Source: an optimization exercise on an open RTL-to-GDS flow (aim: a short achievable clock period and few clock cycles). Production flows keep margins and buffers that such runs may drop. RTL that was checked went through simulation tests only; none was proved equivalent to the original. Not every run is shown, and edits may drop behaviour that the tests do not exercise. Only the layout flow was run in runs 2, 4 and 5; the RTL was not checked for function there.

### The routed nets, run 1

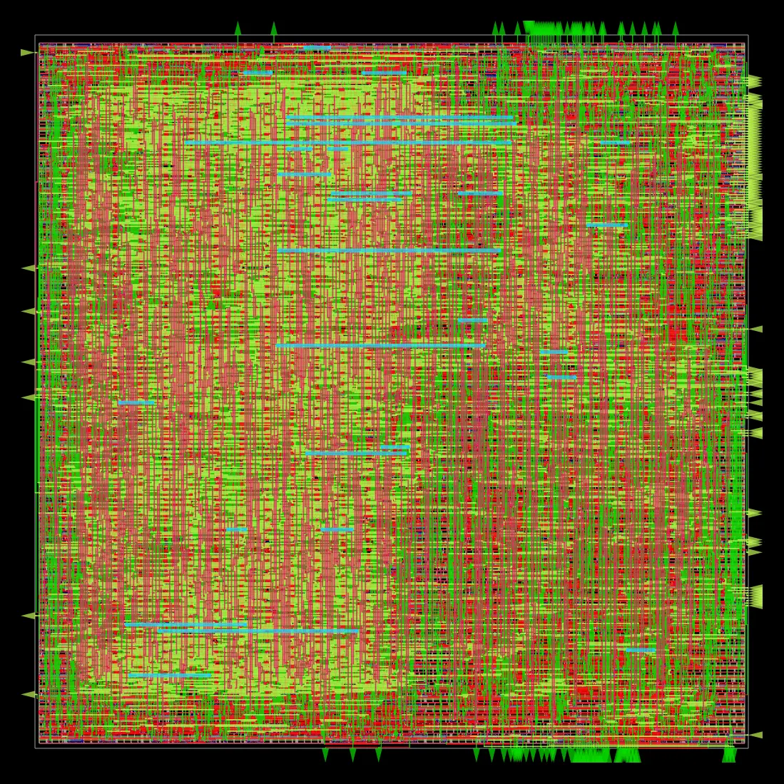
### Sequential cells coloured by instance or generate block, run 1

(1.5 px per µm)
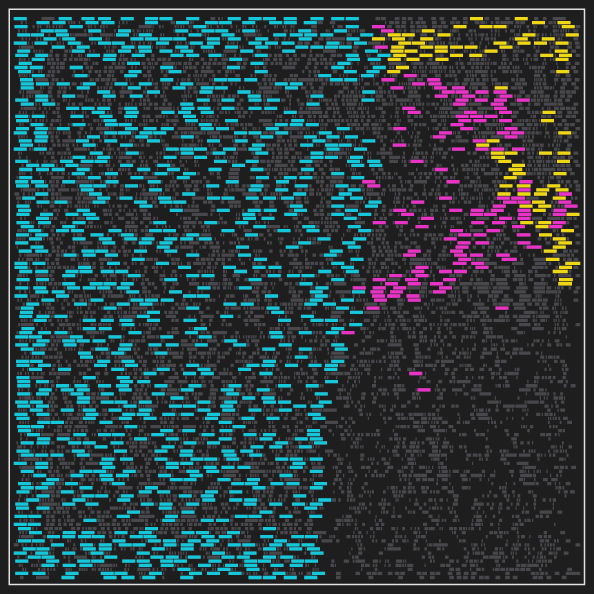
### Routing congestion map, run 1

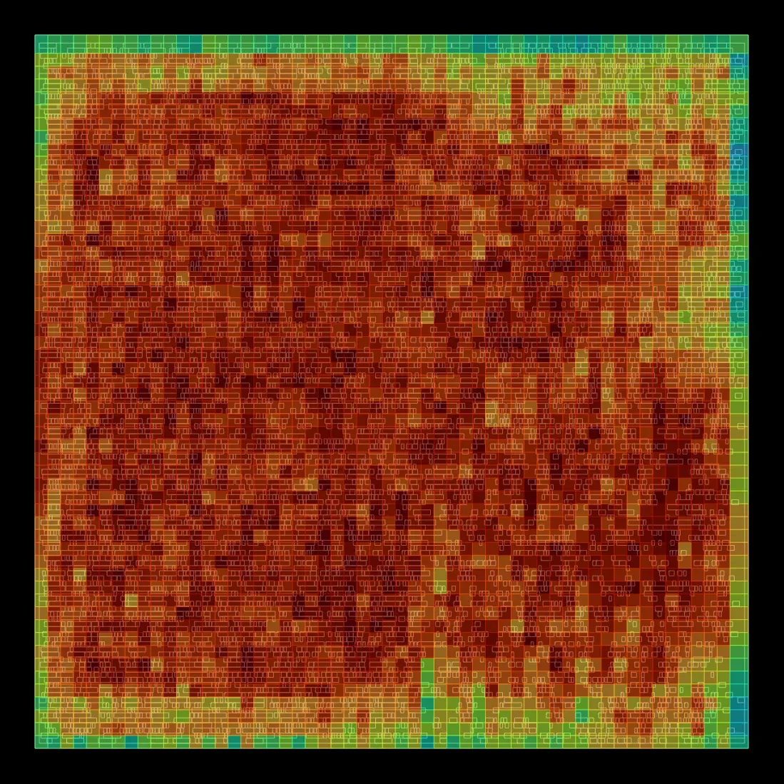
### Met1 routing, run 1

(2 px per µm) Supply wires on this layer in grey.
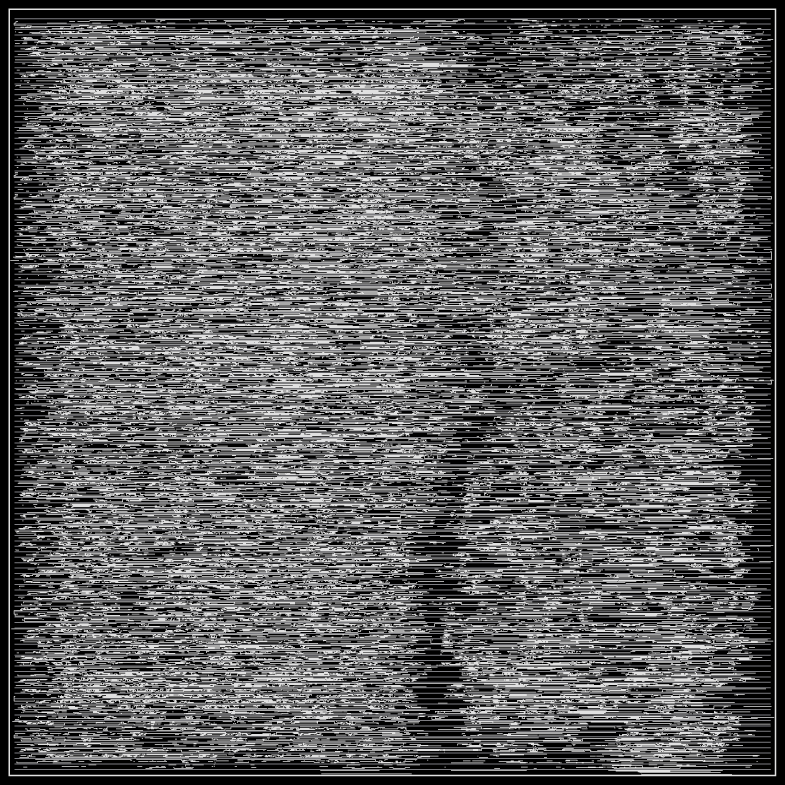
File: design/flow/config.mk
export PLATFORM = sky130hd
export DESIGN_NAME = ulsoc_core
export DESIGN_NICKNAME = ulsoc_core
export VERILOG_FILES = /design/flow/design.v
export SDC_FILE = /design/flow/constraint.sdc
export NUM_CORES = 8
export LEC_CHECK = 0
export CAP_MARGIN = 30
export CORE_MARGIN = 2
export CORE_UTILIZATION = 50
export SLEW_MARGIN = 30
File: design/flow/constraint.sdc
create_clock -name core_clock -period 9.0 [get_ports {clk}]
set_input_delay 1.8000 -clock core_clock [delete_from_list [all_inputs] [get_ports {clk}]]
set_output_delay 1.8000 -clock core_clock [all_outputs]
set_load 0.01 [all_outputs]
File: design/flow/design.v
module ifu_fetch
(
    input       wire    [32-1:0]     pc_i,
    input       wire    [32-1:0]      rd_data_i,
    input       wire                        busy_,
    output      wire    [32-1:0]      inst_o,  
    output      wire    [32-1:0]     pc_o,
    output      wire                        wait_
);
assign inst_o = rd_data_i;
assign pc_o = pc_i;
assign wait_ = busy_;
endmodule
module ifu_reg
(
    input       wire    [32-1:0]      inst_i,  
    input       wire                        clk,
    input       wire                        reset,
    input       wire    [32-1:0]     pc_i,
    input       wire                        flush,
    input       wire                        stall,
    input       wire    [32-1:0]     jmp_addr,
    output      reg     [32-1:0]     pc_o,
    output      reg     [32-1:0]      inst_o,
    output      reg     [32-1:0]     pc_next_o
);
always @(posedge clk or negedge reset) begin
    if(reset == 1'b0)begin
        pc_o <= 0;
        pc_next_o <= 0;
        inst_o <= 32'b0000_0000_0000_0000_0000_0000_0001_0011;
    end
    else if(flush == 1'b1)begin
        pc_o <= jmp_addr;
        pc_next_o <= jmp_addr;
        inst_o <= 32'b0000_0000_0000_0000_0000_0000_0001_0011;
    end
    else if(stall == 1'b1)begin
        pc_o <= pc_o;
        pc_next_o <= pc_o;
        inst_o <= inst_o;
    end
    else begin
        pc_o <= pc_i;
        pc_next_o <= pc_i + 4;
        inst_o <= inst_i;
    end
end
endmodule
module ifu
(
    input       wire                        clk,
    input       wire                        reset,
    input       wire                        flush,
    input       wire                        stall,
    input       wire    [32-1:0]     jmp_addr_i,
    input       wire    [32-1:0]      rd_data_i,
    input       wire                        busy_,
    output      wire    [32-1:0]      inst_o, 
    output      wire    [32-1:0]     pc_o,
    output      wire    [32-1:0]     fetch_addr_o,
    output      wire                        wait_
);
wire [32-1:0] pc;
wire [32-1:0] pc_next;
wire [32-1:0]  inst;
assign fetch_addr_o = pc_next;
ifu_fetch ifu_fetch
(
    .pc_i(pc_next),
    .rd_data_i(rd_data_i),
    .busy_(busy_),
    .inst_o(inst),  
    .pc_o(pc),
    .wait_(wait_)
);
ifu_reg ifu_reg
(
    .clk(clk),
    .reset(reset),
    .inst_i(inst),  
    .pc_i(pc),
    .flush(flush),
    .stall(stall),
    .jmp_addr(jmp_addr_i),
    .pc_o(pc_o),
    .inst_o(inst_o),
    .pc_next_o(pc_next)
);
endmodule
module idu_dec
(
    input       wire    [32-1:0]      inst_i, 
    input       wire    [32-1:0]     pc_i,  
    input      wire     [32-1:0]    rd_data_0,
    input      wire     [32-1:0]    rd_data_1,
    output     reg      [4:0]                    rd_addr_0,
    output     reg      [4:0]                    rd_addr_1,
    output     reg     [32-1:0]         op_1_o,
    output     reg     [32-1:0]         op_2_o,
    output     reg     [32-1:0]         jmp_1_o,
    output     reg     [32-1:0]         jmp_2_o,
    output     wire     [32-1:0]         inst_o, 
    output     wire    [32-1:0]         pc_o,  
    output     reg                             jmp_o,
    output     reg                             wr_en_,
    output     wire     [4:0]                  wb_addr_o, 
    output     reg                             mem_rw,  
    output     reg                             mem_req_
);
wire [6:0] opcode = inst_i[6:0];
wire [4:0] rd = inst_i[11:7];
wire [2:0] funct3 = inst_i[14:12];
wire [4:0] rs1 = inst_i[19:15];
wire [4:0] rs2 = inst_i[24:20];
wire [7:0] funct7 = inst_i[31:25];
assign wb_addr_o = rd;
assign pc_o = pc_i;
assign inst_o = inst_i;
always @(*) begin
    rd_addr_0 = 0;
    rd_addr_1 = 0;
    op_1_o = 0;
    op_2_o = 0;
    jmp_o = 1'b0;
    jmp_1_o = 0;
    jmp_2_o = 0;
    wr_en_ = 1'b1;
    mem_rw = 1'b0;
    mem_req_ = 1'b1;
    case(opcode)
        7'b0010011:begin  
            case(funct3)
                3'b000,3'b010,3'b011,3'b100,3'b110,3'b111,3'b001,3'b101,3'b101:begin
                    rd_addr_0 = rs1;
                    rd_addr_1 = 0;
                    op_1_o = rd_data_0;
                    op_2_o = {{20{inst_i[31]}}, inst_i[31:20]};
                    jmp_o = 1'b0;
                    jmp_1_o = 0;
                    jmp_2_o = 0;
                    wr_en_ = 1'b0;
                end
                default:begin
                    rd_addr_0 = 0;
                    rd_addr_1 = 0;
                    op_1_o = 0;
                    op_2_o = 0;
                    jmp_o = 1'b0;
                    jmp_1_o = 0;
                    jmp_2_o = 0;
                    wr_en_ = 1'b1;
                end
            endcase
        end
        7'b0110011:begin
            case(funct3) 
                3'b000,3'b000,3'b001,3'b010,3'b011,3'b100,3'b101,3'b101,3'b110,3'b111:begin
                    rd_addr_0 = rs1;
                    rd_addr_1 = rs2;
                    op_1_o = rd_data_0;
                    op_2_o = rd_data_1;
                    jmp_o = 1'b0;
                    jmp_1_o = 0;
                    jmp_2_o = 0;
                    wr_en_ = 1'b0;
                end
                default:begin
                    rd_addr_0 = 0;
                    rd_addr_1 = 0;
                    op_1_o = 0;
                    op_2_o = 0;
                    jmp_o = 1'b0;
                    jmp_1_o = 0;
                    jmp_2_o = 0;
                    wr_en_ = 1'b1;
                end
            endcase
        end
        7'b0110111:begin
            rd_addr_0 = rs1;
            rd_addr_1 = 0;
            op_1_o = {inst_i[31:12], 12'b0};
            op_2_o = 0;
            jmp_o = 1'b0;
            jmp_1_o = 0;
            jmp_2_o = 0;
            wr_en_ = 1'b0;
        end
        7'b0010111:begin
            rd_addr_0 = 0;
            rd_addr_1 = 0;
            op_1_o = pc_i;
            op_2_o = {inst_i[31:12], 12'b0};
            wr_en_ = 1'b0;
        end
        7'b1101111:begin  
            rd_addr_0 = 0;
            rd_addr_1 = 0;
            op_1_o = pc_i;
            op_2_o = 4;
            jmp_o = 1'b1;
            jmp_1_o = pc_i;
            jmp_2_o = {{12{inst_i[31]}}, inst_i[19:12], inst_i[20], inst_i[30:21], 1'b0};
            wr_en_ = 1'b0;
        end
        7'b1100111:begin
            rd_addr_0 = rs1;
            rd_addr_1 = 0;
            op_1_o = pc_i;
            op_2_o = 4;
            jmp_o = 1'b1;
            jmp_1_o = rd_data_0;
            jmp_2_o = {{20{inst_i[31]}}, inst_i[31:20]};
            wr_en_ = 1'b0;
        end
        7'b1100011:begin  
            case (funct3)
                3'b000,3'b001,3'b100,3'b101,3'b110,3'b111:begin
                    rd_addr_0 = rs1;
                    rd_addr_1 = rs2;
                    op_1_o = rd_data_0;
                    op_2_o = rd_data_1;
                    jmp_o = 1'b1;
                    jmp_1_o = pc_i;
                    jmp_2_o = {{20{inst_i[31]}}, inst_i[7], inst_i[30:25], inst_i[11:8], 1'b0};
                    wr_en_ = 1'b1;
                end
                default:begin
                    rd_addr_0 = 0;
                    rd_addr_1 = 0;
                    op_1_o = 0;
                    op_2_o = 0;
                    jmp_o = 1'b0;
                    jmp_1_o = 0;
                    jmp_2_o = 0;
                    wr_en_ = 1'b1;
                end
            endcase
        end
        7'b0000011:begin
            case(funct3)
                3'b000,3'b001,3'b010,3'b100,3'b101:begin
                    rd_addr_0 = rs1;
                    rd_addr_1 = 0;
                    op_1_o = rd_data_0;
                    op_2_o = {{20{inst_i[31]}}, inst_i[31:20]};
                    jmp_o = 1'b0;
                    jmp_1_o = 0;
                    jmp_2_o = 0;
                    wr_en_ = 1'b0;
                end
                default:begin
                    rd_addr_0 = 0;
                    rd_addr_1 = 0;
                    op_1_o = 0;
                    op_2_o = 0;
                    jmp_o = 1'b0;
                    jmp_1_o = 0;
                    jmp_2_o = 0;
                    wr_en_ = 1'b1;
                end
            endcase
        end
        7'b0100011:begin
            case(funct3)
                3'b000,3'b001,3'b010:begin
                    rd_addr_0 = rs1;
                    rd_addr_1 = rs2;
                    op_1_o = rd_data_0;
                    op_2_o = {{20{inst_i[31]}}, inst_i[31:25], inst_i[11:7]};
                    jmp_o = 1'b0;
                    jmp_1_o = rd_data_1;
                    jmp_2_o = 0;
                    wr_en_ = 1'b1;
                end
                default:begin
                    rd_addr_0 = 0;
                    rd_addr_1 = 0;
                    op_1_o = 0;
                    op_2_o = 0;
                    jmp_o = 1'b0;
                    jmp_1_o = 0;
                    jmp_2_o = 0;
                    wr_en_ = 1'b1;
                end
            endcase
        end
        7'b0001111:begin
            case(funct3)
                3'b000:begin
                    rd_addr_0 = rs1;
                    rd_addr_1 = rs2;
                    op_1_o = inst_i;
                    op_2_o = 32'h4;
                end
            endcase
        end
        default:begin
            rd_addr_0 = 0;
            rd_addr_1 = 0;
            op_1_o = 0;
            op_2_o = 0;
            jmp_o = 1'b0;
            jmp_1_o = 0;
            jmp_2_o = 0;
            wr_en_ = 1'b1;
        end
    endcase
end
endmodule
module idu_reg
(
    input      wire    [32-1:0]         op_1_i,
    input      wire    [32-1:0]         op_2_i,
    input      wire    [32-1:0]         jmp_1_i,
    input      wire    [32-1:0]         jmp_2_i,
    input      wire    [32-1:0]          inst_i, 
    input      wire    [32-1:0]         pc_i,  
    input      wire                            jmp_i,
    input      wire    [4:0]                   wb_addr_i, 
    input      wire                            dec_wr_en_,
    output     reg     [32-1:0]         op_1_o,
    output     reg     [32-1:0]         op_2_o,
    output     reg     [32-1:0]         jmp_1_o,
    output     reg     [32-1:0]         jmp_2_o,
    output     reg     [32-1:0]          inst_o, 
    output     reg     [32-1:0]         pc_o,  
    output     reg                             jmp_o,
    output     reg      [4:0]                  wb_addr_o, 
    output     reg                             wr_en_,
    input      wire                            clk,
    input      wire                            reset,
    input      wire                            flush,
    input      wire                            stall
);
always @(posedge clk or negedge reset) begin
    if(reset == 1'b0)begin
        inst_o <= 32'b0000_0000_0000_0000_0000_0000_0001_0011;
        op_1_o <= 0;
        op_2_o <= 0;
        jmp_1_o <= 0;
        jmp_2_o <= 0;
        pc_o <= 0;
        jmp_o <= 0;
        wb_addr_o <= 0;
        wr_en_ <= 1'b1;
    end
    else if(flush == 1'b1)begin
        inst_o <= 32'b0000_0000_0000_0000_0000_0000_0001_0011;
        op_1_o <= 0;
        op_2_o <= 0;
        jmp_1_o <= 0;
        jmp_2_o <= 0;
        pc_o <= pc_o;
        jmp_o <= 0;
        wb_addr_o <= wb_addr_o;
        wr_en_ <= 1'b1;
    end
    else if (stall == 1'b1)begin
        op_1_o <= op_1_o;
        op_2_o <= op_2_o;
        jmp_1_o <= jmp_1_o;
        jmp_2_o <= jmp_2_o;
        inst_o <= inst_o;
        pc_o <= pc_o;
        jmp_o <= jmp_o;
        wb_addr_o <= wb_addr_o;
        wr_en_ <= wr_en_;
    end
    else begin
        op_1_o <= op_1_i;
        op_2_o <= op_2_i;
        jmp_1_o <= jmp_1_i;
        jmp_2_o <= jmp_2_i;
        inst_o <= inst_i;
        pc_o <= pc_i;
        jmp_o <= jmp_i;
        wb_addr_o <= wb_addr_i;
        wr_en_ <= dec_wr_en_;
    end
end
endmodule
module idu  
(
    input       wire                        clk,
    input       wire                        reset,
    input       wire                        flush,
    input       wire                        stall,  
    input       wire    [32-1:0]      inst_i, 
    input       wire    [32-1:0]     pc_i,
    output     wire     [32-1:0]         op_1_o,
    output     wire     [32-1:0]         op_2_o,
    output     wire     [32-1:0]         jmp_1_o,
    output     wire     [32-1:0]         jmp_2_o,
    output     wire     [32-1:0]          inst_o, 
    output     wire     [32-1:0]         pc_o,  
    output     wire                             jmp_o,
    output     wire                             wr_en_,
    output     wire     [4:0]                   wb_addr_o, 
    input      wire     [32-1:0]    rd_data_0,
    input      wire     [32-1:0]    rd_data_1,
    output     wire      [4:0]                   rd_addr_0,
    output     wire      [4:0]                   rd_addr_1,
    output     wire                              mem_rw,
    output     wire                              mem_req_
);
wire    [32-1:0]         op_1;
wire    [32-1:0]         op_2;
wire    [32-1:0]         jmp_1;
wire    [32-1:0]         jmp_2;
wire    [32-1:0]          inst; 
wire    [32-1:0]         pc;  
wire                            jmp;
wire    [4:0]                   wb_addr; 
wire                            dec_wr_en_;
idu_reg idu_reg
(
    .op_1_i(op_1),
    .op_2_i(op_2),
    .jmp_1_i(jmp_1),
    .jmp_2_i(jmp_2),
    .inst_i(inst), 
    .pc_i(pc),  
    .jmp_i(jmp),
    .wb_addr_i(wb_addr), 
    .dec_wr_en_(dec_wr_en_),
    .op_1_o(op_1_o),
    .op_2_o(op_2_o),
    .jmp_1_o(jmp_1_o),
    .jmp_2_o(jmp_2_o),
    .inst_o(inst_o), 
    .pc_o(pc_o),  
    .jmp_o(jmp_o),
    .wb_addr_o(wb_addr_o), 
    .wr_en_(wr_en_),
    .clk(clk),
    .reset(reset),
    .flush(flush),
    .stall(stall)
);
idu_dec idu_dec
(
    .inst_i(inst_i), 
    .pc_i(pc_i),  
    .rd_data_0(rd_data_0),
    .rd_data_1(rd_data_1),
    .rd_addr_0(rd_addr_0),
    .rd_addr_1(rd_addr_1),
    .op_1_o(op_1),
    .op_2_o(op_2),
    .jmp_1_o(jmp_1),
    .jmp_2_o(jmp_2),
    .inst_o(inst), 
    .pc_o(pc),  
    .jmp_o(jmp),
    .wr_en_(dec_wr_en_),
    .wb_addr_o(wb_addr), 
    .mem_rw(mem_rw),  
    .mem_req_(mem_req_)
);
endmodule
module regs_32I
(
    input       wire            [4:0]                    rd_addr_0,
    input       wire            [4:0]                    rd_addr_1,
    input       wire            [4:0]                    wr_addr,
    input       wire            [32-1:0]    wr_data,
    input       wire                                     reset,
    input       wire                                     clk,
    input       wire                                     wr_en_,
    output      wire            [32-1:0]    rd_data_0,
    output      wire            [32-1:0]    rd_data_1
);
reg [32-1:0] regs [0:32-1];
assign rd_data_0 = (rd_addr_0 == wr_addr && wr_en_ == 1'b0 && wr_addr != 0) ? wr_data:
                    (rd_addr_0 == 0)?0:regs[rd_addr_0];
assign rd_data_1 = (rd_addr_1 == wr_addr && wr_en_ == 1'b0 && wr_addr != 0) ? wr_data:
                    (rd_addr_1 == 0)?0:regs[rd_addr_1];
integer i;
always @(posedge clk or negedge reset) begin
    if(reset == 1'b0)begin
        for(i = 0;i < 32 ;i = i+1)begin
            regs[i] <= 0;
        end
    end
    else if(wr_en_ == 1'b0 && wr_addr != 0)begin
            regs[wr_addr] <= wr_data;
    end
end
endmodule
module exu_alu
(
    input      wire    [32-1:0]         op_1_i,
    input      wire    [32-1:0]         op_2_i,
    input      wire    [32-1:0]         jmp_1_i,
    input      wire    [32-1:0]         jmp_2_i,
    input      wire    [32-1:0]          inst_i,
    input      wire    [32-1:0]         pc_i,
    input      wire                            wr_en_,
    input      wire     [4:0]                  wb_addr_i,
    output     reg      [32-1:0]        jmp_addr_o,
    output     reg                             jmp_o,
    input      wire    [32-1:0]         mem_rd_data_i,
    output     reg                             mem_we_o,
    output     reg     [3:0]                   mem_wstrb_o,
    output     reg     [32-1:0]         mem_wr_data_o,
    output     wire    [32-1:0]         mem_addr_o,
    output      wire            [4:0]                    wr_addr_o,
    output      wire            [32-1:0]    wr_data_o,
    output      wire                                     reg_wr_en_
);
wire [6:0] opcode = inst_i[6:0];
wire [2:0] funct3 = inst_i[14:12];
wire [6:0] funct7 = inst_i[31:25];
wire  [32-1:0] ops_sll = op_1_i << op_2_i[4:0];
wire  [32-1:0] ops_srl = op_1_i >> op_2_i[4:0];
wire  [32-1:0] ops_sra = ($signed(op_1_i)) >>> op_2_i[4:0];
wire  [32-1:0] ops_add = op_1_i + op_2_i;
wire  [32-1:0] ops_sub = op_1_i - op_2_i;
wire  [32-1:0] ops_and = op_1_i & op_2_i;
wire  [32-1:0] ops_or  = op_1_i | op_2_i;
wire  [32-1:0] ops_xor = op_1_i ^ op_2_i;
wire                  ops_ge  = $signed(op_1_i) >= $signed(op_2_i);
wire                  ops_geu = op_1_i >= op_2_i;
wire                  ops_eq  = op_1_i == op_2_i;
wire  [32-1:0] jmps_add = jmp_1_i + jmp_2_i;
wire  [7:0]  ld_byte = mem_rd_data_i >> {ops_add[1:0], 3'b000};
wire  [15:0] ld_half = ops_add[1] ? mem_rd_data_i[31:16] : mem_rd_data_i[15:0];
reg    [32-1:0]  wb_data;
assign      mem_addr_o = ops_add;
assign      reg_wr_en_ = wr_en_;
assign      wr_addr_o  = wb_addr_i;
assign      wr_data_o  = wb_data;
always @(*) begin
    wb_data = ops_add;
    jmp_o = 1'b0;
    jmp_addr_o = jmps_add;
    mem_we_o = 1'b0;
    mem_wstrb_o = 4'b0000;
    mem_wr_data_o = jmp_1_i;
    case(opcode)
        7'b0010011:begin
            case(funct3)
                3'b000:  wb_data = ops_add;
                3'b010:  wb_data = {31'b0, ~ops_ge};
                3'b011: wb_data = {31'b0, ~ops_geu};
                3'b100:  wb_data = ops_xor;
                3'b110:   wb_data = ops_or;
                3'b111:  wb_data = ops_and;
                3'b001:  wb_data = ops_sll;
                default:      wb_data = (funct7 == 0) ? ops_srl : ops_sra;
            endcase
        end
        7'b0110011:begin
            case(funct3)
                3'b000:   wb_data = (funct7 == 0) ? ops_add : ops_sub;
                3'b010:   wb_data = {31'b0, ~ops_ge};
                3'b011:  wb_data = {31'b0, ~ops_geu};
                3'b100:   wb_data = ops_xor;
                3'b110:    wb_data = ops_or;
                3'b111:   wb_data = ops_and;
                3'b001:   wb_data = ops_sll;
                default:      wb_data = (funct7 == 0) ? ops_srl : ops_sra;
            endcase
        end
        7'b0110111, 7'b0010111:begin
            wb_data = ops_add;
        end
        7'b1101111:begin  
            jmp_o = 1'b1;
            wb_data = ops_add;
        end
        7'b1100111:begin
            jmp_o = 1'b1;
            wb_data = ops_add;
            jmp_addr_o = {jmps_add[31:1], 1'b0};
        end
        7'b1100011:begin
            case (funct3)
                3'b000:  jmp_o = ops_eq;
                3'b001:  jmp_o = ~ops_eq;
                3'b100:  jmp_o = ~ops_ge;
                3'b101:  jmp_o = ops_ge;
                3'b110: jmp_o = ~ops_geu;
                3'b111: jmp_o = ops_geu;
                default:     jmp_o = 1'b0;
            endcase
        end
        7'b0000011:begin
            case(funct3)
                3'b000:  wb_data = {{24{ld_byte[7]}}, ld_byte};
                3'b100: wb_data = {24'b0, ld_byte};
                3'b001:  wb_data = {{16{ld_half[15]}}, ld_half};
                3'b101: wb_data = {16'b0, ld_half};
                default:    wb_data = mem_rd_data_i;
            endcase
        end
        7'b0100011:begin
            case(funct3)
                3'b000:begin
                    mem_we_o = 1'b1;
                    mem_wstrb_o = 4'b0001 << ops_add[1:0];
                    mem_wr_data_o = {4{jmp_1_i[7:0]}};
                end
                3'b001:begin
                    mem_we_o = 1'b1;
                    mem_wstrb_o = ops_add[1] ? 4'b1100 : 4'b0011;
                    mem_wr_data_o = {2{jmp_1_i[15:0]}};
                end
                3'b010:begin
                    mem_we_o = 1'b1;
                    mem_wstrb_o = 4'b1111;
                end
                default:begin
                end
            endcase
        end
        default:begin
        end
    endcase
end
endmodule
module ulsoc_core
(
    input       wire                        clk,
    input       wire                        rst_n,
    output      wire    [32-1:0]     imem_addr,
    input       wire    [32-1:0]      imem_rdata,
    output      wire    [32-1:0]     dmem_addr,
    input       wire    [32-1:0]     dmem_rdata,
    output      wire                        dmem_we,
    output      wire    [3:0]               dmem_wstrb,
    output      wire    [32-1:0]     dmem_wdata,
    output      wire                        wb_valid,
    output      wire    [4:0]               wb_rd,
    output      wire    [32-1:0] wb_data
);
wire                        flush;
wire    [32-1:0]     jmp_addr;
wire    [32-1:0]      if_inst;
wire    [32-1:0]     if_pc;
wire    [32-1:0]     id_op_1;
wire    [32-1:0]     id_op_2;
wire    [32-1:0]     id_jmp_1;
wire    [32-1:0]     id_jmp_2;
wire    [32-1:0]      id_inst;
wire    [32-1:0]     id_pc;
wire                        id_jmp;
wire                        id_wr_en_;
wire    [4:0]               id_wb_addr;
wire    [32-1:0] rd_data_0;
wire    [32-1:0] rd_data_1;
wire    [4:0]               rd_addr_0;
wire    [4:0]               rd_addr_1;
wire    [4:0]               wr_addr;
wire    [32-1:0] wr_data;
wire                        wr_en_;
ifu ifu
(
    .clk(clk),
    .reset(rst_n),
    .flush(flush),
    .stall(1'b0),
    .jmp_addr_i(jmp_addr),
    .rd_data_i(imem_rdata),
    .busy_(1'b1),
    .inst_o(if_inst),
    .pc_o(if_pc),
    .fetch_addr_o(imem_addr),
    .wait_()
);
idu idu
(
    .clk(clk),
    .reset(rst_n),
    .flush(flush),
    .stall(1'b0),
    .inst_i(if_inst),
    .pc_i(if_pc),
    .op_1_o(id_op_1),
    .op_2_o(id_op_2),
    .jmp_1_o(id_jmp_1),
    .jmp_2_o(id_jmp_2),
    .inst_o(id_inst),
    .pc_o(id_pc),
    .jmp_o(id_jmp),
    .wr_en_(id_wr_en_),
    .wb_addr_o(id_wb_addr),
    .rd_data_0(rd_data_0),
    .rd_data_1(rd_data_1),
    .rd_addr_0(rd_addr_0),
    .rd_addr_1(rd_addr_1),
    .mem_rw(),
    .mem_req_()
);
regs_32I regs_32I
(
    .rd_addr_0(rd_addr_0),
    .rd_addr_1(rd_addr_1),
    .wr_addr(wr_addr),
    .wr_data(wr_data),
    .reset(rst_n),
    .clk(clk),
    .wr_en_(wr_en_),
    .rd_data_0(rd_data_0),
    .rd_data_1(rd_data_1)
);
exu_alu exu_alu
(
    .op_1_i(id_op_1),
    .op_2_i(id_op_2),
    .jmp_1_i(id_jmp_1),
    .jmp_2_i(id_jmp_2),
    .inst_i(id_inst),
    .pc_i(id_pc),
    .wr_en_(id_wr_en_),
    .wb_addr_i(id_wb_addr),
    .jmp_addr_o(jmp_addr),
    .jmp_o(flush),
    .mem_rd_data_i(dmem_rdata),
    .mem_we_o(dmem_we),
    .mem_wstrb_o(dmem_wstrb),
    .mem_wr_data_o(dmem_wdata),
    .mem_addr_o(dmem_addr),
    .wr_addr_o(wr_addr),
    .wr_data_o(wr_data),
    .reg_wr_en_(wr_en_)
);
assign wb_valid = (wr_en_ == 1'b0) && (wr_addr != 0);
assign wb_rd    = wr_addr;
assign wb_data  = wr_data;
endmodule
File: design/flow/run.sh
#!/bin/bash
# synth_recipe.tcl (not shown) runs the flow's synth.tcl, then flattens the netlist and writes it again
# the make line also repeats each setting of config.mk as NAME=value (left out here)
make -C /OpenROAD-flow-scripts/flow DESIGN_CONFIG=/design/flow/config.mk WORK_HOME=/design/flow/orfs CLKGATE_MAP_FILE= SYNTH_SCRIPT=/design/flow/synth_recipe.tcl finish
==> metrics.md, run 1 <==
| Metric | Value |
|---|---|
| Port bufs | `204` |
| Slowest-stage cell, CP | `o21ai_0` |
| CTS tree | `yes` |
| H-tree levels | `4` |
| DRT iter0 DRCs | `around 17000` |
| Largest net degree at the start of global routing | `~160` |
| Drt pass-1 iters | `14` |
| Aggregate global-route resource usage | `0.581` |
| CTS Sinks | `approximately 1200` |
| Detailed placement HPWL | `around 280000 µm` |
| Terminus of the critical flop-to-flop path | `idu.idu_reg.op_2_o[7]` |
| Mean Syn Cell Area | `around 9 µm²` |
| Clock latency on the worst-skew pair | `roughly 0.83 ns` |
| CTS buffer count | `136` |
| Largest cell class by area | `multi-input combinational cells` |
| Initial antenna violation count | `50` |
| Clock buffer count | `194` |
| Wire length of the first global-routing pass | `between 500000 and 600000 µm` |
| Crit path kind | `flip-flop to primary output` |
| Clk cell area share | `0.0587` |
| Die Area | `0.146 mm²` |
| Cell with the most instances after synthesis | `nand2_1` |
| Non-clock inverter count | `183` |
| Yosys top cell area share | `0.427` |
| Yosys top cell by area | `dfrtp_1` |
| Non-clock buffering overhead | `0.0597` |
| WP buf/inv | `5` |
| Status | `timing/DRC/antenna clean` |
| WL final | `approximately 440000 µm` |
| Ys async rst share | `1.00` |
| Commonest non-fill, non-tap cell in the layout | `nand2_1` |
| Commonest non-fill, non-tap cells in the layout | `1396 x nand2_1, 1209 x dfrtp_1, 1123 x o21ai_0, 566 x a22oi_1, 354 x nor2_1` |
| Crit-path max FO | `34` |
| Post-DRT Antenna Nets | `0` |
| DRC viols | `0` |
| Skew final | `roughly 0.09 ns` |
| Hold path depth | `2` |
| Area occupied by multi-input gates | `~0.038 mm²` |
| Layout cells sized above 1 | `0.118` |
| Repair and plain buffers | `544` |
| Reg2reg path depth | `16` |
## Picture notes: 'The routed nets'
wl on met1: 141000 µm
DR top layer: met5
met3 routed WL: 74500 µm

## Picture notes: 'Sequential cells coloured by instance or generate block'
colour	scope	placed flops
magenta	idu	140
cyan	regs_32I	992
yellow	ifu	96

## Picture notes: 'Routing congestion map'
met1 Track Usage GR: 0.658
met2 Track Usage GR: 0.764
met3 Use GR: 0.325

## Picture notes: 'Met1 routing'
main direction	horizontal
longest straight run	92.0 µm
wire length on this layer	141 mm
nets with wire on the layer	7812

run 1: kinds of logic (layout without fill, tap and decap cells):
kind of cell	count (synthesis)	count (layout)	synth area share
AOI/OAI and AO/OA	2949	2949	0.270
xor gates and xnor gates	96	96	0.0117
adders and majority gates	132	132	0.0234
buffers and inverters	927	975	0.0517
DFF	1228	1228	0.429
muxes	305	305	0.0551
other	0	43	0
and+or+nand+nor	2554	2554	0.159
run 1: worst reg2reg max path: stages (launching register included):
cell and delay [ns]:
dfrtp_4 0.69, buf_4 0.49, ha_1 0.27, inv_1 0.06, fa_1 0.39, nor3b_1 0.16, nor3_1 0.43, nor2b_1 0.14
o21ai_0 0.73, nand4b_1 0.39, a21oi_1 0.81, nor4b_1 0.16, nand3b_1 0.22, buf_4 0.32, or3_1 0.47, buf_4 0.28
a21oi_1 0.82
### Ports around the boundary, run 1

(1 px per µm) Pins as bars across the die edge, other pins in grey.
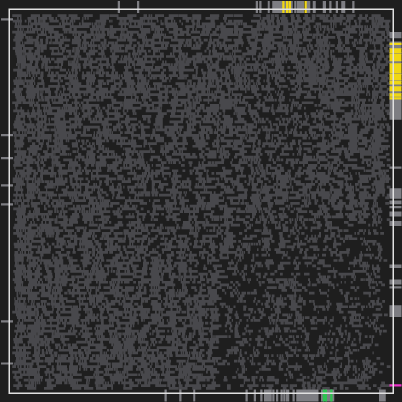

==> run 2: a larger rewrite; changed files in full <==
==> design/flow/design.v <==
module ulsoc_core
(
    input  wire         clk,
    input  wire         rst_n,
    output wire [31:0]  imem_addr,
    input  wire [31:0]  imem_rdata,
    output wire [31:0]  dmem_addr,
    input  wire [31:0]  dmem_rdata,
    output wire         dmem_we,
    output wire [3:0]   dmem_wstrb,
    output wire [31:0]  dmem_wdata,
    output wire         wb_valid,
    output wire [4:0]   wb_rd,
    output wire [31:0]  wb_data
);
reg         exr_q;           
reg  [31:0] exr_pc_q;
reg         dr_q;            
reg  [31:0] dr_pc_q;
reg  [31:0] fpc_q;           
reg         d_v;
reg  [31:0] d_inst;
reg  [31:0] d_pc;
reg         d_pred;
reg         ex_v;
reg         ex_wr;           
reg  [4:0]  ex_rd;
reg         ex_early;        
reg  [31:0] ex_a;
reg  [31:0] ex_b;
reg         ex_fa;           
reg         ex_fb;           
reg  [31:0] ex_addr;
reg         ex_st;
reg  [3:0]  ex_wstrb;
reg  [1:0]  ex_sz;           
reg         ex_ld;
reg         ex_ldu;
reg         ex_br;
reg  [2:0]  ex_f3;
reg         ex_sub;          
reg         ex_op;           
reg         ex_pred;
reg  [31:0] ex_alt;
reg         wb_v;
reg  [4:0]  wb_rd_q;
reg  [31:0] wb_d;
reg  [31:0] rf [1:31];
wire [31:0] fpc = exr_q ? exr_pc_q : (dr_q ? dr_pc_q : fpc_q);
assign imem_addr = fpc;
wire [31:0] fi     = imem_rdata;
wire        f_jal  = (fi[6:0] == 7'b1101111);
wire        f_bbk  = (fi[6:0] == 7'b1100011) && fi[31];
wire [31:0] f_immj = {{12{fi[31]}}, fi[19:12], fi[20], fi[30:21], 1'b0};
wire [31:0] f_immb = {{20{fi[31]}}, fi[7], fi[30:25], fi[11:8], 1'b0};
wire [31:0] f_tj   = fpc + f_immj;
wire [31:0] f_tb   = fpc + f_immb;
wire [31:0] f_seq  = fpc + 32'd4;
wire [6:0]  d_opc = d_inst[6:0];
wire [4:0]  d_rd  = d_inst[11:7];
wire [2:0]  d_f3  = d_inst[14:12];
wire [4:0]  d_rs1 = d_inst[19:15];
wire [4:0]  d_rs2 = d_inst[24:20];
wire d_lui   = (d_opc == 7'b0110111);
wire d_auipc = (d_opc == 7'b0010111);
wire d_jal   = (d_opc == 7'b1101111);
wire d_jalr  = (d_opc == 7'b1100111);
wire d_br    = (d_opc == 7'b1100011);
wire d_load  = (d_opc == 7'b0000011);
wire d_store = (d_opc == 7'b0100011);
wire d_opimm = (d_opc == 7'b0010011);
wire d_opr   = (d_opc == 7'b0110011);
wire [31:0] d_immi = {{20{d_inst[31]}}, d_inst[31:20]};
wire [31:0] d_imms = {{20{d_inst[31]}}, d_inst[31:25], d_inst[11:7]};
wire [31:0] d_immb = {{20{d_inst[31]}}, d_inst[7], d_inst[30:25], d_inst[11:8], 1'b0};
wire [31:0] d_immu = {d_inst[31:12], 12'b0};
wire ex_hit1 = ex_v && ex_wr && (ex_rd == d_rs1);
wire ex_hit2 = ex_v && ex_wr && (ex_rd == d_rs2);
wire wb_hit1 = wb_v && (wb_rd_q == d_rs1);
wire wb_hit2 = wb_v && (wb_rd_q == d_rs2);
wire [31:0] rf1 = (d_rs1 == 5'd0) ? 32'd0 : rf[d_rs1];
wire [31:0] rf2 = (d_rs2 == 5'd0) ? 32'd0 : rf[d_rs2];
wire [31:0] d_v1 = (ex_hit1 && ex_early) ? ex_a : (wb_hit1 ? wb_d : rf1);
wire [31:0] d_v2 = (ex_hit2 && ex_early) ? ex_a : (wb_hit2 ? wb_d : rf2);
wire d_fa = ex_hit1 && !ex_early;
wire d_fb = ex_hit2 && !ex_early;
wire d_uses_addr = d_load || d_store || d_jalr;
wire d_stall     = d_v && d_uses_addr && d_fa;
wire [31:0] d_aimm = d_store ? d_imms : d_immi;
wire [31:0] d_sum  = d_v1 + d_aimm;
wire [31:0] d_pc4   = d_pc + 32'd4;
wire [31:0] d_tb    = d_pc + d_immb;
wire [31:0] d_auipv = d_pc + d_immu;
wire d_jr = d_v && d_jalr && !d_stall;       
reg  [3:0]  d_wstrb;
always @(*) begin
    case (d_f3[1:0])
        2'd0:    d_wstrb = 4'b0001 << d_sum[1:0];
        2'd1:    d_wstrb = d_sum[1] ? 4'b1100 : 4'b0011;
        default: d_wstrb = 4'b1111;
    endcase
end
wire [31:0] a = ex_fa ? wb_d : ex_a;
wire [31:0] b = ex_fb ? wb_d : ex_b;
wire [31:0] r_add = a + b;
wire [31:0] r_sub = a - b;
wire        c_eq  = (a == b);
wire        c_lt  = ($signed(a) < $signed(b));
wire        c_ltu = (a < b);
wire [31:0] r_sll = a << b[4:0];
wire [31:0] r_srl = a >> b[4:0];
wire [31:0] r_sra = $signed(a) >>> b[4:0];
reg         taken;
always @(*) begin
    case (ex_f3)
        3'd0:    taken = c_eq;
        3'd1:    taken = !c_eq;
        3'd4:    taken = c_lt;
        3'd5:    taken = !c_lt;
        3'd6:    taken = c_ltu;
        default: taken = !c_ltu;
    endcase
end
wire ex_mis = ex_v && ex_br && (taken != ex_pred);
wire [31:0] ld_sh = dmem_rdata >> {ex_addr[1:0], 3'b000};
reg  [31:0] ld_val;
always @(*) begin
    case (ex_sz)
        2'd0:    ld_val = {{24{ld_sh[7] & !ex_ldu}}, ld_sh[7:0]};
        2'd1:    ld_val = {{16{ld_sh[15] & !ex_ldu}}, ld_sh[15:0]};
        default: ld_val = dmem_rdata;
    endcase
end
reg  [31:0] alu;
always @(*) begin
    case (ex_f3)
        3'd0:    alu = ex_sub ? r_sub : r_add;
        3'd1:    alu = r_sll;
        3'd2:    alu = {31'd0, c_lt};
        3'd3:    alu = {31'd0, c_ltu};
        3'd4:    alu = a ^ b;
        3'd5:    alu = ex_sub ? r_sra : r_srl;
        3'd6:    alu = a | b;
        default: alu = a & b;
    endcase
end
wire [31:0] ex_res = ex_ld ? ld_val : (ex_op ? alu : ex_a);
assign dmem_addr  = ex_addr;
assign dmem_we    = ex_v && ex_st;
assign dmem_wstrb = ex_wstrb;
assign dmem_wdata = (ex_sz == 2'd0) ? {4{b[7:0]}} :
                    (ex_sz == 2'd1) ? {2{b[15:0]}} : b;
assign wb_valid = wb_v;
assign wb_rd    = wb_rd_q;
assign wb_data  = wb_d;
integer i;
always @(posedge clk or negedge rst_n) begin
    if (!rst_n) begin
        exr_q   <= 1'b0;
        exr_pc_q <= 32'd0;
        dr_q    <= 1'b0;
        dr_pc_q <= 32'd0;
        fpc_q   <= 32'd0;
        d_v     <= 1'b0;
        d_inst  <= 32'h00000013;
        d_pc    <= 32'd0;
        d_pred  <= 1'b0;
        ex_v    <= 1'b0;
        ex_wr   <= 1'b0;
        ex_rd   <= 5'd0;
        ex_early <= 1'b0;
        ex_a    <= 32'd0;
        ex_b    <= 32'd0;
        ex_fa   <= 1'b0;
        ex_fb   <= 1'b0;
        ex_addr <= 32'd0;
        ex_st   <= 1'b0;
        ex_wstrb <= 4'd0;
        ex_sz   <= 2'd0;
        ex_ld   <= 1'b0;
        ex_ldu  <= 1'b0;
        ex_br   <= 1'b0;
        ex_f3   <= 3'd0;
        ex_sub  <= 1'b0;
        ex_op   <= 1'b0;
        ex_pred <= 1'b0;
        ex_alt  <= 32'd0;
        wb_v    <= 1'b0;
        wb_rd_q <= 5'd0;
        wb_d    <= 32'd0;
        for (i = 1; i < 32; i = i + 1) rf[i] <= 32'd0;
    end
    else begin
        exr_q    <= ex_mis;
        exr_pc_q <= ex_alt;
        dr_q     <= d_jr && !ex_mis;
        dr_pc_q  <= {d_sum[31:1], 1'b0};
        if (d_stall)
            fpc_q <= fpc;
        else if (f_jal)
            fpc_q <= f_tj;
        else if (f_bbk)
            fpc_q <= f_tb;
        else
            fpc_q <= f_seq;
        if (ex_mis)
            d_v <= 1'b0;
        else if (!d_stall)
            d_v <= !d_jr;
        if (!d_stall) begin
            d_inst <= fi;
            d_pc   <= fpc;
            d_pred <= f_jal || f_bbk;
        end
        ex_v     <= d_v && !d_stall && !ex_mis;
        ex_wr    <= (d_rd != 5'd0) && !d_br && !d_store;
        ex_rd    <= d_rd;
        ex_early <= d_lui || d_auipc || d_jal || d_jalr;
        ex_a     <= d_lui ? d_immu : d_auipc ? d_auipv : (d_jal || d_jalr) ? d_pc4 : d_v1;
        ex_b     <= d_opimm ? d_immi : d_v2;
        ex_fa    <= d_fa && (d_opimm || d_opr || d_br);
        ex_fb    <= d_fb && (d_opr || d_br || d_store);
        ex_addr  <= d_sum;
        ex_st    <= d_store;
        ex_wstrb <= d_wstrb;
        ex_sz    <= d_f3[1:0];
        ex_ld    <= d_load;
        ex_ldu   <= d_f3[2];
        ex_br    <= d_br;
        ex_f3    <= d_f3;
        ex_sub   <= d_inst[30] && (d_opr || (d_opimm && d_f3 == 3'd5));
        ex_op    <= d_opimm || d_opr;
        ex_pred  <= d_pred;
        ex_alt   <= d_pred ? d_pc4 : d_tb;
        wb_v    <= ex_v && ex_wr;
        wb_rd_q <= ex_rd;
        wb_d    <= ex_res;
        if (wb_v)
            rf[wb_rd_q] <= wb_d;
    end
end
endmodule
==> design/flow/config.mk <==
export PLATFORM = sky130hd
export DESIGN_NAME = ulsoc_core
export DESIGN_NICKNAME = ulsoc_core
export VERILOG_FILES = /design/flow/design.v
export SDC_FILE = /design/flow/constraint.sdc
export NUM_CORES = 8
export LEC_CHECK = 0
export ABC_CLOCK_PERIOD_IN_PS = 2500
export CAP_MARGIN = 30
export CORE_MARGIN = 2
export CORE_UTILIZATION = 50
export SETUP_SLACK_MARGIN = 5
export SLEW_MARGIN = 30
### Ports around the boundary, run 2

(1 px per µm) Pins as bars across the die edge, other pins in grey.
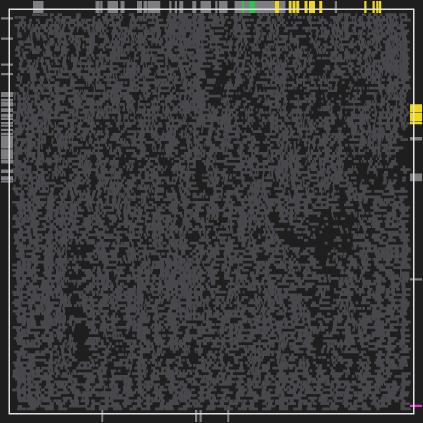
colour	port	pins	direction	edge
magenta	rst_n	1	input	east
green	dmem_wstrb	4	output	north
yellow	dmem_wdata	32	output	20 north, 12 east
all pins by edge	137 north, 43 west, 21 east, 4 south

### Met1 routing, run 2

(2 px per µm) Supply wires on this layer in grey.
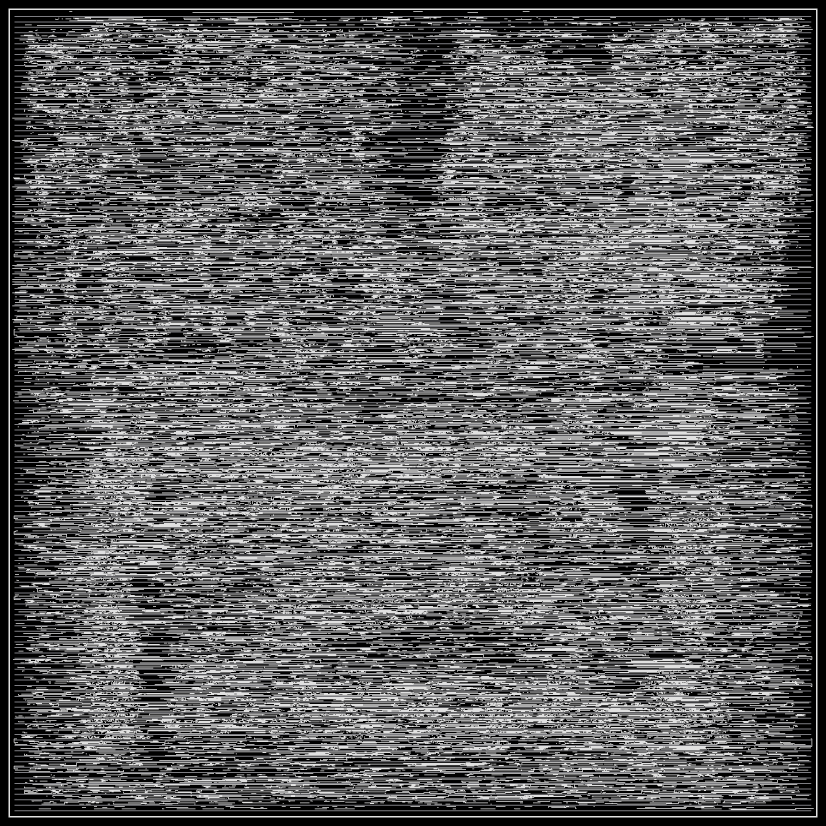
main direction	horizontal
longest straight run	130 µm
nets with wire on the layer	8254
wire length on this layer	157 mm
met1 Track Usage GR: 0.666
WL final: 438000 µm
vias after detailed routing: 81996

### Nets reached from selected ports, run 2

(1 px per µm)
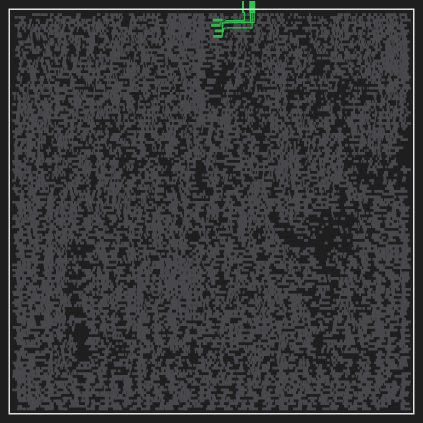
colour	port	direction	end cells	buffers	wire
green	dmem_wstrb	output	4	4	171 µm
port bufs: 204
Ports: 205

==> run 2 against run 1 <==
- still clean
- routed wire length up 0.78%
- setup slack improved by 2.9 ns
- design area grew 21%
- count of clock-buffer cells in the layout up 11
- sequential share of layout area fell by 4.3 points
- maximum frequency grew 55%
- via count increased by 3.0%
- first-iteration DRC count grew 6.8%
- sequential cell count up 85
- critical path type is now flip-flop to flip-flop
- largest cell class unchanged
==> metrics.md, run 2 <==
| Metric | Value |
|---|---|
| Die Area | `0.162 mm² (was 0.146 mm²)` |
| Post-Synth Adder-Cell Area | `0.0366 (was 0.0234)` |
| H-tree levels | `4 (unchanged)` |
| Commonest non-fill, non-tap cells in the layout | `1290 x dfrtp_1, 1017 x mux2_2, 813 x a22oi_1, 684 x nand2_1, 459 x a21oi_1 (was 1396 x nand2_1, 1209 x dfrtp_1, 1123 x o21ai_0, 566 x a22oi_1, 354 x nor2_1)` |
| DRC viols | `0 (unchanged)` |
| Crit-path max FO | `11 (was 34)` |
| Crit path kind | `flip-flop to flip-flop (was flip-flop to primary output)` |
| Ys async rst share | `1.00 (unchanged)` |
| Initial antenna violation count | `30 (was 50)` |
| Wire length of the first global-routing pass | `603000 µm (was 591000 µm)` |
| Drt pass-1 iters | `14 (unchanged)` |
| CTS buffer count | `148 (was 136)` |
| Yosys top cell by area | `dfrtp_1 (unchanged)` |
| Layout cells sized above 1 | `0.318 (was 0.118)` |
| XOR/XNOR Fraction of Synth Area | `0.0208 (was 0.0117)` |
| Met3 Use GR | `0.246 (was 0.325)` |
| Commonest non-fill, non-tap cell in the layout | `dfrtp_1 (was nand2_1)` |
| Status | `timing/DRC/antenna clean (unchanged)` |
| Cell with the most instances after synthesis | `dfrtp_1 (was nand2_1)` |
| Met2 Track Usage GR | `0.702 (was 0.764)` |
| WP buf/inv | `4 (was 5)` |
| Wl on met1 | `157000 µm (was 141000 µm)` |
| Largest net degree at the start of global routing | `174 (was 159)` |
| Compound-Gate Fraction of Synth Area | `0.209 (was 0.270)` |
| DRT iter0 DRCs | `17949 (was 16811)` |
| Detailed placement HPWL | `269000 µm (was 281000 µm)` |
| CTS Sinks | `1313 (was 1228)` |
| Aggregate global-route resource usage | `0.524 (was 0.581)` |
| Skew final | `0.0457 ns (was 0.0898 ns)` |
[run 2: worst paths after layout]
check / startpoint / endpoint / slack [ns] / cells after the start
max: d_inst[18] / dr_pc_q[31] / 3.63 / 19
min: ex_alt[13] / exr_pc_q[13] / 0.35 / 0
max reg2reg: d_inst[18] / dr_pc_q[31] / 3.63 / 19
min reg2reg: ex_alt[13] / exr_pc_q[13] / 0.35 / 0
max in group asynchronous: rst_n / wb_d[2] / 5.94 / 3
min in group asynchronous: rst_n / rf[22][15] / 0.91 / 1
[run 2: cell type report]
class	count	area (µm²)
sequential	1313	32900
timing repair buffer	934	9860
multi-input combinational	5982	47700
timing repair inverter	1	8.76
clock buffer	205	4270
tap	2072	2590
clock inverter	62	830
antenna	17	42.5
inverter	173	736
fill	13106	59300
[run 2: cell families after synthesis]
logic type,after synthesis
compound gates,2480
xor+xnor,189
fa+ha+maj,229
buf+inv,857
flops,1313
mux,1233
simple gates,1850
[run 2: what timing repair did]
action / 4_1_cts / 5_1_grt
buffers inserted: 337 / 104
gates resized for setup: 973 / 388
endpoints found under the setup margin: 214 / 174
cloned: 23 / 1
pin swaps: 244 / 233
### Routing congestion map, run 2

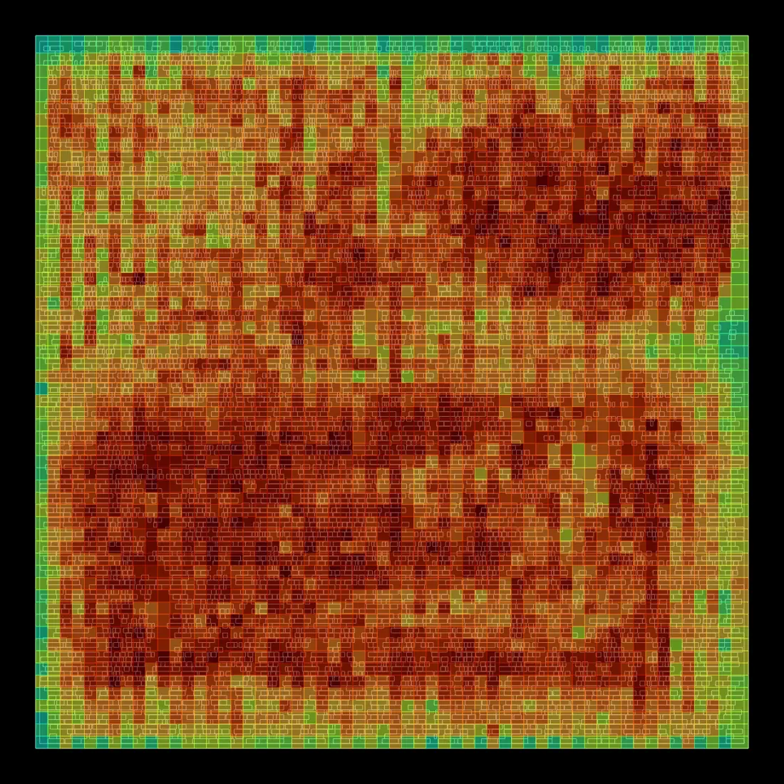

==> run 3: a larger rewrite; changed files in full <==
==> design/flow/design.v <==
module fe_pre
(
    input  wire [31:0] fi,           
    input  wire [8:0]  pc_lo,        
    output wire [8:0]  lo_j,
    output wire        cj,
    output wire [8:0]  lo_b,
    output wire        cb,
    output wire        pj,           
    output wire        pb            
);
wire sg = fi[31];
assign {cj, lo_j} = {1'b0, pc_lo} + {1'b0, fi[28:21], 1'b0};
assign {cb, lo_b} = {1'b0, pc_lo} + {1'b0, fi[28:25], fi[11:8], 1'b0};
wire jnear = (fi[19:12] == {8{sg}}) && (fi[20] == sg) && (fi[30:29] == {2{sg}});
wire bnear = (fi[7] == sg) && (fi[30:29] == {2{sg}});
assign pj = (fi[6:0] == 7'b1101111) && jnear;
assign pb = (fi[6:0] == 7'b1100011) && sg && bnear;
endmodule
module rs_sel
(
    input  wire [4:0]  rs,
    input  wire [4:0]  n_rd,         
    input  wire        n_wr,
    input  wire        n_early,      
    input  wire [4:0]  w_rd,         
    input  wire        w_wr,
    input  wire [31:1] ok,           
    output wire [31:1] sel_rf,
    output wire        sel_wb,
    output wire        sel_ee,
    output wire        fa            
);
wire hn = n_wr && (n_rd == rs);
wire hw = w_wr && (w_rd == rs);
wire [31:0] oh = 32'd1 << rs;
assign sel_rf = oh[31:1] & ok & {31{!hn && !hw}};
assign sel_wb = hw && !hn;
assign sel_ee = hn && n_early;
assign fa     = hn && !n_early;
endmodule
module rf_rd
(
    input  wire [31:1]   sel,
    input  wire          sel_wb,
    input  wire          sel_ee,
    input  wire [991:0]  rf,         
    input  wire [31:0]   wbd,
    input  wire [31:0]   eev,
    output reg  [31:0]   v
);
integer k;
always @(*) begin
    v = ({32{sel_wb}} & wbd) | ({32{sel_ee}} & eev);
    for (k = 1; k < 32; k = k + 1)
        v = v | ({32{sel[k]}} & rf[32*(k-1) +: 32]);
end
endmodule
module alu
(
    input  wire [31:0] a,
    input  wire [31:0] b,
    input  wire        s_add, s_sub, s_sll, s_slt, s_sltu, s_xor, s_srl, s_sra, s_or, s_and,
    output wire [31:0] r
);
wire [31:0] r_add = a + b;
wire [31:0] r_sub = a - b;
wire        lt    = $signed(a) < $signed(b);
wire        ltu   = a < b;
wire [31:0] r_sll = a << b[4:0];
wire [31:0] r_srl = a >> b[4:0];
wire [31:0] r_sra = $signed(a) >>> b[4:0];
assign r = ({32{s_add}} & r_add) |
           ({32{s_sub}} & r_sub) |
           ({32{s_sll}} & r_sll) |
           ({32{s_srl}} & r_srl) |
           ({32{s_sra}} & r_sra) |
           ({32{s_xor}} & (a ^ b)) |
           ({32{s_or}}  & (a | b)) |
           ({32{s_and}} & (a & b)) |
           {31'd0, (s_slt && lt) || (s_sltu && ltu)};
endmodule
module brc
(
    input  wire [31:0] a,
    input  wire [31:0] b,
    input  wire        m_eq1, m_eq0, m_lt1, m_lt0, m_ltu1, m_ltu0,
    output wire        mis
);
wire eq  = (a == b);
wire lt  = $signed(a) < $signed(b);
wire ltu = a < b;
assign mis = (m_eq1 && eq) || (m_eq0 && !eq) ||
             (m_lt1 && lt) || (m_lt0 && !lt) ||
             (m_ltu1 && ltu) || (m_ltu0 && !ltu);
endmodule
module ldal
(
    input  wire [31:0] d,
    input  wire [3:0]  s_b,
    input  wire [1:0]  s_h,
    input  wire        s_w,
    input  wire        s_sx,
    output wire [31:0] v
);
wire [7:0]  bb = ({8{s_b[0]}} & d[7:0])   | ({8{s_b[1]}} & d[15:8]) |
                 ({8{s_b[2]}} & d[23:16]) | ({8{s_b[3]}} & d[31:24]);
wire [15:0] hh = ({16{s_h[0]}} & d[15:0]) | ({16{s_h[1]}} & d[31:16]);
wire        bs = s_sx && bb[7];
wire        hs = s_sx && hh[15];
assign v = ({32{s_w}} & d) | {{24{bs}}, bb} | {{16{hs}}, hh};
endmodule
module ulsoc_core
(
    input  wire         clk,
    input  wire         rst_n,
    output wire [31:0]  imem_addr,
    input  wire [31:0]  imem_rdata,
    output wire [31:0]  dmem_addr,
    input  wire [31:0]  dmem_rdata,
    output wire         dmem_we,
    output wire [3:0]   dmem_wstrb,
    output wire [31:0]  dmem_wdata,
    output wire         wb_valid,
    output wire [4:0]   wb_rd,
    output wire [31:0]  wb_data
);
reg          s_exr, s_dr, s_sq, s_j, s_b, s_h0, s_hp, s_hm;
reg  [31:0]  exr_pc;
reg  [31:0]  dr_pc;
reg  [31:0]  seq_q;
reg  [8:0]   lo_j, lo_b;
reg  [31:9]  hi_q, hip_q, him_q;
reg          d_v;
reg  [31:0]  d_inst;
reg  [31:0]  d_pc;
reg          d_pred;
reg  [31:1]  d_rf1, d_rf2;       
reg          d_wb1, d_wb2;       
reg          d_ee1, d_ee2;       
reg          d_fa1, d_fa2;       
reg          ex_v;
reg          ex_wr;              
reg  [4:0]   ex_rd;
reg  [31:0]  ex_a;
reg  [31:0]  ex_b;
reg  [31:0]  ex_addr;
reg          ex_st;
reg  [3:0]   ex_wstrb;
reg  [1:0]   ex_sz;              
reg  [31:0]  ex_alt;             
reg          m_eq1, m_eq0, m_lt1, m_lt0, m_ltu1, m_ltu0;
reg          s_add, s_sub, s_sll, s_slt, s_sltu, s_xor, s_srl, s_sra, s_or, s_and, s_pass;
reg  [3:0]   s_lb;               
reg  [1:0]   s_lh;               
reg          s_lw;
reg          s_lsx;              
reg          wb_v;
reg  [4:0]   wb_rd_q;
reg  [31:0]  wb_d;
reg  [31:0]  rf [1:31];
reg  [31:1]  rf_ok;
wire [31:0] fpc;
assign fpc[8:0]  = ({9{s_exr}} & exr_pc[8:0]) | ({9{s_dr}} & dr_pc[8:0]) |
                   ({9{s_sq}} & seq_q[8:0])   | ({9{s_j}} & lo_j) | ({9{s_b}} & lo_b);
assign fpc[31:9] = ({23{s_exr}} & exr_pc[31:9]) | ({23{s_dr}} & dr_pc[31:9]) |
                   ({23{s_sq}} & seq_q[31:9])   | ({23{s_h0}} & hi_q) |
                   ({23{s_hp}} & hip_q)         | ({23{s_hm}} & him_q);
assign imem_addr = fpc;
wire [31:0] fi = imem_rdata;
wire [8:0]  f_lo_j, f_lo_b;
wire        f_cj, f_cb, f_pj, f_pb;
fe_pre u_fe_pre (.fi(fi), .pc_lo(fpc[8:0]), .lo_j(f_lo_j), .cj(f_cj), .lo_b(f_lo_b), .cb(f_cb),
                 .pj(f_pj), .pb(f_pb));
wire [6:0]  d_opc = d_inst[6:0];
wire [4:0]  d_rd  = d_inst[11:7];
wire [2:0]  d_f3  = d_inst[14:12];
wire d_lui   = (d_opc == 7'b0110111);
wire d_auipc = (d_opc == 7'b0010111);
wire d_jal   = (d_opc == 7'b1101111);
wire d_jalr  = (d_opc == 7'b1100111);
wire d_br    = (d_opc == 7'b1100011);
wire d_load  = (d_opc == 7'b0000011);
wire d_store = (d_opc == 7'b0100011);
wire d_opimm = (d_opc == 7'b0010011);
wire d_opr   = (d_opc == 7'b0110011);
wire d_op    = d_opimm || d_opr;
wire d_early = d_lui || d_auipc || d_jal || d_jalr;
wire d_wr    = (d_rd != 5'd0) && !d_br && !d_store;
wire [31:0] d_immi = {{20{d_inst[31]}}, d_inst[31:20]};
wire [31:0] d_imms = {{20{d_inst[31]}}, d_inst[31:25], d_inst[11:7]};
wire [31:0] d_immb = {{20{d_inst[31]}}, d_inst[7], d_inst[30:25], d_inst[11:8], 1'b0};
wire [31:0] d_immj = {{12{d_inst[31]}}, d_inst[19:12], d_inst[20], d_inst[30:21], 1'b0};
wire [31:0] d_immu = {d_inst[31:12], 12'b0};
wire [991:0] rf_bus;
genvar gi;
generate
    for (gi = 1; gi < 32; gi = gi + 1) begin : rfb
        assign rf_bus[32*(gi-1) +: 32] = rf[gi];
    end
endgenerate
wire [31:0] d_v1, d_v2;
rf_rd u_rd1 (.sel(d_rf1), .sel_wb(d_wb1), .sel_ee(d_ee1), .rf(rf_bus), .wbd(wb_d), .eev(ex_a), .v(d_v1));
rf_rd u_rd2 (.sel(d_rf2), .sel_wb(d_wb2), .sel_ee(d_ee2), .rf(rf_bus), .wbd(wb_d), .eev(ex_a), .v(d_v2));
wire d_stall = d_v && (d_load || d_store || d_jalr) && d_fa1;
wire d_redir = d_v && (d_stall || d_jalr || (d_jal && !d_pred));
wire [31:0] d_sum = d_v1 + (d_store ? d_imms : d_immi);
wire [31:0] d_pc4 = d_pc + 32'd4;
reg  [3:0]  d_wstrb;
always @(*) begin
    case (d_f3[1:0])
        2'd0:    d_wstrb = 4'b0001 << d_sum[1:0];
        2'd1:    d_wstrb = d_sum[1] ? 4'b1100 : 4'b0011;
        default: d_wstrb = 4'b1111;
    endcase
end
wire [31:0] d_aval = d_lui ? d_immu : d_auipc ? (d_pc + d_immu) : (d_jal || d_jalr) ? d_pc4 : d_v1;
wire [31:0] d_bval = d_opimm ? d_immi : d_v2;
wire [31:0] alu_r, ld_v;
wire        ex_mis_c;
alu u_alu (.a(ex_a), .b(ex_b), .s_add(s_add), .s_sub(s_sub), .s_sll(s_sll), .s_slt(s_slt),
           .s_sltu(s_sltu), .s_xor(s_xor), .s_srl(s_srl), .s_sra(s_sra), .s_or(s_or),
           .s_and(s_and), .r(alu_r));
brc u_brc (.a(ex_a), .b(ex_b), .m_eq1(m_eq1), .m_eq0(m_eq0), .m_lt1(m_lt1), .m_lt0(m_lt0),
           .m_ltu1(m_ltu1), .m_ltu0(m_ltu0), .mis(ex_mis_c));
ldal u_ldal (.d(dmem_rdata), .s_b(s_lb), .s_h(s_lh), .s_w(s_lw), .s_sx(s_lsx), .v(ld_v));
wire        ex_mis = ex_v && ex_mis_c;
wire [31:0] ex_res = alu_r | ld_v | ({32{s_pass}} & ex_a);
assign dmem_addr  = ex_addr;
assign dmem_we    = ex_v && ex_st;
assign dmem_wstrb = ex_wstrb;
assign dmem_wdata = (ex_sz == 2'd0) ? {4{ex_b[7:0]}} :
                    (ex_sz == 2'd1) ? {2{ex_b[15:0]}} : ex_b;
assign wb_valid = wb_v;
assign wb_rd    = wb_rd_q;
assign wb_data  = wb_d;
wire [31:1] rf_ok_nx = rf_ok | ({31{wb_v}} & (31'd1 << (wb_rd_q - 5'd1)));
wire [31:1] f_rf1, f_rf2;
wire        f_wb1, f_wb2, f_ee1, f_ee2, f_fa1, f_fa2;
rs_sel u_rs1 (.rs(fi[19:15]), .n_rd(d_rd), .n_wr(d_v && d_wr), .n_early(d_early),
              .w_rd(ex_rd), .w_wr(ex_v && ex_wr), .ok(rf_ok_nx),
              .sel_rf(f_rf1), .sel_wb(f_wb1), .sel_ee(f_ee1), .fa(f_fa1));
rs_sel u_rs2 (.rs(fi[24:20]), .n_rd(d_rd), .n_wr(d_v && d_wr), .n_early(d_early),
              .w_rd(ex_rd), .w_wr(ex_v && ex_wr), .ok(rf_ok_nx),
              .sel_rf(f_rf2), .sel_wb(f_wb2), .sel_ee(f_ee2), .fa(f_fa2));
wire f_go = !ex_mis && !d_redir;     
always @(posedge clk or negedge rst_n) begin
    if (!rst_n) begin
        s_exr <= 1'b0;
        s_dr  <= 1'b0;
        s_sq  <= 1'b0;
        s_j   <= 1'b0;
        s_b   <= 1'b0;
        s_h0  <= 1'b0;
        s_hp  <= 1'b0;
        s_hm  <= 1'b0;
        d_v   <= 1'b0;
        ex_v  <= 1'b0;
        wb_v  <= 1'b0;
        rf_ok <= 31'd0;
    end
    else begin
        s_exr <= ex_mis;
        s_dr  <= !ex_mis && d_redir;
        s_sq  <= f_go && !f_pj && !f_pb;
        s_j   <= f_go && f_pj;
        s_b   <= f_go && f_pb;
        s_h0  <= f_go && ((f_pj && (f_cj == f_immsg)) || (f_pb && f_cb));
        s_hp  <= f_go && f_pj && f_cj && !f_immsg;
        s_hm  <= f_go && ((f_pj && !f_cj && f_immsg) || (f_pb && !f_cb));
        d_v   <= f_go;
        ex_v  <= d_v && !d_stall && !ex_mis;
        wb_v  <= ex_v && ex_wr;
        rf_ok <= rf_ok_nx;
    end
end
wire f_immsg = fi[31];
wire d_go    = d_v && !d_stall;      
wire [31:0] d_tgt = d_stall ? d_pc : d_jalr ? {d_sum[31:1], 1'b0} : (d_pc + d_immj);
always @(posedge clk) begin
    exr_pc <= ex_alt;
    dr_pc  <= d_tgt;
    seq_q  <= fpc + 32'd4;
    lo_j   <= f_lo_j;
    lo_b   <= f_lo_b;
    hi_q   <= fpc[31:9];
    hip_q  <= fpc[31:9] + 23'd1;
    him_q  <= fpc[31:9] - 23'd1;
    d_inst <= fi;
    d_pc   <= fpc;
    d_pred <= f_pj || f_pb;
    d_rf1  <= f_rf1;
    d_rf2  <= f_rf2;
    d_wb1  <= f_wb1;
    d_wb2  <= f_wb2;
    d_ee1  <= f_ee1;
    d_ee2  <= f_ee2;
    d_fa1  <= f_fa1;
    d_fa2  <= f_fa2;
    ex_wr    <= d_wr;
    ex_rd    <= d_rd;
    ex_a     <= (d_fa1 && (d_op || d_br)) ? ex_res : d_aval;
    ex_b     <= (d_fa2 && (d_opr || d_br || d_store)) ? ex_res : d_bval;
    ex_addr  <= d_sum;
    ex_st    <= d_store;
    ex_wstrb <= d_wstrb;
    ex_sz    <= d_f3[1:0];
    ex_alt   <= d_pred ? d_pc4 : (d_pc + d_immb);
    m_eq1  <= d_go && d_br && (d_f3[2:1] == 2'd0) && !(d_pred ^ d_f3[0]);
    m_eq0  <= d_go && d_br && (d_f3[2:1] == 2'd0) &&  (d_pred ^ d_f3[0]);
    m_lt1  <= d_go && d_br && (d_f3[2:1] == 2'd2) && !(d_pred ^ d_f3[0]);
    m_lt0  <= d_go && d_br && (d_f3[2:1] == 2'd2) &&  (d_pred ^ d_f3[0]);
    m_ltu1 <= d_go && d_br && (d_f3[2:1] == 2'd3) && !(d_pred ^ d_f3[0]);
    m_ltu0 <= d_go && d_br && (d_f3[2:1] == 2'd3) &&  (d_pred ^ d_f3[0]);
    s_add  <= d_op && d_f3 == 3'd0 && !(d_opr && d_inst[30]);
    s_sub  <= d_opr && d_f3 == 3'd0 && d_inst[30];
    s_sll  <= d_op && d_f3 == 3'd1;
    s_slt  <= d_op && d_f3 == 3'd2;
    s_sltu <= d_op && d_f3 == 3'd3;
    s_xor  <= d_op && d_f3 == 3'd4;
    s_srl  <= d_op && d_f3 == 3'd5 && !d_inst[30];
    s_sra  <= d_op && d_f3 == 3'd5 && d_inst[30];
    s_or   <= d_op && d_f3 == 3'd6;
    s_and  <= d_op && d_f3 == 3'd7;
    s_pass <= d_early;
    s_lb   <= {4{d_load && d_f3[1:0] == 2'd0}} & (4'b0001 << d_sum[1:0]);
    s_lh   <= {2{d_load && d_f3[1:0] == 2'd1}} & (d_sum[1] ? 2'b10 : 2'b01);
    s_lw   <= d_load && d_f3[1:0] == 2'd2;
    s_lsx  <= !d_f3[2];
    wb_rd_q <= ex_rd;
    wb_d    <= ex_res;
    if (wb_v)
        rf[wb_rd_q] <= wb_d;
end
endmodule
==> design/flow/config.mk <==
export PLATFORM = sky130hd
export DESIGN_NAME = ulsoc_core
export DESIGN_NICKNAME = ulsoc_core
export VERILOG_FILES = /design/flow/design.v
export SDC_FILE = /design/flow/constraint.sdc
export NUM_CORES = 8
export LEC_CHECK = 0
export CAP_MARGIN = 30
export CORE_MARGIN = 2
export CORE_UTILIZATION = 50
export SETUP_SLACK_MARGIN = 5
export SLEW_MARGIN = 30
export SYNTH_HIERARCHICAL = 1
### Routing congestion map, run 3

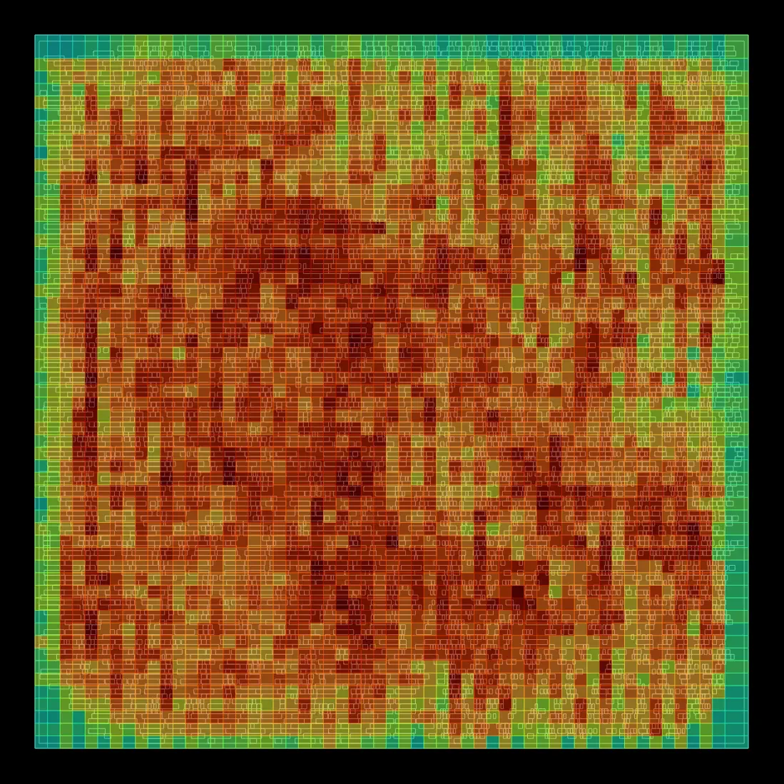
aggregate global-route resource usage: 0.452
met1 Track Usage GR: 0.572
drt wl/cell: 38.9 µm
met2 Track Usage GR: 0.662
met3 Use GR: 0.151

### Nets reached from selected ports, run 3

(1 px per µm)
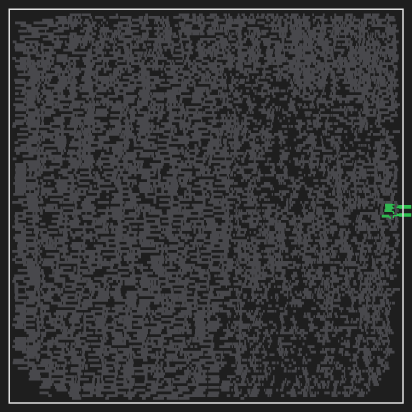
colour	port	direction	end cells	buffers	wire
green	dmem_wstrb	output	4	4	38.2 µm

==> run 3 against run 2 <==
- maximum frequency grew 26%
- still clean
- setup slack improved by 1.1 ns
- core utilization down 2.8 points
==> metrics.md, run 3 <==
| Metric | Value |
|---|---|
| Status | `timing/DRC/antenna clean (unchanged)` |
| Commonest non-fill, non-tap cells in the layout | `998 x a22oi_1, 992 x edfxtp_1, 452 x nand2_1, 384 x dfxtp_1 (was 1290 x dfrtp_1, 1017 x mux2_2, 813 x a22oi_1, 684 x nand2_1, 459 x a21oi_1)` |
| Worst r2r src | `d_rf1[31] (was d_inst[18])` |
| Skew final | `0.0474 ns (was 0.0457 ns)` |
| Clock latency on the worst-skew pair | `0.83 ns (about the same)` |
| WP buf/inv | `1 (was 4)` |
| Crit-path max FO | `32 (was 11)` |
| Hold_sp | `ex_alt[19] (was ex_alt[13])` |
| Port bufs | `204 (unchanged)` |
| Terminus of the critical flop-to-flop path | `dr_pc[28] (was dr_pc_q[31])` |
| Post-DRT Antenna Nets | `0 (unchanged)` |
| Commonest non-fill, non-tap cell in the layout | `a22oi_1 (was dfrtp_1)` |
| Post-synthesis mux area share | `0.0245 (was 0.172)` |
| XOR/XNOR Fraction of Synth Area | `0.0280 (was 0.0208)` |
| Ports | `205 (unchanged)` |
| R2r setup slk | `4.74 ns (was 3.63 ns)` |
| Post-synthesis simple-gate area fraction | `0.118 (was 0.106)` |
| Number of cells on the critical path | `14 (was 19)` |
| Crit path kind | `flip-flop to flip-flop (unchanged)` |
| Compound-Gate Fraction of Synth Area | `0.208 (was 0.209)` |
| Ys async rst share | `0.0275 (was 1.00)` |
| Mean Syn Cell Area | `11.2 µm² (was 9.77 µm²)` |
| Yosys top cell area share | `0.395 (was 0.412)` |
| Wire length of the first global-routing pass | `486000 µm (was 603000 µm)` |
| Crit path from | `d_rf1[31] (was d_inst[18])` |
| CTS buffer count | `158 (was 148)` |
| CTS Sinks | `1527 (was 1313)` |
| DRC viols | `0 (unchanged)` |
| Yosys top cell by area | `edfxtp_1 (was dfrtp_1)` |
| Number of fill cells in the layout | `12266 (was 13106)` |
| Largest family of logic cells by synthesized area | `compound AO/OA/AOI/OAI gates (unchanged)` |
| Hold path depth | `0 (unchanged)` |
| CTS tree | `yes (unchanged)` |
| Hold endpoint | `exr_pc[19] (was exr_pc_q[13])` |
| Worst setup path end | `dr_pc[28] (was dr_pc_q[31])` |
| Reg2reg path depth | `14 (was 19)` |
| Initial antenna violation count | `18 (was 30)` |
| Wl on met1 | `128000 µm (was 157000 µm)` |
| Detailed placement HPWL | `221000 µm (was 269000 µm)` |
| Drt pass-1 iters | `10 (was 14)` |
| Met3 routed WL | `51500 µm (was 71200 µm)` |
| Vias after detailed routing | `67346 (was 81996)` |
| DR top layer | `met5 (unchanged)` |
| WL final | `359000 µm (was 438000 µm)` |
| Die Area | `0.154 mm² (was 0.162 mm²)` |
Testbench counts for the RTL of run 3, summed over its fixed seeds: cycles 74,608.
### Ports around the boundary, run 3

(1 px per µm) Pins as bars across the die edge, other pins in grey.
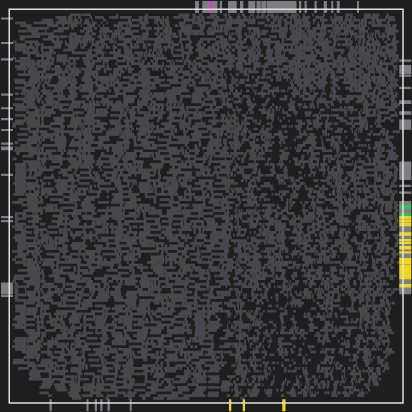
colour	port	pins	direction	edge
magenta	rst_n	1	input	north
yellow	dmem_wdata	32	output	28 east, 4 south
green	dmem_wstrb	4	output	east
all pins by edge	103 east, 70 north, 22 west, 10 south

[run 3: cell count changes in the layout (fill, tap and decap cells not counted), moves of 185 or more]
cell / delta
edfxtp_1: +992
a22oi_1: +185
nand2_1: -232
dfxtp_1: +384
dfrtp_1: -1254
mux2_2: -979
[run 3: kinds of logic (layout without fill, tap and decap cells)]
| family | Yosys count | in the layout |
|---|---|---|
| compound gates | 2190 | 2190 |
| flops | 1527 | 1527 |
| fa+ha+maj | 238 | 238 |
| mux | 144 | 144 |
| other cells | 0 | 5 |
| simple gates | 1746 | 1746 |
| xor+xnor | 241 | 241 |
| buf+inv | 659 | 1124 |
[run 3: layout make-up]
class | count | area (µm²) | share of cell area
antenna | 5 | 12.5 | 0.000140
multi-input combinational | 4559 | 33600 | 0.376
tap | 2016 | 2520 | 0.0282
clock buffer | 218 | 4480 | 0.0501
timing repair buffer | 631 | 6190 | 0.0692
inverter | 203 | 779 | 0.00872
clock inverter | 72 | 832 | 0.00930
sequential | 1527 | 41000 | 0.458
[run 3: what timing repair did]
action / 4_1_cts / 5_1_grt
buffers inserted: 112 / 79
cloned: 5 / 9
setup endpoints to repair: 195 / 113
pin swaps: 106 / 96
resized for setup: 483 / 277
endpoints found under the hold margin: 0 / 0
### The routed nets, run 3

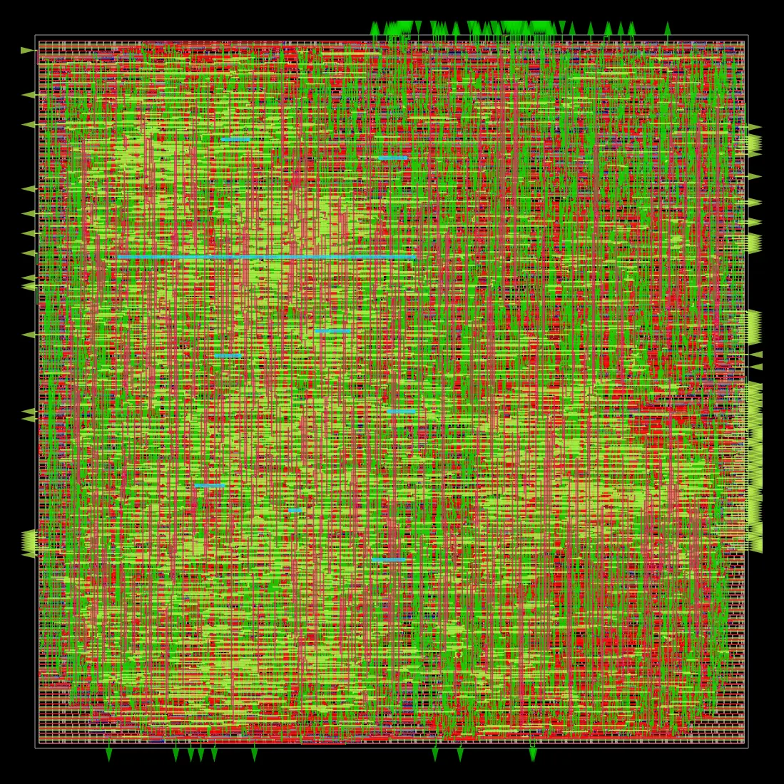

## Run 4: large edit since run 3, in outline
design/flow/design.v: 335 -> 603 lines; modules unchanged: 1
  fe_pre: edited, 19 -> 15 lines
  fe_dec: new, 9 lines
  fq_mux: new, 15 lines
  inc4: new, 7 lines
  c_inv: new, 1 lines
  c_nand2: new, 1 lines
  c_nor2: new, 1 lines
  c_xor2: new, 1 lines
  c_xnor2: new, 1 lines
  c_nand2b: new, 1 lines
  c_nor2b: new, 1 lines
  c_aoi21: new, 1 lines
  c_oai21: new, 1 lines
  ksa: new, 69 lines
  c_aoi22: new, 3 lines
  c_nand4: new, 3 lines
  c_nand3: new, 3 lines
  aomux: new, 46 lines
  rs_sel: edited, 22 -> 31 lines
  add32: new, 8 lines
  addc: new, 8 lines
  incdec23: new, 9 lines
  rf_rd: edited, 17 -> 12 lines
  shf: new, 13 lines
  cmp: new, 16 lines
  eqc: new, 8 lines
  rmux: new, 22 lines
  alu: edited, 24 -> 19 lines
  exfin: new, 16 lines
  brc: edited, 14 -> 10 lines
  and 1 more new or edited modules
==> module alu as of run 4 <==
module alu
(
    input  wire [31:0] a,
    input  wire [31:0] b,
    input  wire [4:0]  shn,
    input  wire [31:0] ld_v,
    input  wire        lt, ltu,
    input  wire        s_add, s_sub, s_sll, s_slt, s_sltu, s_xor, s_srl, s_sra, s_or, s_and, s_pass,
    output wire [31:0] r
);
wire [31:0] r_add, r_sub, r_sll, r_srl, r_sra;
ksa #(32, 0) u_add (.a(a), .b(b), .s(r_add), .co());
ksa #(32, 1) u_sub (.a(a), .b(b), .s(r_sub), .co());
shf u_shf (.a(a), .shn(shn), .sll(r_sll), .srl(r_srl), .sra(r_sra));
rmux u_rmux (.a(a), .b(b), .r_add(r_add), .r_sub(r_sub), .r_sll(r_sll), .r_srl(r_srl), .r_sra(r_sra),
             .lt(lt), .ltu(ltu), .s_add(s_add), .s_sub(s_sub), .s_sll(s_sll), .s_slt(s_slt),
             .s_sltu(s_sltu), .s_xor(s_xor), .s_srl(s_srl), .s_sra(s_sra), .s_or(s_or),
             .s_and(s_and), .s_pass(s_pass), .ld_v(ld_v), .r(r));
endmodule
==> module c_nand4 as of run 4 <==
module c_nand4 (input wire a, input wire b, input wire c, input wire d, output wire y);
    assign y = ~(a & b & c & d);
endmodule
==> module aomux as of run 4 <==
module aomux #(parameter N = 33)
(
    input  wire [N-1:0]    sel,
    input  wire [32*N-1:0] d,
    output wire [31:0]     y
);
localparam N1 = (N + 1) / 2;         
localparam N2 = (N1 + 3) / 4;        
localparam N3 = (N2 + 1) / 2;        
genvar j, k;
generate
    for (j = 0; j < 32; j = j + 1) begin : bit_
        wire [4*N2-1:0] l1;
        wire [2*N3-1:0] l2;
        wire [2:0]      l3;
        for (k = 0; k < 4 * N2; k = k + 1) begin : a1
            if (2 * k + 1 < N) begin : two
                c_aoi22 u (.a1(sel[2*k]), .a2(d[32*(2*k)+j]), .b1(sel[2*k+1]), .b2(d[32*(2*k+1)+j]), .y(l1[k]));
            end
            else if (2 * k < N) begin : one
                c_nand2 u (.a(sel[2*k]), .b(d[32*(2*k)+j]), .y(l1[k]));
            end
            else begin : none
                assign l1[k] = 1'b1;
            end
        end
        for (k = 0; k < 2 * N3; k = k + 1) begin : a2
            if (k < N2) begin : g
                c_nand4 u (.a(l1[4*k]), .b(l1[4*k+1]), .c(l1[4*k+2]), .d(l1[4*k+3]), .y(l2[k]));
            end
            else begin : none
                assign l2[k] = 1'b0;
            end
        end
        for (k = 0; k < 3; k = k + 1) begin : a3
            if (k < N3) begin : g
                c_nor2 u (.a(l2[2*k]), .b(l2[2*k+1]), .y(l3[k]));
            end
            else begin : none
                assign l3[k] = 1'b1;
            end
        end
        c_nand3 u4 (.a(l3[0]), .b(l3[1]), .c(l3[2]), .y(y[j]));
    end
endgenerate
endmodule
==> module rs_sel as of run 4 <==
module rs_sel
(
    input  wire [4:0]  rs,
    input  wire [4:0]  n_rd,         
    input  wire        n_wr,
    input  wire        n_early,      
    input  wire [4:0]  w_rd,         
    input  wire        w_wr,
    input  wire [31:1] ok,           
    output wire [31:1] sel_rf,
    output wire        sel_wb,
    output wire        sel_ee,
    output wire        fa            
);
wire [31:1] n_oh = {31{n_wr}} & (31'd1 << (n_rd - 5'd1));
wire [31:1] w_oh = {31{w_wr}} & (31'd1 << (w_rd - 5'd1));
wire [31:1] m    = ok & ~n_oh & ~w_oh;
wire [3:0]  q0 = 4'd1 << rs[1:0];
wire [7:0]  q1 = 8'd1 << rs[4:2];
genvar k;
generate
    for (k = 1; k < 32; k = k + 1) begin : dk
        assign sel_rf[k] = q0[k % 4] & q1[k / 4] & m[k];
    end
endgenerate
wire hn = n_wr && (n_rd == rs);
wire hw = w_wr && (w_rd == rs);
assign sel_wb = hw && !hn;
assign sel_ee = hn && n_early;
assign fa     = hn && !n_early;
endmodule
==> module addc as of run 4 <==
module addc
(
    input  wire [31:0] a,
    input  wire [31:0] b,
    output wire [31:0] s
);
assign s = a + b;
endmodule
==> module fe_pre as of run 4 <==
module fe_pre
(
    input  wire [31:0] fi,           
    input  wire [8:0]  pc_lo,        
    output wire [8:0]  lo_j,
    output wire        cj,
    output wire [8:0]  lo_b,
    output wire        cb,
    output wire        pj,           
    output wire        pb            
);
ksa #(9, 0) u_j (.a(pc_lo), .b({fi[28:21], 1'b0}), .s(lo_j), .co(cj));
ksa #(9, 0) u_b (.a(pc_lo), .b({fi[28:25], fi[11:8], 1'b0}), .s(lo_b), .co(cb));
fe_dec u_dec (.fi(fi), .pj(pj), .pb(pb));
endmodule
==> module c_nand2b as of run 4 <==
module c_nand2b(input wire a, input wire b, output wire y);   assign y = ~(a & ~b);             endmodule
==> module c_xor2 as of run 4 <==
module c_xor2  (input wire a, input wire b, output wire y);   assign y = a ^ b;                 endmodule
==> module inc4 as of run 4 <==
module inc4
(
    input  wire [31:0] a,
    output wire [31:0] s
);
assign s = {a[31:2] + 30'd1, a[1:0]};
endmodule
==> module c_nor2b as of run 4 <==
module c_nor2b (input wire a, input wire b, output wire y);   assign y = ~(a | ~b);             endmodule
==> module brc as of run 4 <==
module brc
(
    input  wire        eq, lt, ltu,
    input  wire        m_eq1, m_eq0, m_lt1, m_lt0, m_ltu1, m_ltu0,
    output wire        mis
);
assign mis = (m_eq1 && eq) || (m_eq0 && !eq) ||
             (m_lt1 && lt) || (m_lt0 && !lt) ||
             (m_ltu1 && ltu) || (m_ltu0 && !ltu);
endmodule
==> module c_inv as of run 4 <==
module c_inv   (input wire a, output wire y);                 assign y = ~a;                    endmodule
==> module fe_dec as of run 4 <==
module fe_dec
(
    input  wire [31:0] fi,
    output wire        pj,
    output wire        pb
);
assign pj = (fi[6:0] == 7'b1101111);
assign pb = (fi[6:0] == 7'b1100011) && fi[31];
endmodule
==> module c_nand2 as of run 4 <==
module c_nand2 (input wire a, input wire b, output wire y);   assign y = ~(a & b);              endmodule
==> module exfin as of run 4 <==
module exfin
(
    input  wire [31:0] r,
    input  wire        fa,
    input  wire        fbw,          
    input  wire        fbh,          
    input  wire        fbb,          
    input  wire [31:0] d_a,
    input  wire [31:0] d_b,
    output wire [31:0] a_nx,
    output wire [31:0] b_nx
);
assign a_nx = fa ? r : d_a;
assign b_nx = ({32{fbw}} & r) | ({32{fbh}} & {2{r[15:0]}}) | ({32{fbb}} & {4{r[7:0]}}) |
              ({32{!(fbw || fbh || fbb)}} & d_b);
endmodule
==> module add32 as of run 4 <==
module add32
(
    input  wire [31:0] a,
    input  wire [31:0] b,
    output wire [31:0] s
);
ksa #(32, 0) u_k (.a(a), .b(b), .s(s), .co());
endmodule
==> module incdec23 as of run 4 <==
module incdec23
(
    input  wire [22:0] a,
    output wire [22:0] p,
    output wire [22:0] m
);
assign p = a + 23'd1;
assign m = a - 23'd1;
endmodule
==> module rmux as of run 4 <==
module rmux
(
    input  wire [31:0] a,
    input  wire [31:0] b,
    input  wire [31:0] r_add, r_sub, r_sll, r_srl, r_sra,
    input  wire        lt, ltu,
    input  wire        s_add, s_sub, s_sll, s_slt, s_sltu, s_xor, s_srl, s_sra, s_or, s_and, s_pass,
    input  wire [31:0] ld_v,         
    output wire [31:0] r
);
assign r = ld_v |
           ({32{s_add}} & r_add) |
           ({32{s_sub}} & r_sub) |
           ({32{s_sll}} & r_sll) |
           ({32{s_srl}} & r_srl) |
           ({32{s_sra}} & r_sra) |
           ({32{s_xor}} & (a ^ b)) |
           ({32{s_or}}  & (a | b)) |
           ({32{s_and}} & (a & b)) |
           ({32{s_pass}} & a) |
           {31'd0, (s_slt && lt) || (s_sltu && ltu)};
endmodule
==> module cmp as of run 4 <==
module cmp
(
    input  wire [31:0] a,
    input  wire [31:0] b,
    output wire        lt,
    output wire        ltu,
    output wire        eq
);
wire [31:0] du, ds;
wire        geu, ges;
ksa #(32, 1) u_u (.a(a), .b(b), .s(du), .co(geu));
ksa #(32, 1) u_s (.a({~a[31], a[30:0]}), .b({~b[31], b[30:0]}), .s(ds), .co(ges));
c_inv u_iu (.a(geu), .y(ltu));
c_inv u_is (.a(ges), .y(lt));
eqc u_eq (.a(a), .b(b), .eq(eq));
endmodule
==> module ksa as of run 4 <==
module ksa #(parameter W = 32, parameter SUB = 0)
(
    input  wire [W-1:0] a,
    input  wire [W-1:0] b,
    output wire [W-1:0] s,
    output wire         co
);
localparam L = $clog2(W);
wire [W-1:0] g [0:L];
wire [W-1:0] t [0:L];
wire [W-1:0] p;                  
genvar l, i;
generate
    for (i = 0; i < W; i = i + 1) begin : l0
        if (SUB) begin : sb
            c_xnor2 ux (.a(a[i]), .b(b[i]), .y(p[i]));
            if (i == 0) begin : ci
                c_nor2b ug (.a(a[i]), .b(b[i]), .y(g[0][i]));
            end
            else begin : nci
                c_nand2b ug (.a(a[i]), .b(b[i]), .y(g[0][i]));
            end
            c_nor2b ut (.a(a[i]), .b(b[i]), .y(t[0][i]));
        end
        else begin : ad
            c_xor2  ux (.a(a[i]), .b(b[i]), .y(p[i]));
            c_nand2 ug (.a(a[i]), .b(b[i]), .y(g[0][i]));
            c_nor2  ut (.a(a[i]), .b(b[i]), .y(t[0][i]));
        end
    end
    for (l = 1; l <= L; l = l + 1) begin : lv
        localparam D = 1 << (l - 1);
        for (i = 0; i < W; i = i + 1) begin : bt
            if (i >= D) begin : m
                if (l % 2 == 1) begin : odd
                    c_oai21 ug (.a1(t[l-1][i]), .a2(g[l-1][i-D]), .b1(g[l-1][i]), .y(g[l][i]));
                    c_nor2  ut (.a(t[l-1][i]), .b(t[l-1][i-D]), .y(t[l][i]));
                end
                else begin : even
                    c_aoi21 ug (.a1(t[l-1][i]), .a2(g[l-1][i-D]), .b1(g[l-1][i]), .y(g[l][i]));
                    c_nand2 ut (.a(t[l-1][i]), .b(t[l-1][i-D]), .y(t[l][i]));
                end
            end
            else begin : pass
                c_inv ug (.a(g[l-1][i]), .y(g[l][i]));
                assign t[l][i] = 1'b0;
            end
        end
    end
    if (L % 2 == 1) begin : sp
        for (i = 1; i < W; i = i + 1) begin : s_
            c_xor2 us (.a(p[i]), .b(g[L][i-1]), .y(s[i]));
        end
        assign co = g[L][W-1];
    end
    else begin : sn
        for (i = 1; i < W; i = i + 1) begin : s_
            c_xnor2 us (.a(p[i]), .b(g[L][i-1]), .y(s[i]));
        end
        c_inv uco (.a(g[L][W-1]), .y(co));
    end
    if (SUB) begin : s0s
        c_inv us0 (.a(p[0]), .y(s[0]));
    end
    else begin : s0a
        assign s[0] = p[0];
    end
endgenerate
endmodule
==> module shf as of run 4 <==
module shf
(
    input  wire [31:0] a,
    input  wire [4:0]  shn,          
    output wire [31:0] sll,
    output wire [31:0] srl,
    output wire [31:0] sra
);
wire [4:0] sh = ~shn;
assign sll = a << sh;
assign srl = a >> sh;
assign sra = $signed(a) >>> sh;
endmodule
==> module eqc as of run 4 <==
module eqc
(
    input  wire [31:0] a,
    input  wire [31:0] b,
    output wire        eq
);
assign eq = (a == b);
endmodule
==> module c_xnor2 as of run 4 <==
module c_xnor2 (input wire a, input wire b, output wire y);   assign y = ~(a ^ b);              endmodule
==> module c_oai21 as of run 4 <==
module c_oai21 (input wire a1, input wire a2, input wire b1, output wire y); assign y = ~((a1 | a2) & b1); endmodule
==> module c_aoi22 as of run 4 <==
module c_aoi22 (input wire a1, input wire a2, input wire b1, input wire b2, output wire y);
    assign y = ~((a1 & a2) | (b1 & b2));
endmodule
==> module c_nand3 as of run 4 <==
module c_nand3 (input wire a, input wire b, input wire c, output wire y);
    assign y = ~(a & b & c);
endmodule
==> module c_aoi21 as of run 4 <==
module c_aoi21 (input wire a1, input wire a2, input wire b1, output wire y); assign y = ~((a1 & a2) | b1); endmodule
==> module c_nor2 as of run 4 <==
module c_nor2  (input wire a, input wire b, output wire y);   assign y = ~(a | b);              endmodule
==> design/flow/flow/run.sh (new file) <==
#!/bin/bash
# Own layout flow: the standard synthesis unchanged, then the standard ORFS
# steps (floorplan to finish) with three repair settings changed:
#  - timing and design repair may resize a cell to any size of its function,
#    not only to sizes with the same footprint (MATCH_CELL_FOOTPRINT=0);
#  - the port buffers are sky130_fd_sc_hd__buf_4;
set -euo pipefail
bash standard.sh synth > synth.log 2>&1
bash standard.sh MATCH_CELL_FOOTPRINT=0 \
    "BUFFER_PORTS_ARGS=-buffer_cell sky130_fd_sc_hd__buf_4" \
    SETUP_SLACK_MARGIN=6 finish > layout.log 2>&1
test -s out/final.def
==> design/flow/standard.sh (new file) <==
#!/bin/bash
# synth_recipe.tcl (not shown) runs the flow's synth.tcl, then flattens the netlist and writes it again
# the make line also repeats each setting of config.mk as NAME=value (left out here)
make -C /OpenROAD-flow-scripts/flow DESIGN_CONFIG=/design/flow/config.mk WORK_HOME=/design/flow/orfs CLKGATE_MAP_FILE= SYNTH_SCRIPT=/design/flow/synth_recipe.tcl "${@:-finish}"
--- a/design/flow/config.mk
+++ b/design/flow/config.mk
@@ -9,5 +9,4 @@
 export CORE_MARGIN = 2
 export CORE_UTILIZATION = 50
-export SETUP_SLACK_MARGIN = 5
 export SLEW_MARGIN = 30
 export SYNTH_HIERARCHICAL = 1
removed: design/flow/run.sh
### The routed nets, run 4

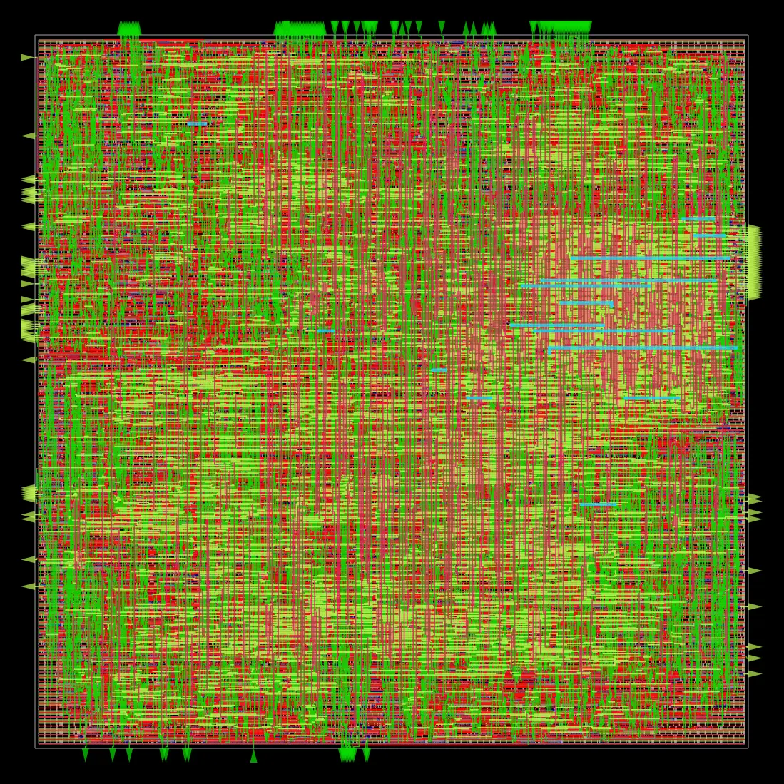
wl on met1: 169000 µm
drt wl/cell: 36.5 µm
met3 routed WL: 62900 µm
aggregate global-route resource usage: 0.463

### Routing congestion map, run 4

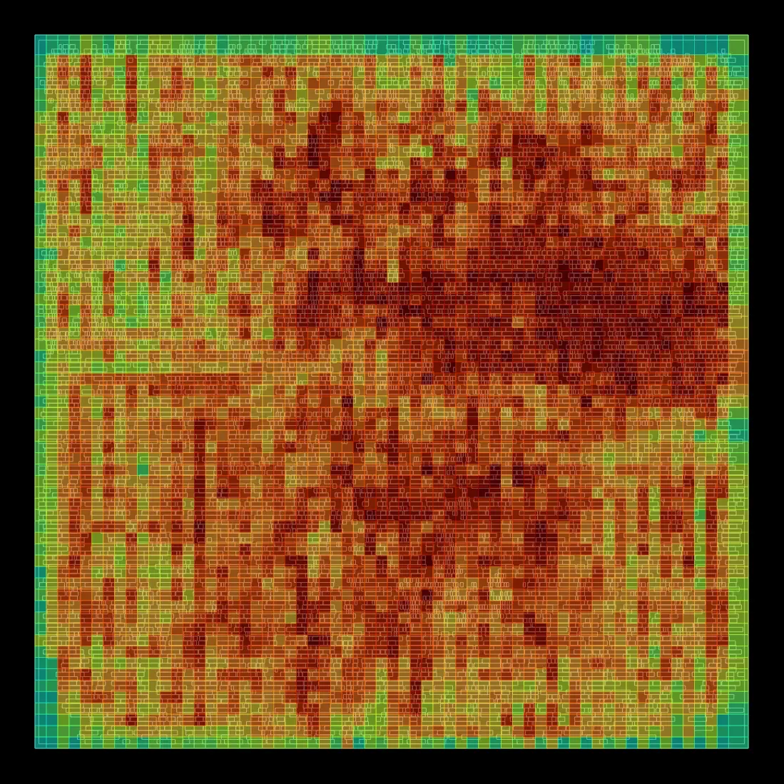
gr busiest metal: met2
Final Core Density: 0.650
met3 Use GR: 0.174
met2 Track Usage GR: 0.640
met1 Track Usage GR: 0.597

==> run 4 against run 3 <==
- register-to-register slack improved by 0.77 ns
- non-clock buffer count increased by 524
- routed wire length increased by 25%
- critical endpoint is now imem_addr[10]
- core utilization increased by 5.3 points
- global-route usage increased by 1.2 points
- hold slack got worse by 0.00077 ns
- maximum frequency increased by 6.3%
- setup slack improved by 0.25 ns
- die area increased by 22%
- count of clock-buffer cells in the layout decreased by 6
- design area increased by 33%
==> metrics.md, run 4 <==
| Metric | Value |
|---|---|
| H-tree levels | `4 (unchanged)` |
| Commonest non-fill, non-tap cell in the layout | `a22oi_2 (was a22oi_1)` |
| WP buf/inv | `3 (was 1)` |
| # Post-CTS Setup Buffers | `539 (was 112)` |
| DRC viols | `0 (unchanged)` |
| Post-DRT Antenna Nets | `0 (unchanged)` |
| Terminus of the critical flop-to-flop path | `ex_b[25] (was dr_pc[28])` |
| Number of cells on the critical path | `4 (was 14)` |
| Largest net degree at the start of global routing | `70 (was 68)` |
| CTS Sinks | `1472 (was 1527)` |
| Commonest non-fill, non-tap cells in the layout | `1037 x a22oi_2, 992 x edfxtp_1, 687 x buf_4, 568 x nand2_1, 500 x nor2_1 (was 998 x a22oi_1, 992 x edfxtp_1, 452 x nand2_1, 384 x dfxtp_1)` |
| Crit path from | `s_exr (was d_rf1[31])` |
| Layout cells sized above 1 | `0.423 (was 0.185)` |
| Ports | `205 (unchanged)` |
| WL final | `450000 µm (was 359000 µm)` |
| R2r setup slk | `5.51 ns (was 4.74 ns)` |
| CTS tree | `yes (unchanged)` |
| Skew final | `0.0807 ns (was 0.0474 ns)` |
| Slowest-stage cell, CP | `a222oi_1 (was nor4_4)` |
| Vias after detailed routing | `85966 (was 67346)` |
| Mean Syn Cell Area | `11.0 µm² (was 11.2 µm²)` |
| Hold path depth | `0 (unchanged)` |
| Wire length of the first global-routing pass | `611000 µm (was 486000 µm)` |
| Initial antenna violation count | `49 (was 18)` |
| Die Area | `0.187 mm² (was 0.154 mm²)` |
| Crit-path max FO | `32 (unchanged)` |
| Hold endpoint | `exr_pc[26] (was exr_pc[19])` |
| Worst r2r src | `ex_shn[0] (was d_rf1[31])` |
| Status | `timing/DRC/antenna clean (unchanged)` |
| DRT iter0 DRCs | `13677 (was 12195)` |
### Ports around the boundary, run 4

Pins as bars across the die edge, other pins in grey.
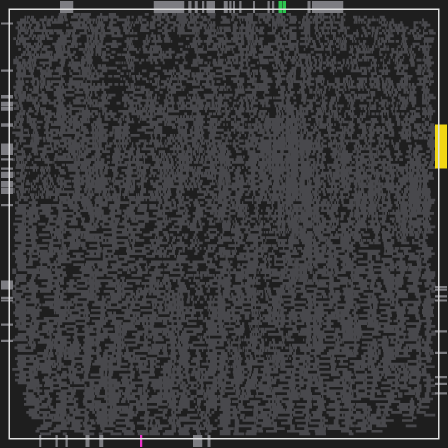
colour	port	pins	direction	edge
magenta	rst_n	1	input	south
yellow	dmem_wdata	32	output	east
green	dmem_wstrb	4	output	north
all pins by edge	101 north, 44 west, 41 east, 19 south
die width: 433 µm
Die H: 433 µm

[run 4: cell types whose count changed in the layout (fill, tap and decap cells not counted), sizes merged, moves of 125 or more]
cell,delta
a21oi,+151
buf,+661
clkdlybuf4s50,-144
conb,+308
mux2,+149
nand2,+125
nand4,+159
nor2,+400
o21ai,+198
xor2,+173
[run 4: final cells by class]
class | instances | area (µm²) | area share
antenna | 26 | 65.1 | 0.000548
timing repair inverter | 1 | 7.51 | 0.0000632
clock inverter | 82 | 991 | 0.00834
clock buffer | 212 | 4500 | 0.0379
timing repair buffer | 1155 | 12900 | 0.108
tap | 2464 | 3080 | 0.0259
sequential | 1472 | 40300 | 0.339
inverter | 322 | 1230 | 0.0104
multi-input combinational | 6592 | 55800 | 0.469
[run 4: per-stage QoR]
stage               area [µm²]  worst slack, ns
floorplan                93300             5.69
finish                  119000             5.00
global route            119000             4.94
detailed placement       98300             4.24
global placement         98200             4.29
CTS                     115000             5.03
[run 4: metal layers]
metal,vias to the layer above,part of all wire,wire length (µm)
li1,34970,-,-
met1,42355,0.37,169000
met2,6712,0.40,179000
met3,1899,0.14,62900
met4,30,0.086,38600
met5,-,0.0015,692
### Met1 routing, run 4

(2 px per µm) Supply wires on this layer in grey.
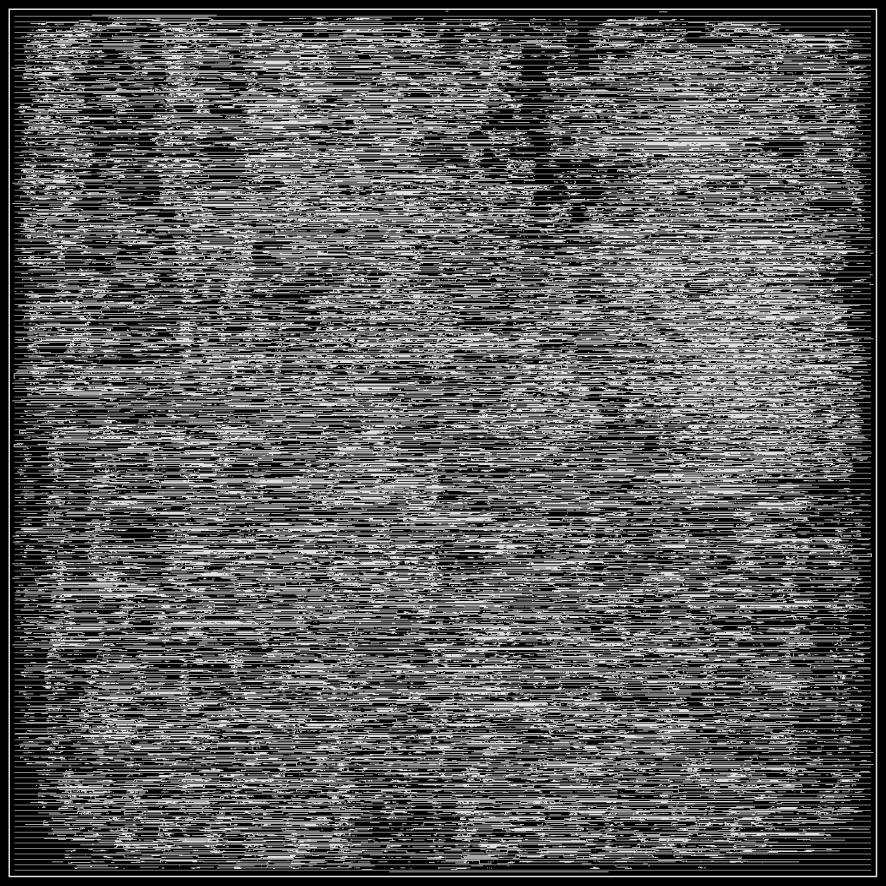

--- run 5 (diff from run 4) ---
--- a/design/flow/design.v
+++ b/design/flow/design.v
@@ -30,12 +30,23 @@
     input  wire [31:9] hi, hip, him,
     output wire [31:0] fq
 );
-wire sq = !pj && !pb;
-wire h0 = (pj && (cj == sg)) || (pb && cb);
-wire hp = pj && cj && !sg;
-wire hm = (pj && !cj && sg) || (pb && !cb);
-assign fq[8:0]  = ({9{pj}} & lo_j) | ({9{pb}} & lo_b) | ({9{sq}} & seq[8:0]);
-assign fq[31:9] = ({23{h0}} & hi) | ({23{hp}} & hip) | ({23{hm}} & him) | ({23{sq}} & seq[31:9]);
+wire sq, h0, hp, hm;
+fq_sel u_sel (.pj(pj), .pb(pb), .cj(cj), .cb(cb), .sg(sg), .sq(sq), .h0(h0), .hp(hp), .hm(hm));
+wire [31:0] lo, hh;
+ao3x32 u_lo (.s0(pj), .s1(pb), .s2(sq), .d0({23'd0, lo_j}), .d1({23'd0, lo_b}), .d2(seq), .y(lo));
+ao4x32 u_hi (.s0(h0), .s1(hp), .s2(hm), .s3(sq), .d0({hi, 9'd0}), .d1({hip, 9'd0}), .d2({him, 9'd0}),
+             .d3(seq), .y(hh));
+assign fq = {hh[31:9], lo[8:0]};
+endmodule
+module fq_sel
+(
+    input  wire pj, pb, cj, cb, sg,
+    output wire sq, h0, hp, hm
+);
+assign sq = !pj && !pb;
+assign h0 = (pj && (cj == sg)) || (pb && cb);
+assign hp = pj && cj && !sg;
+assign hm = (pj && !cj && sg) || (pb && !cb);
 endmodule
 module inc4
 (
@@ -44,6 +55,15 @@
 );
 assign s = {a[31:2] + 30'd1, a[1:0]};
 endmodule
+module fo_mux
+(
+    input  wire        s,
+    input  wire [31:0] a,            
+    input  wire [31:0] b,
+    output wire [31:0] y
+);
+assign y = s ? a : b;
+endmodule
 module c_inv   (input wire a, output wire y);                 assign y = ~a;                    endmodule
 module c_nand2 (input wire a, input wire b, output wire y);   assign y = ~(a & b);              endmodule
 module c_nor2  (input wire a, input wire b, output wire y);   assign y = ~(a | b);              endmodule
@@ -177,6 +197,38 @@
     end
 endgenerate
 endmodule
+module ao3x32
+(
+    input  wire        s0, s1, s2,
+    input  wire [31:0] d0, d1, d2,
+    output wire [31:0] y
+);
+genvar j;
+generate
+    for (j = 0; j < 32; j = j + 1) begin : b
+        wire x01, x2;
+        c_aoi22 u0 (.a1(s0), .a2(d0[j]), .b1(s1), .b2(d1[j]), .y(x01));
+        c_nand2 u1 (.a(s2), .b(d2[j]), .y(x2));
+        c_nand2 u2 (.a(x01), .b(x2), .y(y[j]));
+    end
+endgenerate
+endmodule
+module ao4x32
+(
+    input  wire        s0, s1, s2, s3,
+    input  wire [31:0] d0, d1, d2, d3,
+    output wire [31:0] y
+);
+genvar j;
+generate
+    for (j = 0; j < 32; j = j + 1) begin : b
+        wire x01, x23;
+        c_aoi22 u0 (.a1(s0), .a2(d0[j]), .b1(s1), .b2(d1[j]), .y(x01));
+        c_aoi22 u1 (.a1(s2), .a2(d2[j]), .b1(s3), .b2(d3[j]), .y(x23));
+        c_nand2 u2 (.a(x01), .b(x23), .y(y[j]));
+    end
+endgenerate
+endmodule
 module rs_sel
 (
     input  wire [4:0]  rs,
@@ -282,63 +334,6 @@
 );
 assign eq = (a == b);
 endmodule
-module rmux
-(
-    input  wire [31:0] a,
-    input  wire [31:0] b,
-    input  wire [31:0] r_add, r_sub, r_sll, r_srl, r_sra,
-    input  wire        lt, ltu,
-    input  wire        s_add, s_sub, s_sll, s_slt, s_sltu, s_xor, s_srl, s_sra, s_or, s_and, s_pass,
-    input  wire [31:0] ld_v,         
-    output wire [31:0] r
-);
-assign r = ld_v |
-           ({32{s_add}} & r_add) |
-           ({32{s_sub}} & r_sub) |
-           ({32{s_sll}} & r_sll) |
-           ({32{s_srl}} & r_srl) |
-           ({32{s_sra}} & r_sra) |
-           ({32{s_xor}} & (a ^ b)) |
-           ({32{s_or}}  & (a | b)) |
-           ({32{s_and}} & (a & b)) |
-           ({32{s_pass}} & a) |
-           {31'd0, (s_slt && lt) || (s_sltu && ltu)};
-endmodule
-module alu
-(
-    input  wire [31:0] a,
-    input  wire [31:0] b,
-    input  wire [4:0]  shn,
-    input  wire [31:0] ld_v,
-    input  wire        lt, ltu,
-    input  wire        s_add, s_sub, s_sll, s_slt, s_sltu, s_xor, s_srl, s_sra, s_or, s_and, s_pass,
-    output wire [31:0] r
-);
-wire [31:0] r_add, r_sub, r_sll, r_srl, r_sra;
-ksa #(32, 0) u_add (.a(a), .b(b), .s(r_add), .co());
-ksa #(32, 1) u_sub (.a(a), .b(b), .s(r_sub), .co());
-shf u_shf (.a(a), .shn(shn), .sll(r_sll), .srl(r_srl), .sra(r_sra));
-rmux u_rmux (.a(a), .b(b), .r_add(r_add), .r_sub(r_sub), .r_sll(r_sll), .r_srl(r_srl), .r_sra(r_sra),
-             .lt(lt), .ltu(ltu), .s_add(s_add), .s_sub(s_sub), .s_sll(s_sll), .s_slt(s_slt),
-             .s_sltu(s_sltu), .s_xor(s_xor), .s_srl(s_srl), .s_sra(s_sra), .s_or(s_or),
-             .s_and(s_and), .s_pass(s_pass), .ld_v(ld_v), .r(r));
-endmodule
-module exfin
-(
-    input  wire [31:0] r,
-    input  wire        fa,
-    input  wire        fbw,          
-    input  wire        fbh,          
-    input  wire        fbb,          
-    input  wire [31:0] d_a,
-    input  wire [31:0] d_b,
-    output wire [31:0] a_nx,
-    output wire [31:0] b_nx
-);
-assign a_nx = fa ? r : d_a;
-assign b_nx = ({32{fbw}} & r) | ({32{fbh}} & {2{r[15:0]}}) | ({32{fbb}} & {4{r[7:0]}}) |
-              ({32{!(fbw || fbh || fbb)}} & d_b);
-endmodule
 module brc
 (
     input  wire        eq, lt, ltu,
@@ -365,6 +360,57 @@
 wire        hs = s_sx && hh[15];
 assign v = ({32{s_w}} & d) | {{24{bs}}, bb} | {{16{hs}}, hh};
 endmodule
+module alu_ops
+(
+    input  wire [31:0] a,
+    input  wire [31:0] b,
+    input  wire [4:0]  shn,
+    output wire [31:0] r_add, r_sub, r_sll, r_srl, r_sra, r_xor, r_or, r_and
+);
+ksa #(32, 0) u_add (.a(a), .b(b), .s(r_add), .co());
+ksa #(32, 1) u_sub (.a(a), .b(b), .s(r_sub), .co());
+shf u_shf (.a(a), .shn(shn), .sll(r_sll), .srl(r_srl), .sra(r_sra));
+lgc u_lgc (.a(a), .b(b), .x(r_xor), .o(r_or), .n(r_and));
+endmodule
+module lgc
+(
+    input  wire [31:0] a,
+    input  wire [31:0] b,
+    output wire [31:0] x, o, n
+);
+assign x = a ^ b;
+assign o = a | b;
+assign n = a & b;
+endmodule
+module exsel
+(
+    input  wire [32*11-1:0] ops,     
+    input  wire [10:0]      s,       
+    input  wire [31:0]      ld_v,    
+    input  wire             fa,
+    input  wire             fbw,     
+    input  wire             fbh,     
+    input  wire             fbb,     
+    input  wire [31:0]      d_a,
+    input  wire [31:0]      d_b,
+    output wire [31:0]      r,
+    output wire [31:0]      a_nx,
+    output wire [31:0]      b_nx
+);
+wire [32*11-1:0] ops_h, ops_b;
+genvar k;
+generate
+    for (k = 0; k < 11; k = k + 1) begin : rp
+        assign ops_h[32*k +: 32] = {2{ops[32*k +: 16]}};
+        assign ops_b[32*k +: 32] = {4{ops[32*k +: 8]}};
+    end
+endgenerate
+wire nfb = !(fbw || fbh || fbb);
+aomux #(12) u_r (.sel({1'b1, s}), .d({ld_v, ops}), .y(r));
+aomux #(13) u_a (.sel({!fa, fa, {11{fa}} & s}), .d({d_a, ld_v, ops}), .y(a_nx));
+aomux #(37) u_b (.sel({nfb, fbb, fbh, fbw, {11{fbb}} & s, {11{fbh}} & s, {11{fbw}} & s}),
+                 .d({d_b, {4{ld_v[7:0]}}, {2{ld_v[15:0]}}, ld_v, ops_b, ops_h, ops}), .y(b_nx));
+endmodule
 module ulsoc_core
 (
     input  wire         clk,
@@ -380,13 +426,11 @@
     output wire [4:0]   wb_rd,
     output wire [31:0]  wb_data
 );
-reg          s_exr, s_dr, s_fq;
-reg  [31:0]  exr_pc;
-reg  [31:0]  dr_pc;
-reg  [31:0]  fq;
+reg  [31:0]  fpc;                
 reg          d_v;
 reg  [31:0]  d_inst;
 reg  [31:0]  d_pc;
+reg  [31:0]  d_pc4;
 reg          d_pred;
 reg  [31:1]  d_rf1, d_rf2;       
 reg          d_wb1, d_wb2;       
@@ -405,6 +449,7 @@
 reg  [3:0]   ex_wstrb;
 reg  [4:0]   ex_shn;             
 reg  [31:0]  ex_alt;             
+reg          ex_jalr;            
 reg          m_eq1, m_eq0, m_lt1, m_lt0, m_ltu1, m_ltu0;
 reg          s_add, s_sub, s_sll, s_slt, s_sltu, s_xor, s_srl, s_sra, s_or, s_and, s_pass;
 reg  [3:0]   s_lb;               
@@ -416,7 +461,6 @@
 reg  [31:0]  wb_d;
 reg  [31:0]  rf [1:31];
 reg  [31:1]  rf_ok;
-wire [31:0] fpc = ({32{s_exr}} & exr_pc) | ({32{s_dr}} & dr_pc) | ({32{s_fq}} & fq);
 assign imem_addr = fpc;
 wire [31:0] fi = imem_rdata;
 wire [8:0]  f_lo_j, f_lo_b;
@@ -462,14 +506,15 @@
                (d_inst[30:29] == {2{d_inst[31]}});
 wire d_bnear = (d_inst[7] == d_inst[31]) && (d_inst[30:29] == {2{d_inst[31]}});
 wire d_far   = d_pred && (d_jal ? !d_jnear : !d_bnear);
-wire d_redir = d_v && (d_stall || d_jalr || d_far);
+wire d_redir = d_v && (d_stall || d_far);
 wire [31:0] d_sum;
 add32 u_dsum (.a(d_v1), .b(d_aimm), .s(d_sum));
-wire [31:0] d_pc4, d_auipv, d_tb, d_tj;
-addc u_pc4 (.a(d_pc), .b(32'd4),  .s(d_pc4));
-addc u_aui (.a(d_pc), .b(d_immu), .s(d_auipv));
-addc u_tb  (.a(d_pc), .b(d_immb), .s(d_tb));
-addc u_tj  (.a(d_pc), .b(d_immj), .s(d_tj));
+wire [31:0] d_auipv, d_tb, d_tj;
+wire [19:0] d_auih;
+ksa #(20, 0) u_aui (.a(d_pc[31:12]), .b(d_inst[31:12]), .s(d_auih), .co());
+assign d_auipv = {d_auih, d_pc[11:0]};
+ksa #(32, 0) u_tb  (.a(d_pc), .b(d_immb), .s(d_tb), .co());
+ksa #(32, 0) u_tj  (.a(d_pc), .b(d_immj), .s(d_tj), .co());
 reg  [3:0]  d_wstrb;
 always @(*) begin
     case (d_f3[1:0])
@@ -487,17 +532,19 @@
 wire [31:0] ld_v, ex_res, ex_a_nx, ex_b_nx;
 cmp  u_cmp (.a(ex_a), .b(ex_b), .lt(c_lt), .ltu(c_ltu), .eq(c_eq));
 ldal u_ldal (.d(dmem_rdata), .s_b(s_lb), .s_h(s_lh), .s_w(s_lw), .s_sx(s_lsx), .v(ld_v));
-alu  u_alu (.a(ex_a), .b(ex_b), .shn(ex_shn), .ld_v(ld_v), .lt(c_lt), .ltu(c_ltu),
-            .s_add(s_add), .s_sub(s_sub), .s_sll(s_sll), .s_slt(s_slt), .s_sltu(s_sltu),
-            .s_xor(s_xor), .s_srl(s_srl), .s_sra(s_sra), .s_or(s_or), .s_and(s_and),
-            .s_pass(s_pass), .r(ex_res));
 brc  u_brc (.eq(c_eq), .lt(c_lt), .ltu(c_ltu), .m_eq1(m_eq1), .m_eq0(m_eq0), .m_lt1(m_lt1),
             .m_lt0(m_lt0), .m_ltu1(m_ltu1), .m_ltu0(m_ltu0), .mis(ex_mis_c));
+wire [31:0] r_add, r_sub, r_sll, r_srl, r_sra, r_xor, r_or, r_and;
+alu_ops u_ops (.a(ex_a), .b(ex_b), .shn(ex_shn), .r_add(r_add), .r_sub(r_sub), .r_sll(r_sll),
+               .r_srl(r_srl), .r_sra(r_sra), .r_xor(r_xor), .r_or(r_or), .r_and(r_and));
 wire d_fbx = d_fa2 && d_store;
-exfin u_exfin (.r(ex_res), .fa(d_fa1 && (d_op || d_br)),
+exsel u_exsel (.ops({{31'd0, c_ltu}, {31'd0, c_lt}, ex_a, r_and, r_or, r_xor, r_sra, r_srl, r_sll,
+                     r_sub, r_add}),
+               .s({s_sltu, s_slt, s_pass, s_and, s_or, s_xor, s_sra, s_srl, s_sll, s_sub, s_add}),
+               .ld_v(ld_v), .fa(d_fa1 && (d_op || d_br)),
                .fbw(d_fa2 && (d_opr || d_br || (d_store && d_f3[1:0] == 2'd2))),
                .fbh(d_fbx && d_f3[1:0] == 2'd1), .fbb(d_fbx && d_f3[1:0] == 2'd0),
-               .d_a(d_aval), .d_b(d_bval), .a_nx(ex_a_nx), .b_nx(ex_b_nx));
+               .d_a(d_aval), .d_b(d_bval), .r(ex_res), .a_nx(ex_a_nx), .b_nx(ex_b_nx));
 wire        ex_mis = ex_v && ex_mis_c;
 assign dmem_addr  = ex_addr;
 assign dmem_we    = ex_v && ex_st;
@@ -515,35 +562,34 @@
 rs_sel u_rs2 (.rs(fi[24:20]), .n_rd(d_rd), .n_wr(d_v && d_wr), .n_early(d_early),
               .w_rd(ex_rd), .w_wr(ex_v && ex_wr), .ok(rf_ok_nx),
               .sel_rf(f_rf2), .sel_wb(f_wb2), .sel_ee(f_ee2), .fa(f_fa2));
-wire f_go = !ex_mis && !d_redir;     
+wire ex_redir = ex_v && (ex_mis_c || ex_jalr);   
+wire f_go = !ex_redir && !d_redir;   
+wire [31:0] fpc_o, fpc_n;
+fo_mux  u_fo (.s(d_redir), .a(d_tgt), .b(f_fq), .y(fpc_o));
+fo_mux  u_fn (.s(ex_redir), .a(ex_tgt), .b(fpc_o), .y(fpc_n));
 always @(posedge clk or negedge rst_n) begin
     if (!rst_n) begin
-        s_exr <= 1'b0;
-        s_dr  <= 1'b0;
-        s_fq  <= 1'b0;
+        fpc   <= 32'd0;
         d_v   <= 1'b0;
         ex_v  <= 1'b0;
         wb_v  <= 1'b0;
         rf_ok <= 31'd0;
     end
     else begin
-        s_exr <= ex_mis;
-        s_dr  <= !ex_mis && d_redir;
-        s_fq  <= f_go;
+        fpc   <= fpc_n;
         d_v   <= f_go;
-        ex_v  <= d_v && !d_stall && !ex_mis;
+        ex_v  <= d_v && !d_stall && !ex_redir;
         wb_v  <= ex_v && ex_wr;
         rf_ok <= rf_ok_nx;
     end
 end
 wire d_go = d_v && !d_stall;         
-wire [31:0] d_tgt = d_stall ? d_pc : d_jalr ? {d_sum[31:1], 1'b0} : d_jal ? d_tj : d_tb;
+wire [31:0] d_tgt = d_stall ? d_pc : d_jal ? d_tj : d_tb;
+wire [31:0] ex_tgt = ex_jalr ? {ex_addr[31:1], 1'b0} : ex_alt;
 always @(posedge clk) begin
-    exr_pc <= ex_alt;
-    dr_pc  <= d_tgt;
-    fq     <= f_fq;
     d_inst  <= fi;
     d_pc    <= fpc;
+    d_pc4   <= f_seq;
     d_pred  <= f_pj || f_pb;
     d_rf1   <= f_rf1;
     d_rf2   <= f_rf2;
@@ -574,6 +620,7 @@
     ex_wstrb <= d_wstrb;
     ex_shn   <= ~ex_b_nx[4:0];
     ex_alt   <= d_pred ? d_pc4 : d_tb;
+    ex_jalr  <= d_jalr;
     m_eq1  <= d_go && d_br && (d_f3[2:1] == 2'd0) && !(d_pred ^ d_f3[0]);
     m_eq0  <= d_go && d_br && (d_f3[2:1] == 2'd0) &&  (d_pred ^ d_f3[0]);
     m_lt1  <= d_go && d_br && (d_f3[2:1] == 2'd2) && !(d_pred ^ d_f3[0]);
### Met1 routing, run 5

(1.5 px per µm) Supply wires on this layer in grey.
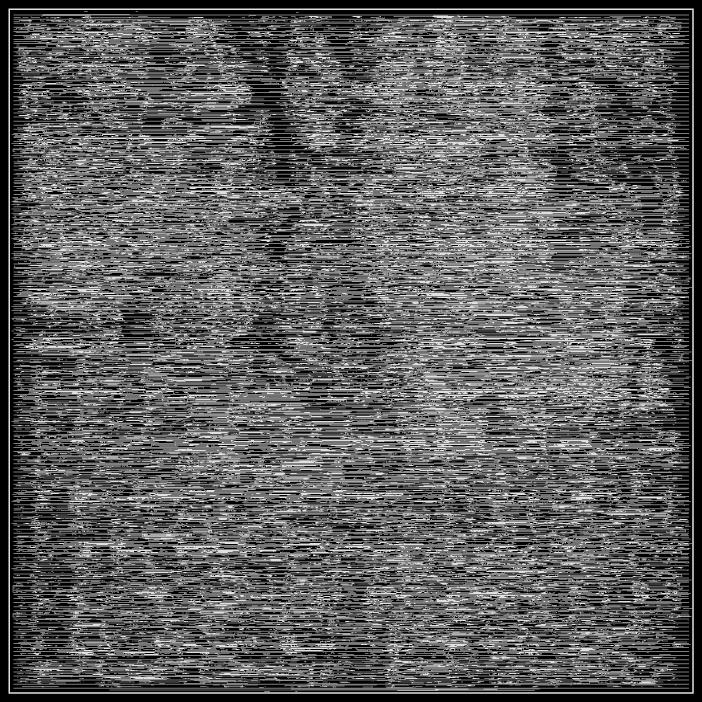
main direction	horizontal
longest straight run	219 µm
wire length on this layer	194 mm
nets with wire on the layer	11035
share of all routed wire	34%
met1 Track Usage GR: 0.617
vias after detailed routing: 102142
WL final: 568000 µm

### Routing congestion map, run 5

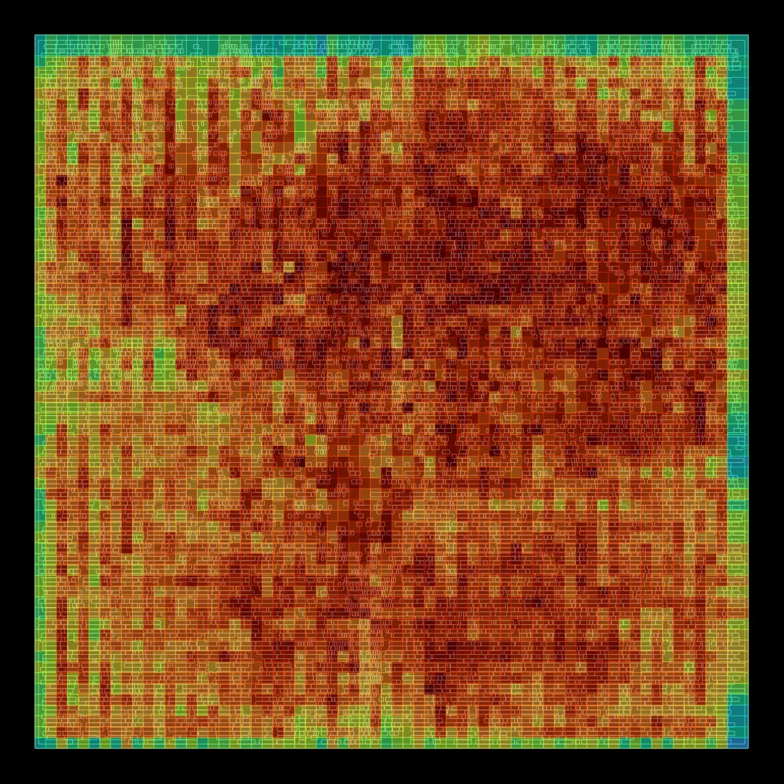
drt wl/cell: 39.7 µm
met3 Use GR: 0.259
met2 Track Usage GR: 0.714

==> run 5 against run 4 <==
- core utilization is 0.64 points higher
- first-iteration DRC count is 27% higher
- design area is 12% higher
- cell count is 16% higher
- sequential share of layout area is 3.9 points lower
- critical path depth is 2 lower
- die area is 10% higher
- non-clock buffer count is 47 higher
- critical path type unchanged
- largest cell class unchanged
==> metrics.md, run 5 <==
| Metric | Value |
|---|---|
| H-tree levels | `4 (unchanged)` |
| Fin area | `0.133 mm² (was 0.119 mm²)` |
| Status | `timing/DRC/antenna clean (unchanged)` |
| Post-DRT Antenna Nets | `0 (unchanged)` |
| Number of fill cells in the layout | `15661 (was 14218)` |
| DRC viols | `0 (unchanged)` |
### Nets reached from selected ports, run 5

(1 px per µm)
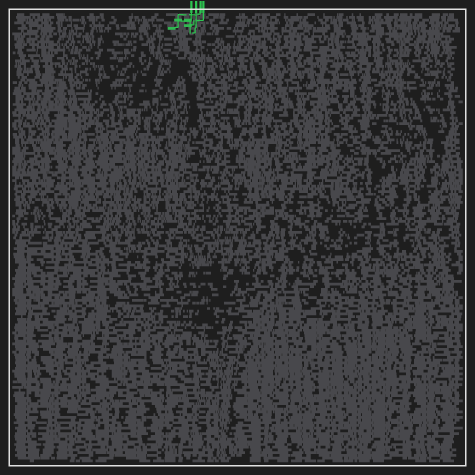
colour	port	direction	end cells	buffers	wire
green	dmem_wstrb	output	4	4	119 µm

## run 5: area by class of cell
class,count,area (µm²),share of cell area
Clock inverter,96,1170,0.00881
Clock buffer,200,4260,0.0321
Tap cell,2672,3340,0.0252
Antenna cell,36,90.1,0.000679
Inverter,347,1330,0.0100
Sequential cell,1439,39800,0.300
Timing Repair Buffer,1202,13900,0.105
Multi-Input combinational cell,8317,68700,0.518
## run 5: worst max-delay path, delay by kind of cell, from the launching register on
| family | cells | cell delay (ns) |
|---|---|---|
| buf+inv | 2 | 0.33 |
| flops | 1 | 0.59 |
## run 5: path summary, 6_finish.rpt
kind,from,end,slack (ns)
max,wb_d[11],wb_data[11],5.39
min,d_early,s_pass,0.39
max reg2reg,d_rf1[13],ex_a[13],5.56
min reg2reg,d_early,s_pass,0.39
max in group asynchronous,rst_n,fpc[2],6.91
min in group asynchronous,rst_n,fpc[29],0.79

afterwards: timing with drivers on the ports:
Ports are ideal in the flow. The routed layouts listed here were re-timed in OpenROAD. Step 1 (the two cells are an assumption about what drives the block):
set clk [get_ports {clk}]
set_driving_cell -lib_cell sky130_fd_sc_hd__clkbuf_16 $clk
set_driving_cell -lib_cell sky130_fd_sc_hd__buf_2 [delete_from_list [all_inputs] $clk]
Step 2 times the ports against the registers' clock, not the clock port: input delays grow and output delays shrink by t, the midpoint of the rising clock arrivals with the driver on. Slacks: ideal ports / drivers / drivers and shift; pairs: ideal ports / drivers.
run	shift t [ns]	slack for setup (ns)	slew at the worst register clock pin (ns)	worst data-port slew with drivers (ns)
run 1	0.878	0.685 / 0.596 / 1.474	0.07 / 0.07	0.09
run 2	0.891	3.634 / 3.634 / 3.634	0.07 / 0.07	0.08
run 3	0.897	4.743 / 4.743 / 4.402	0.07 / 0.07	0.06
run 4	0.930	4.996 / 4.898 / 4.896	0.07 / 0.07	0.11
run 5	0.953	5.393 / 5.294 / 4.803	0.07 / 0.07	0.18
After both steps setup and hold are still met in every run listed. The setup slack of run 5, which loses most, moves by -0.099 ns with the drivers and by -0.590 ns with both steps.
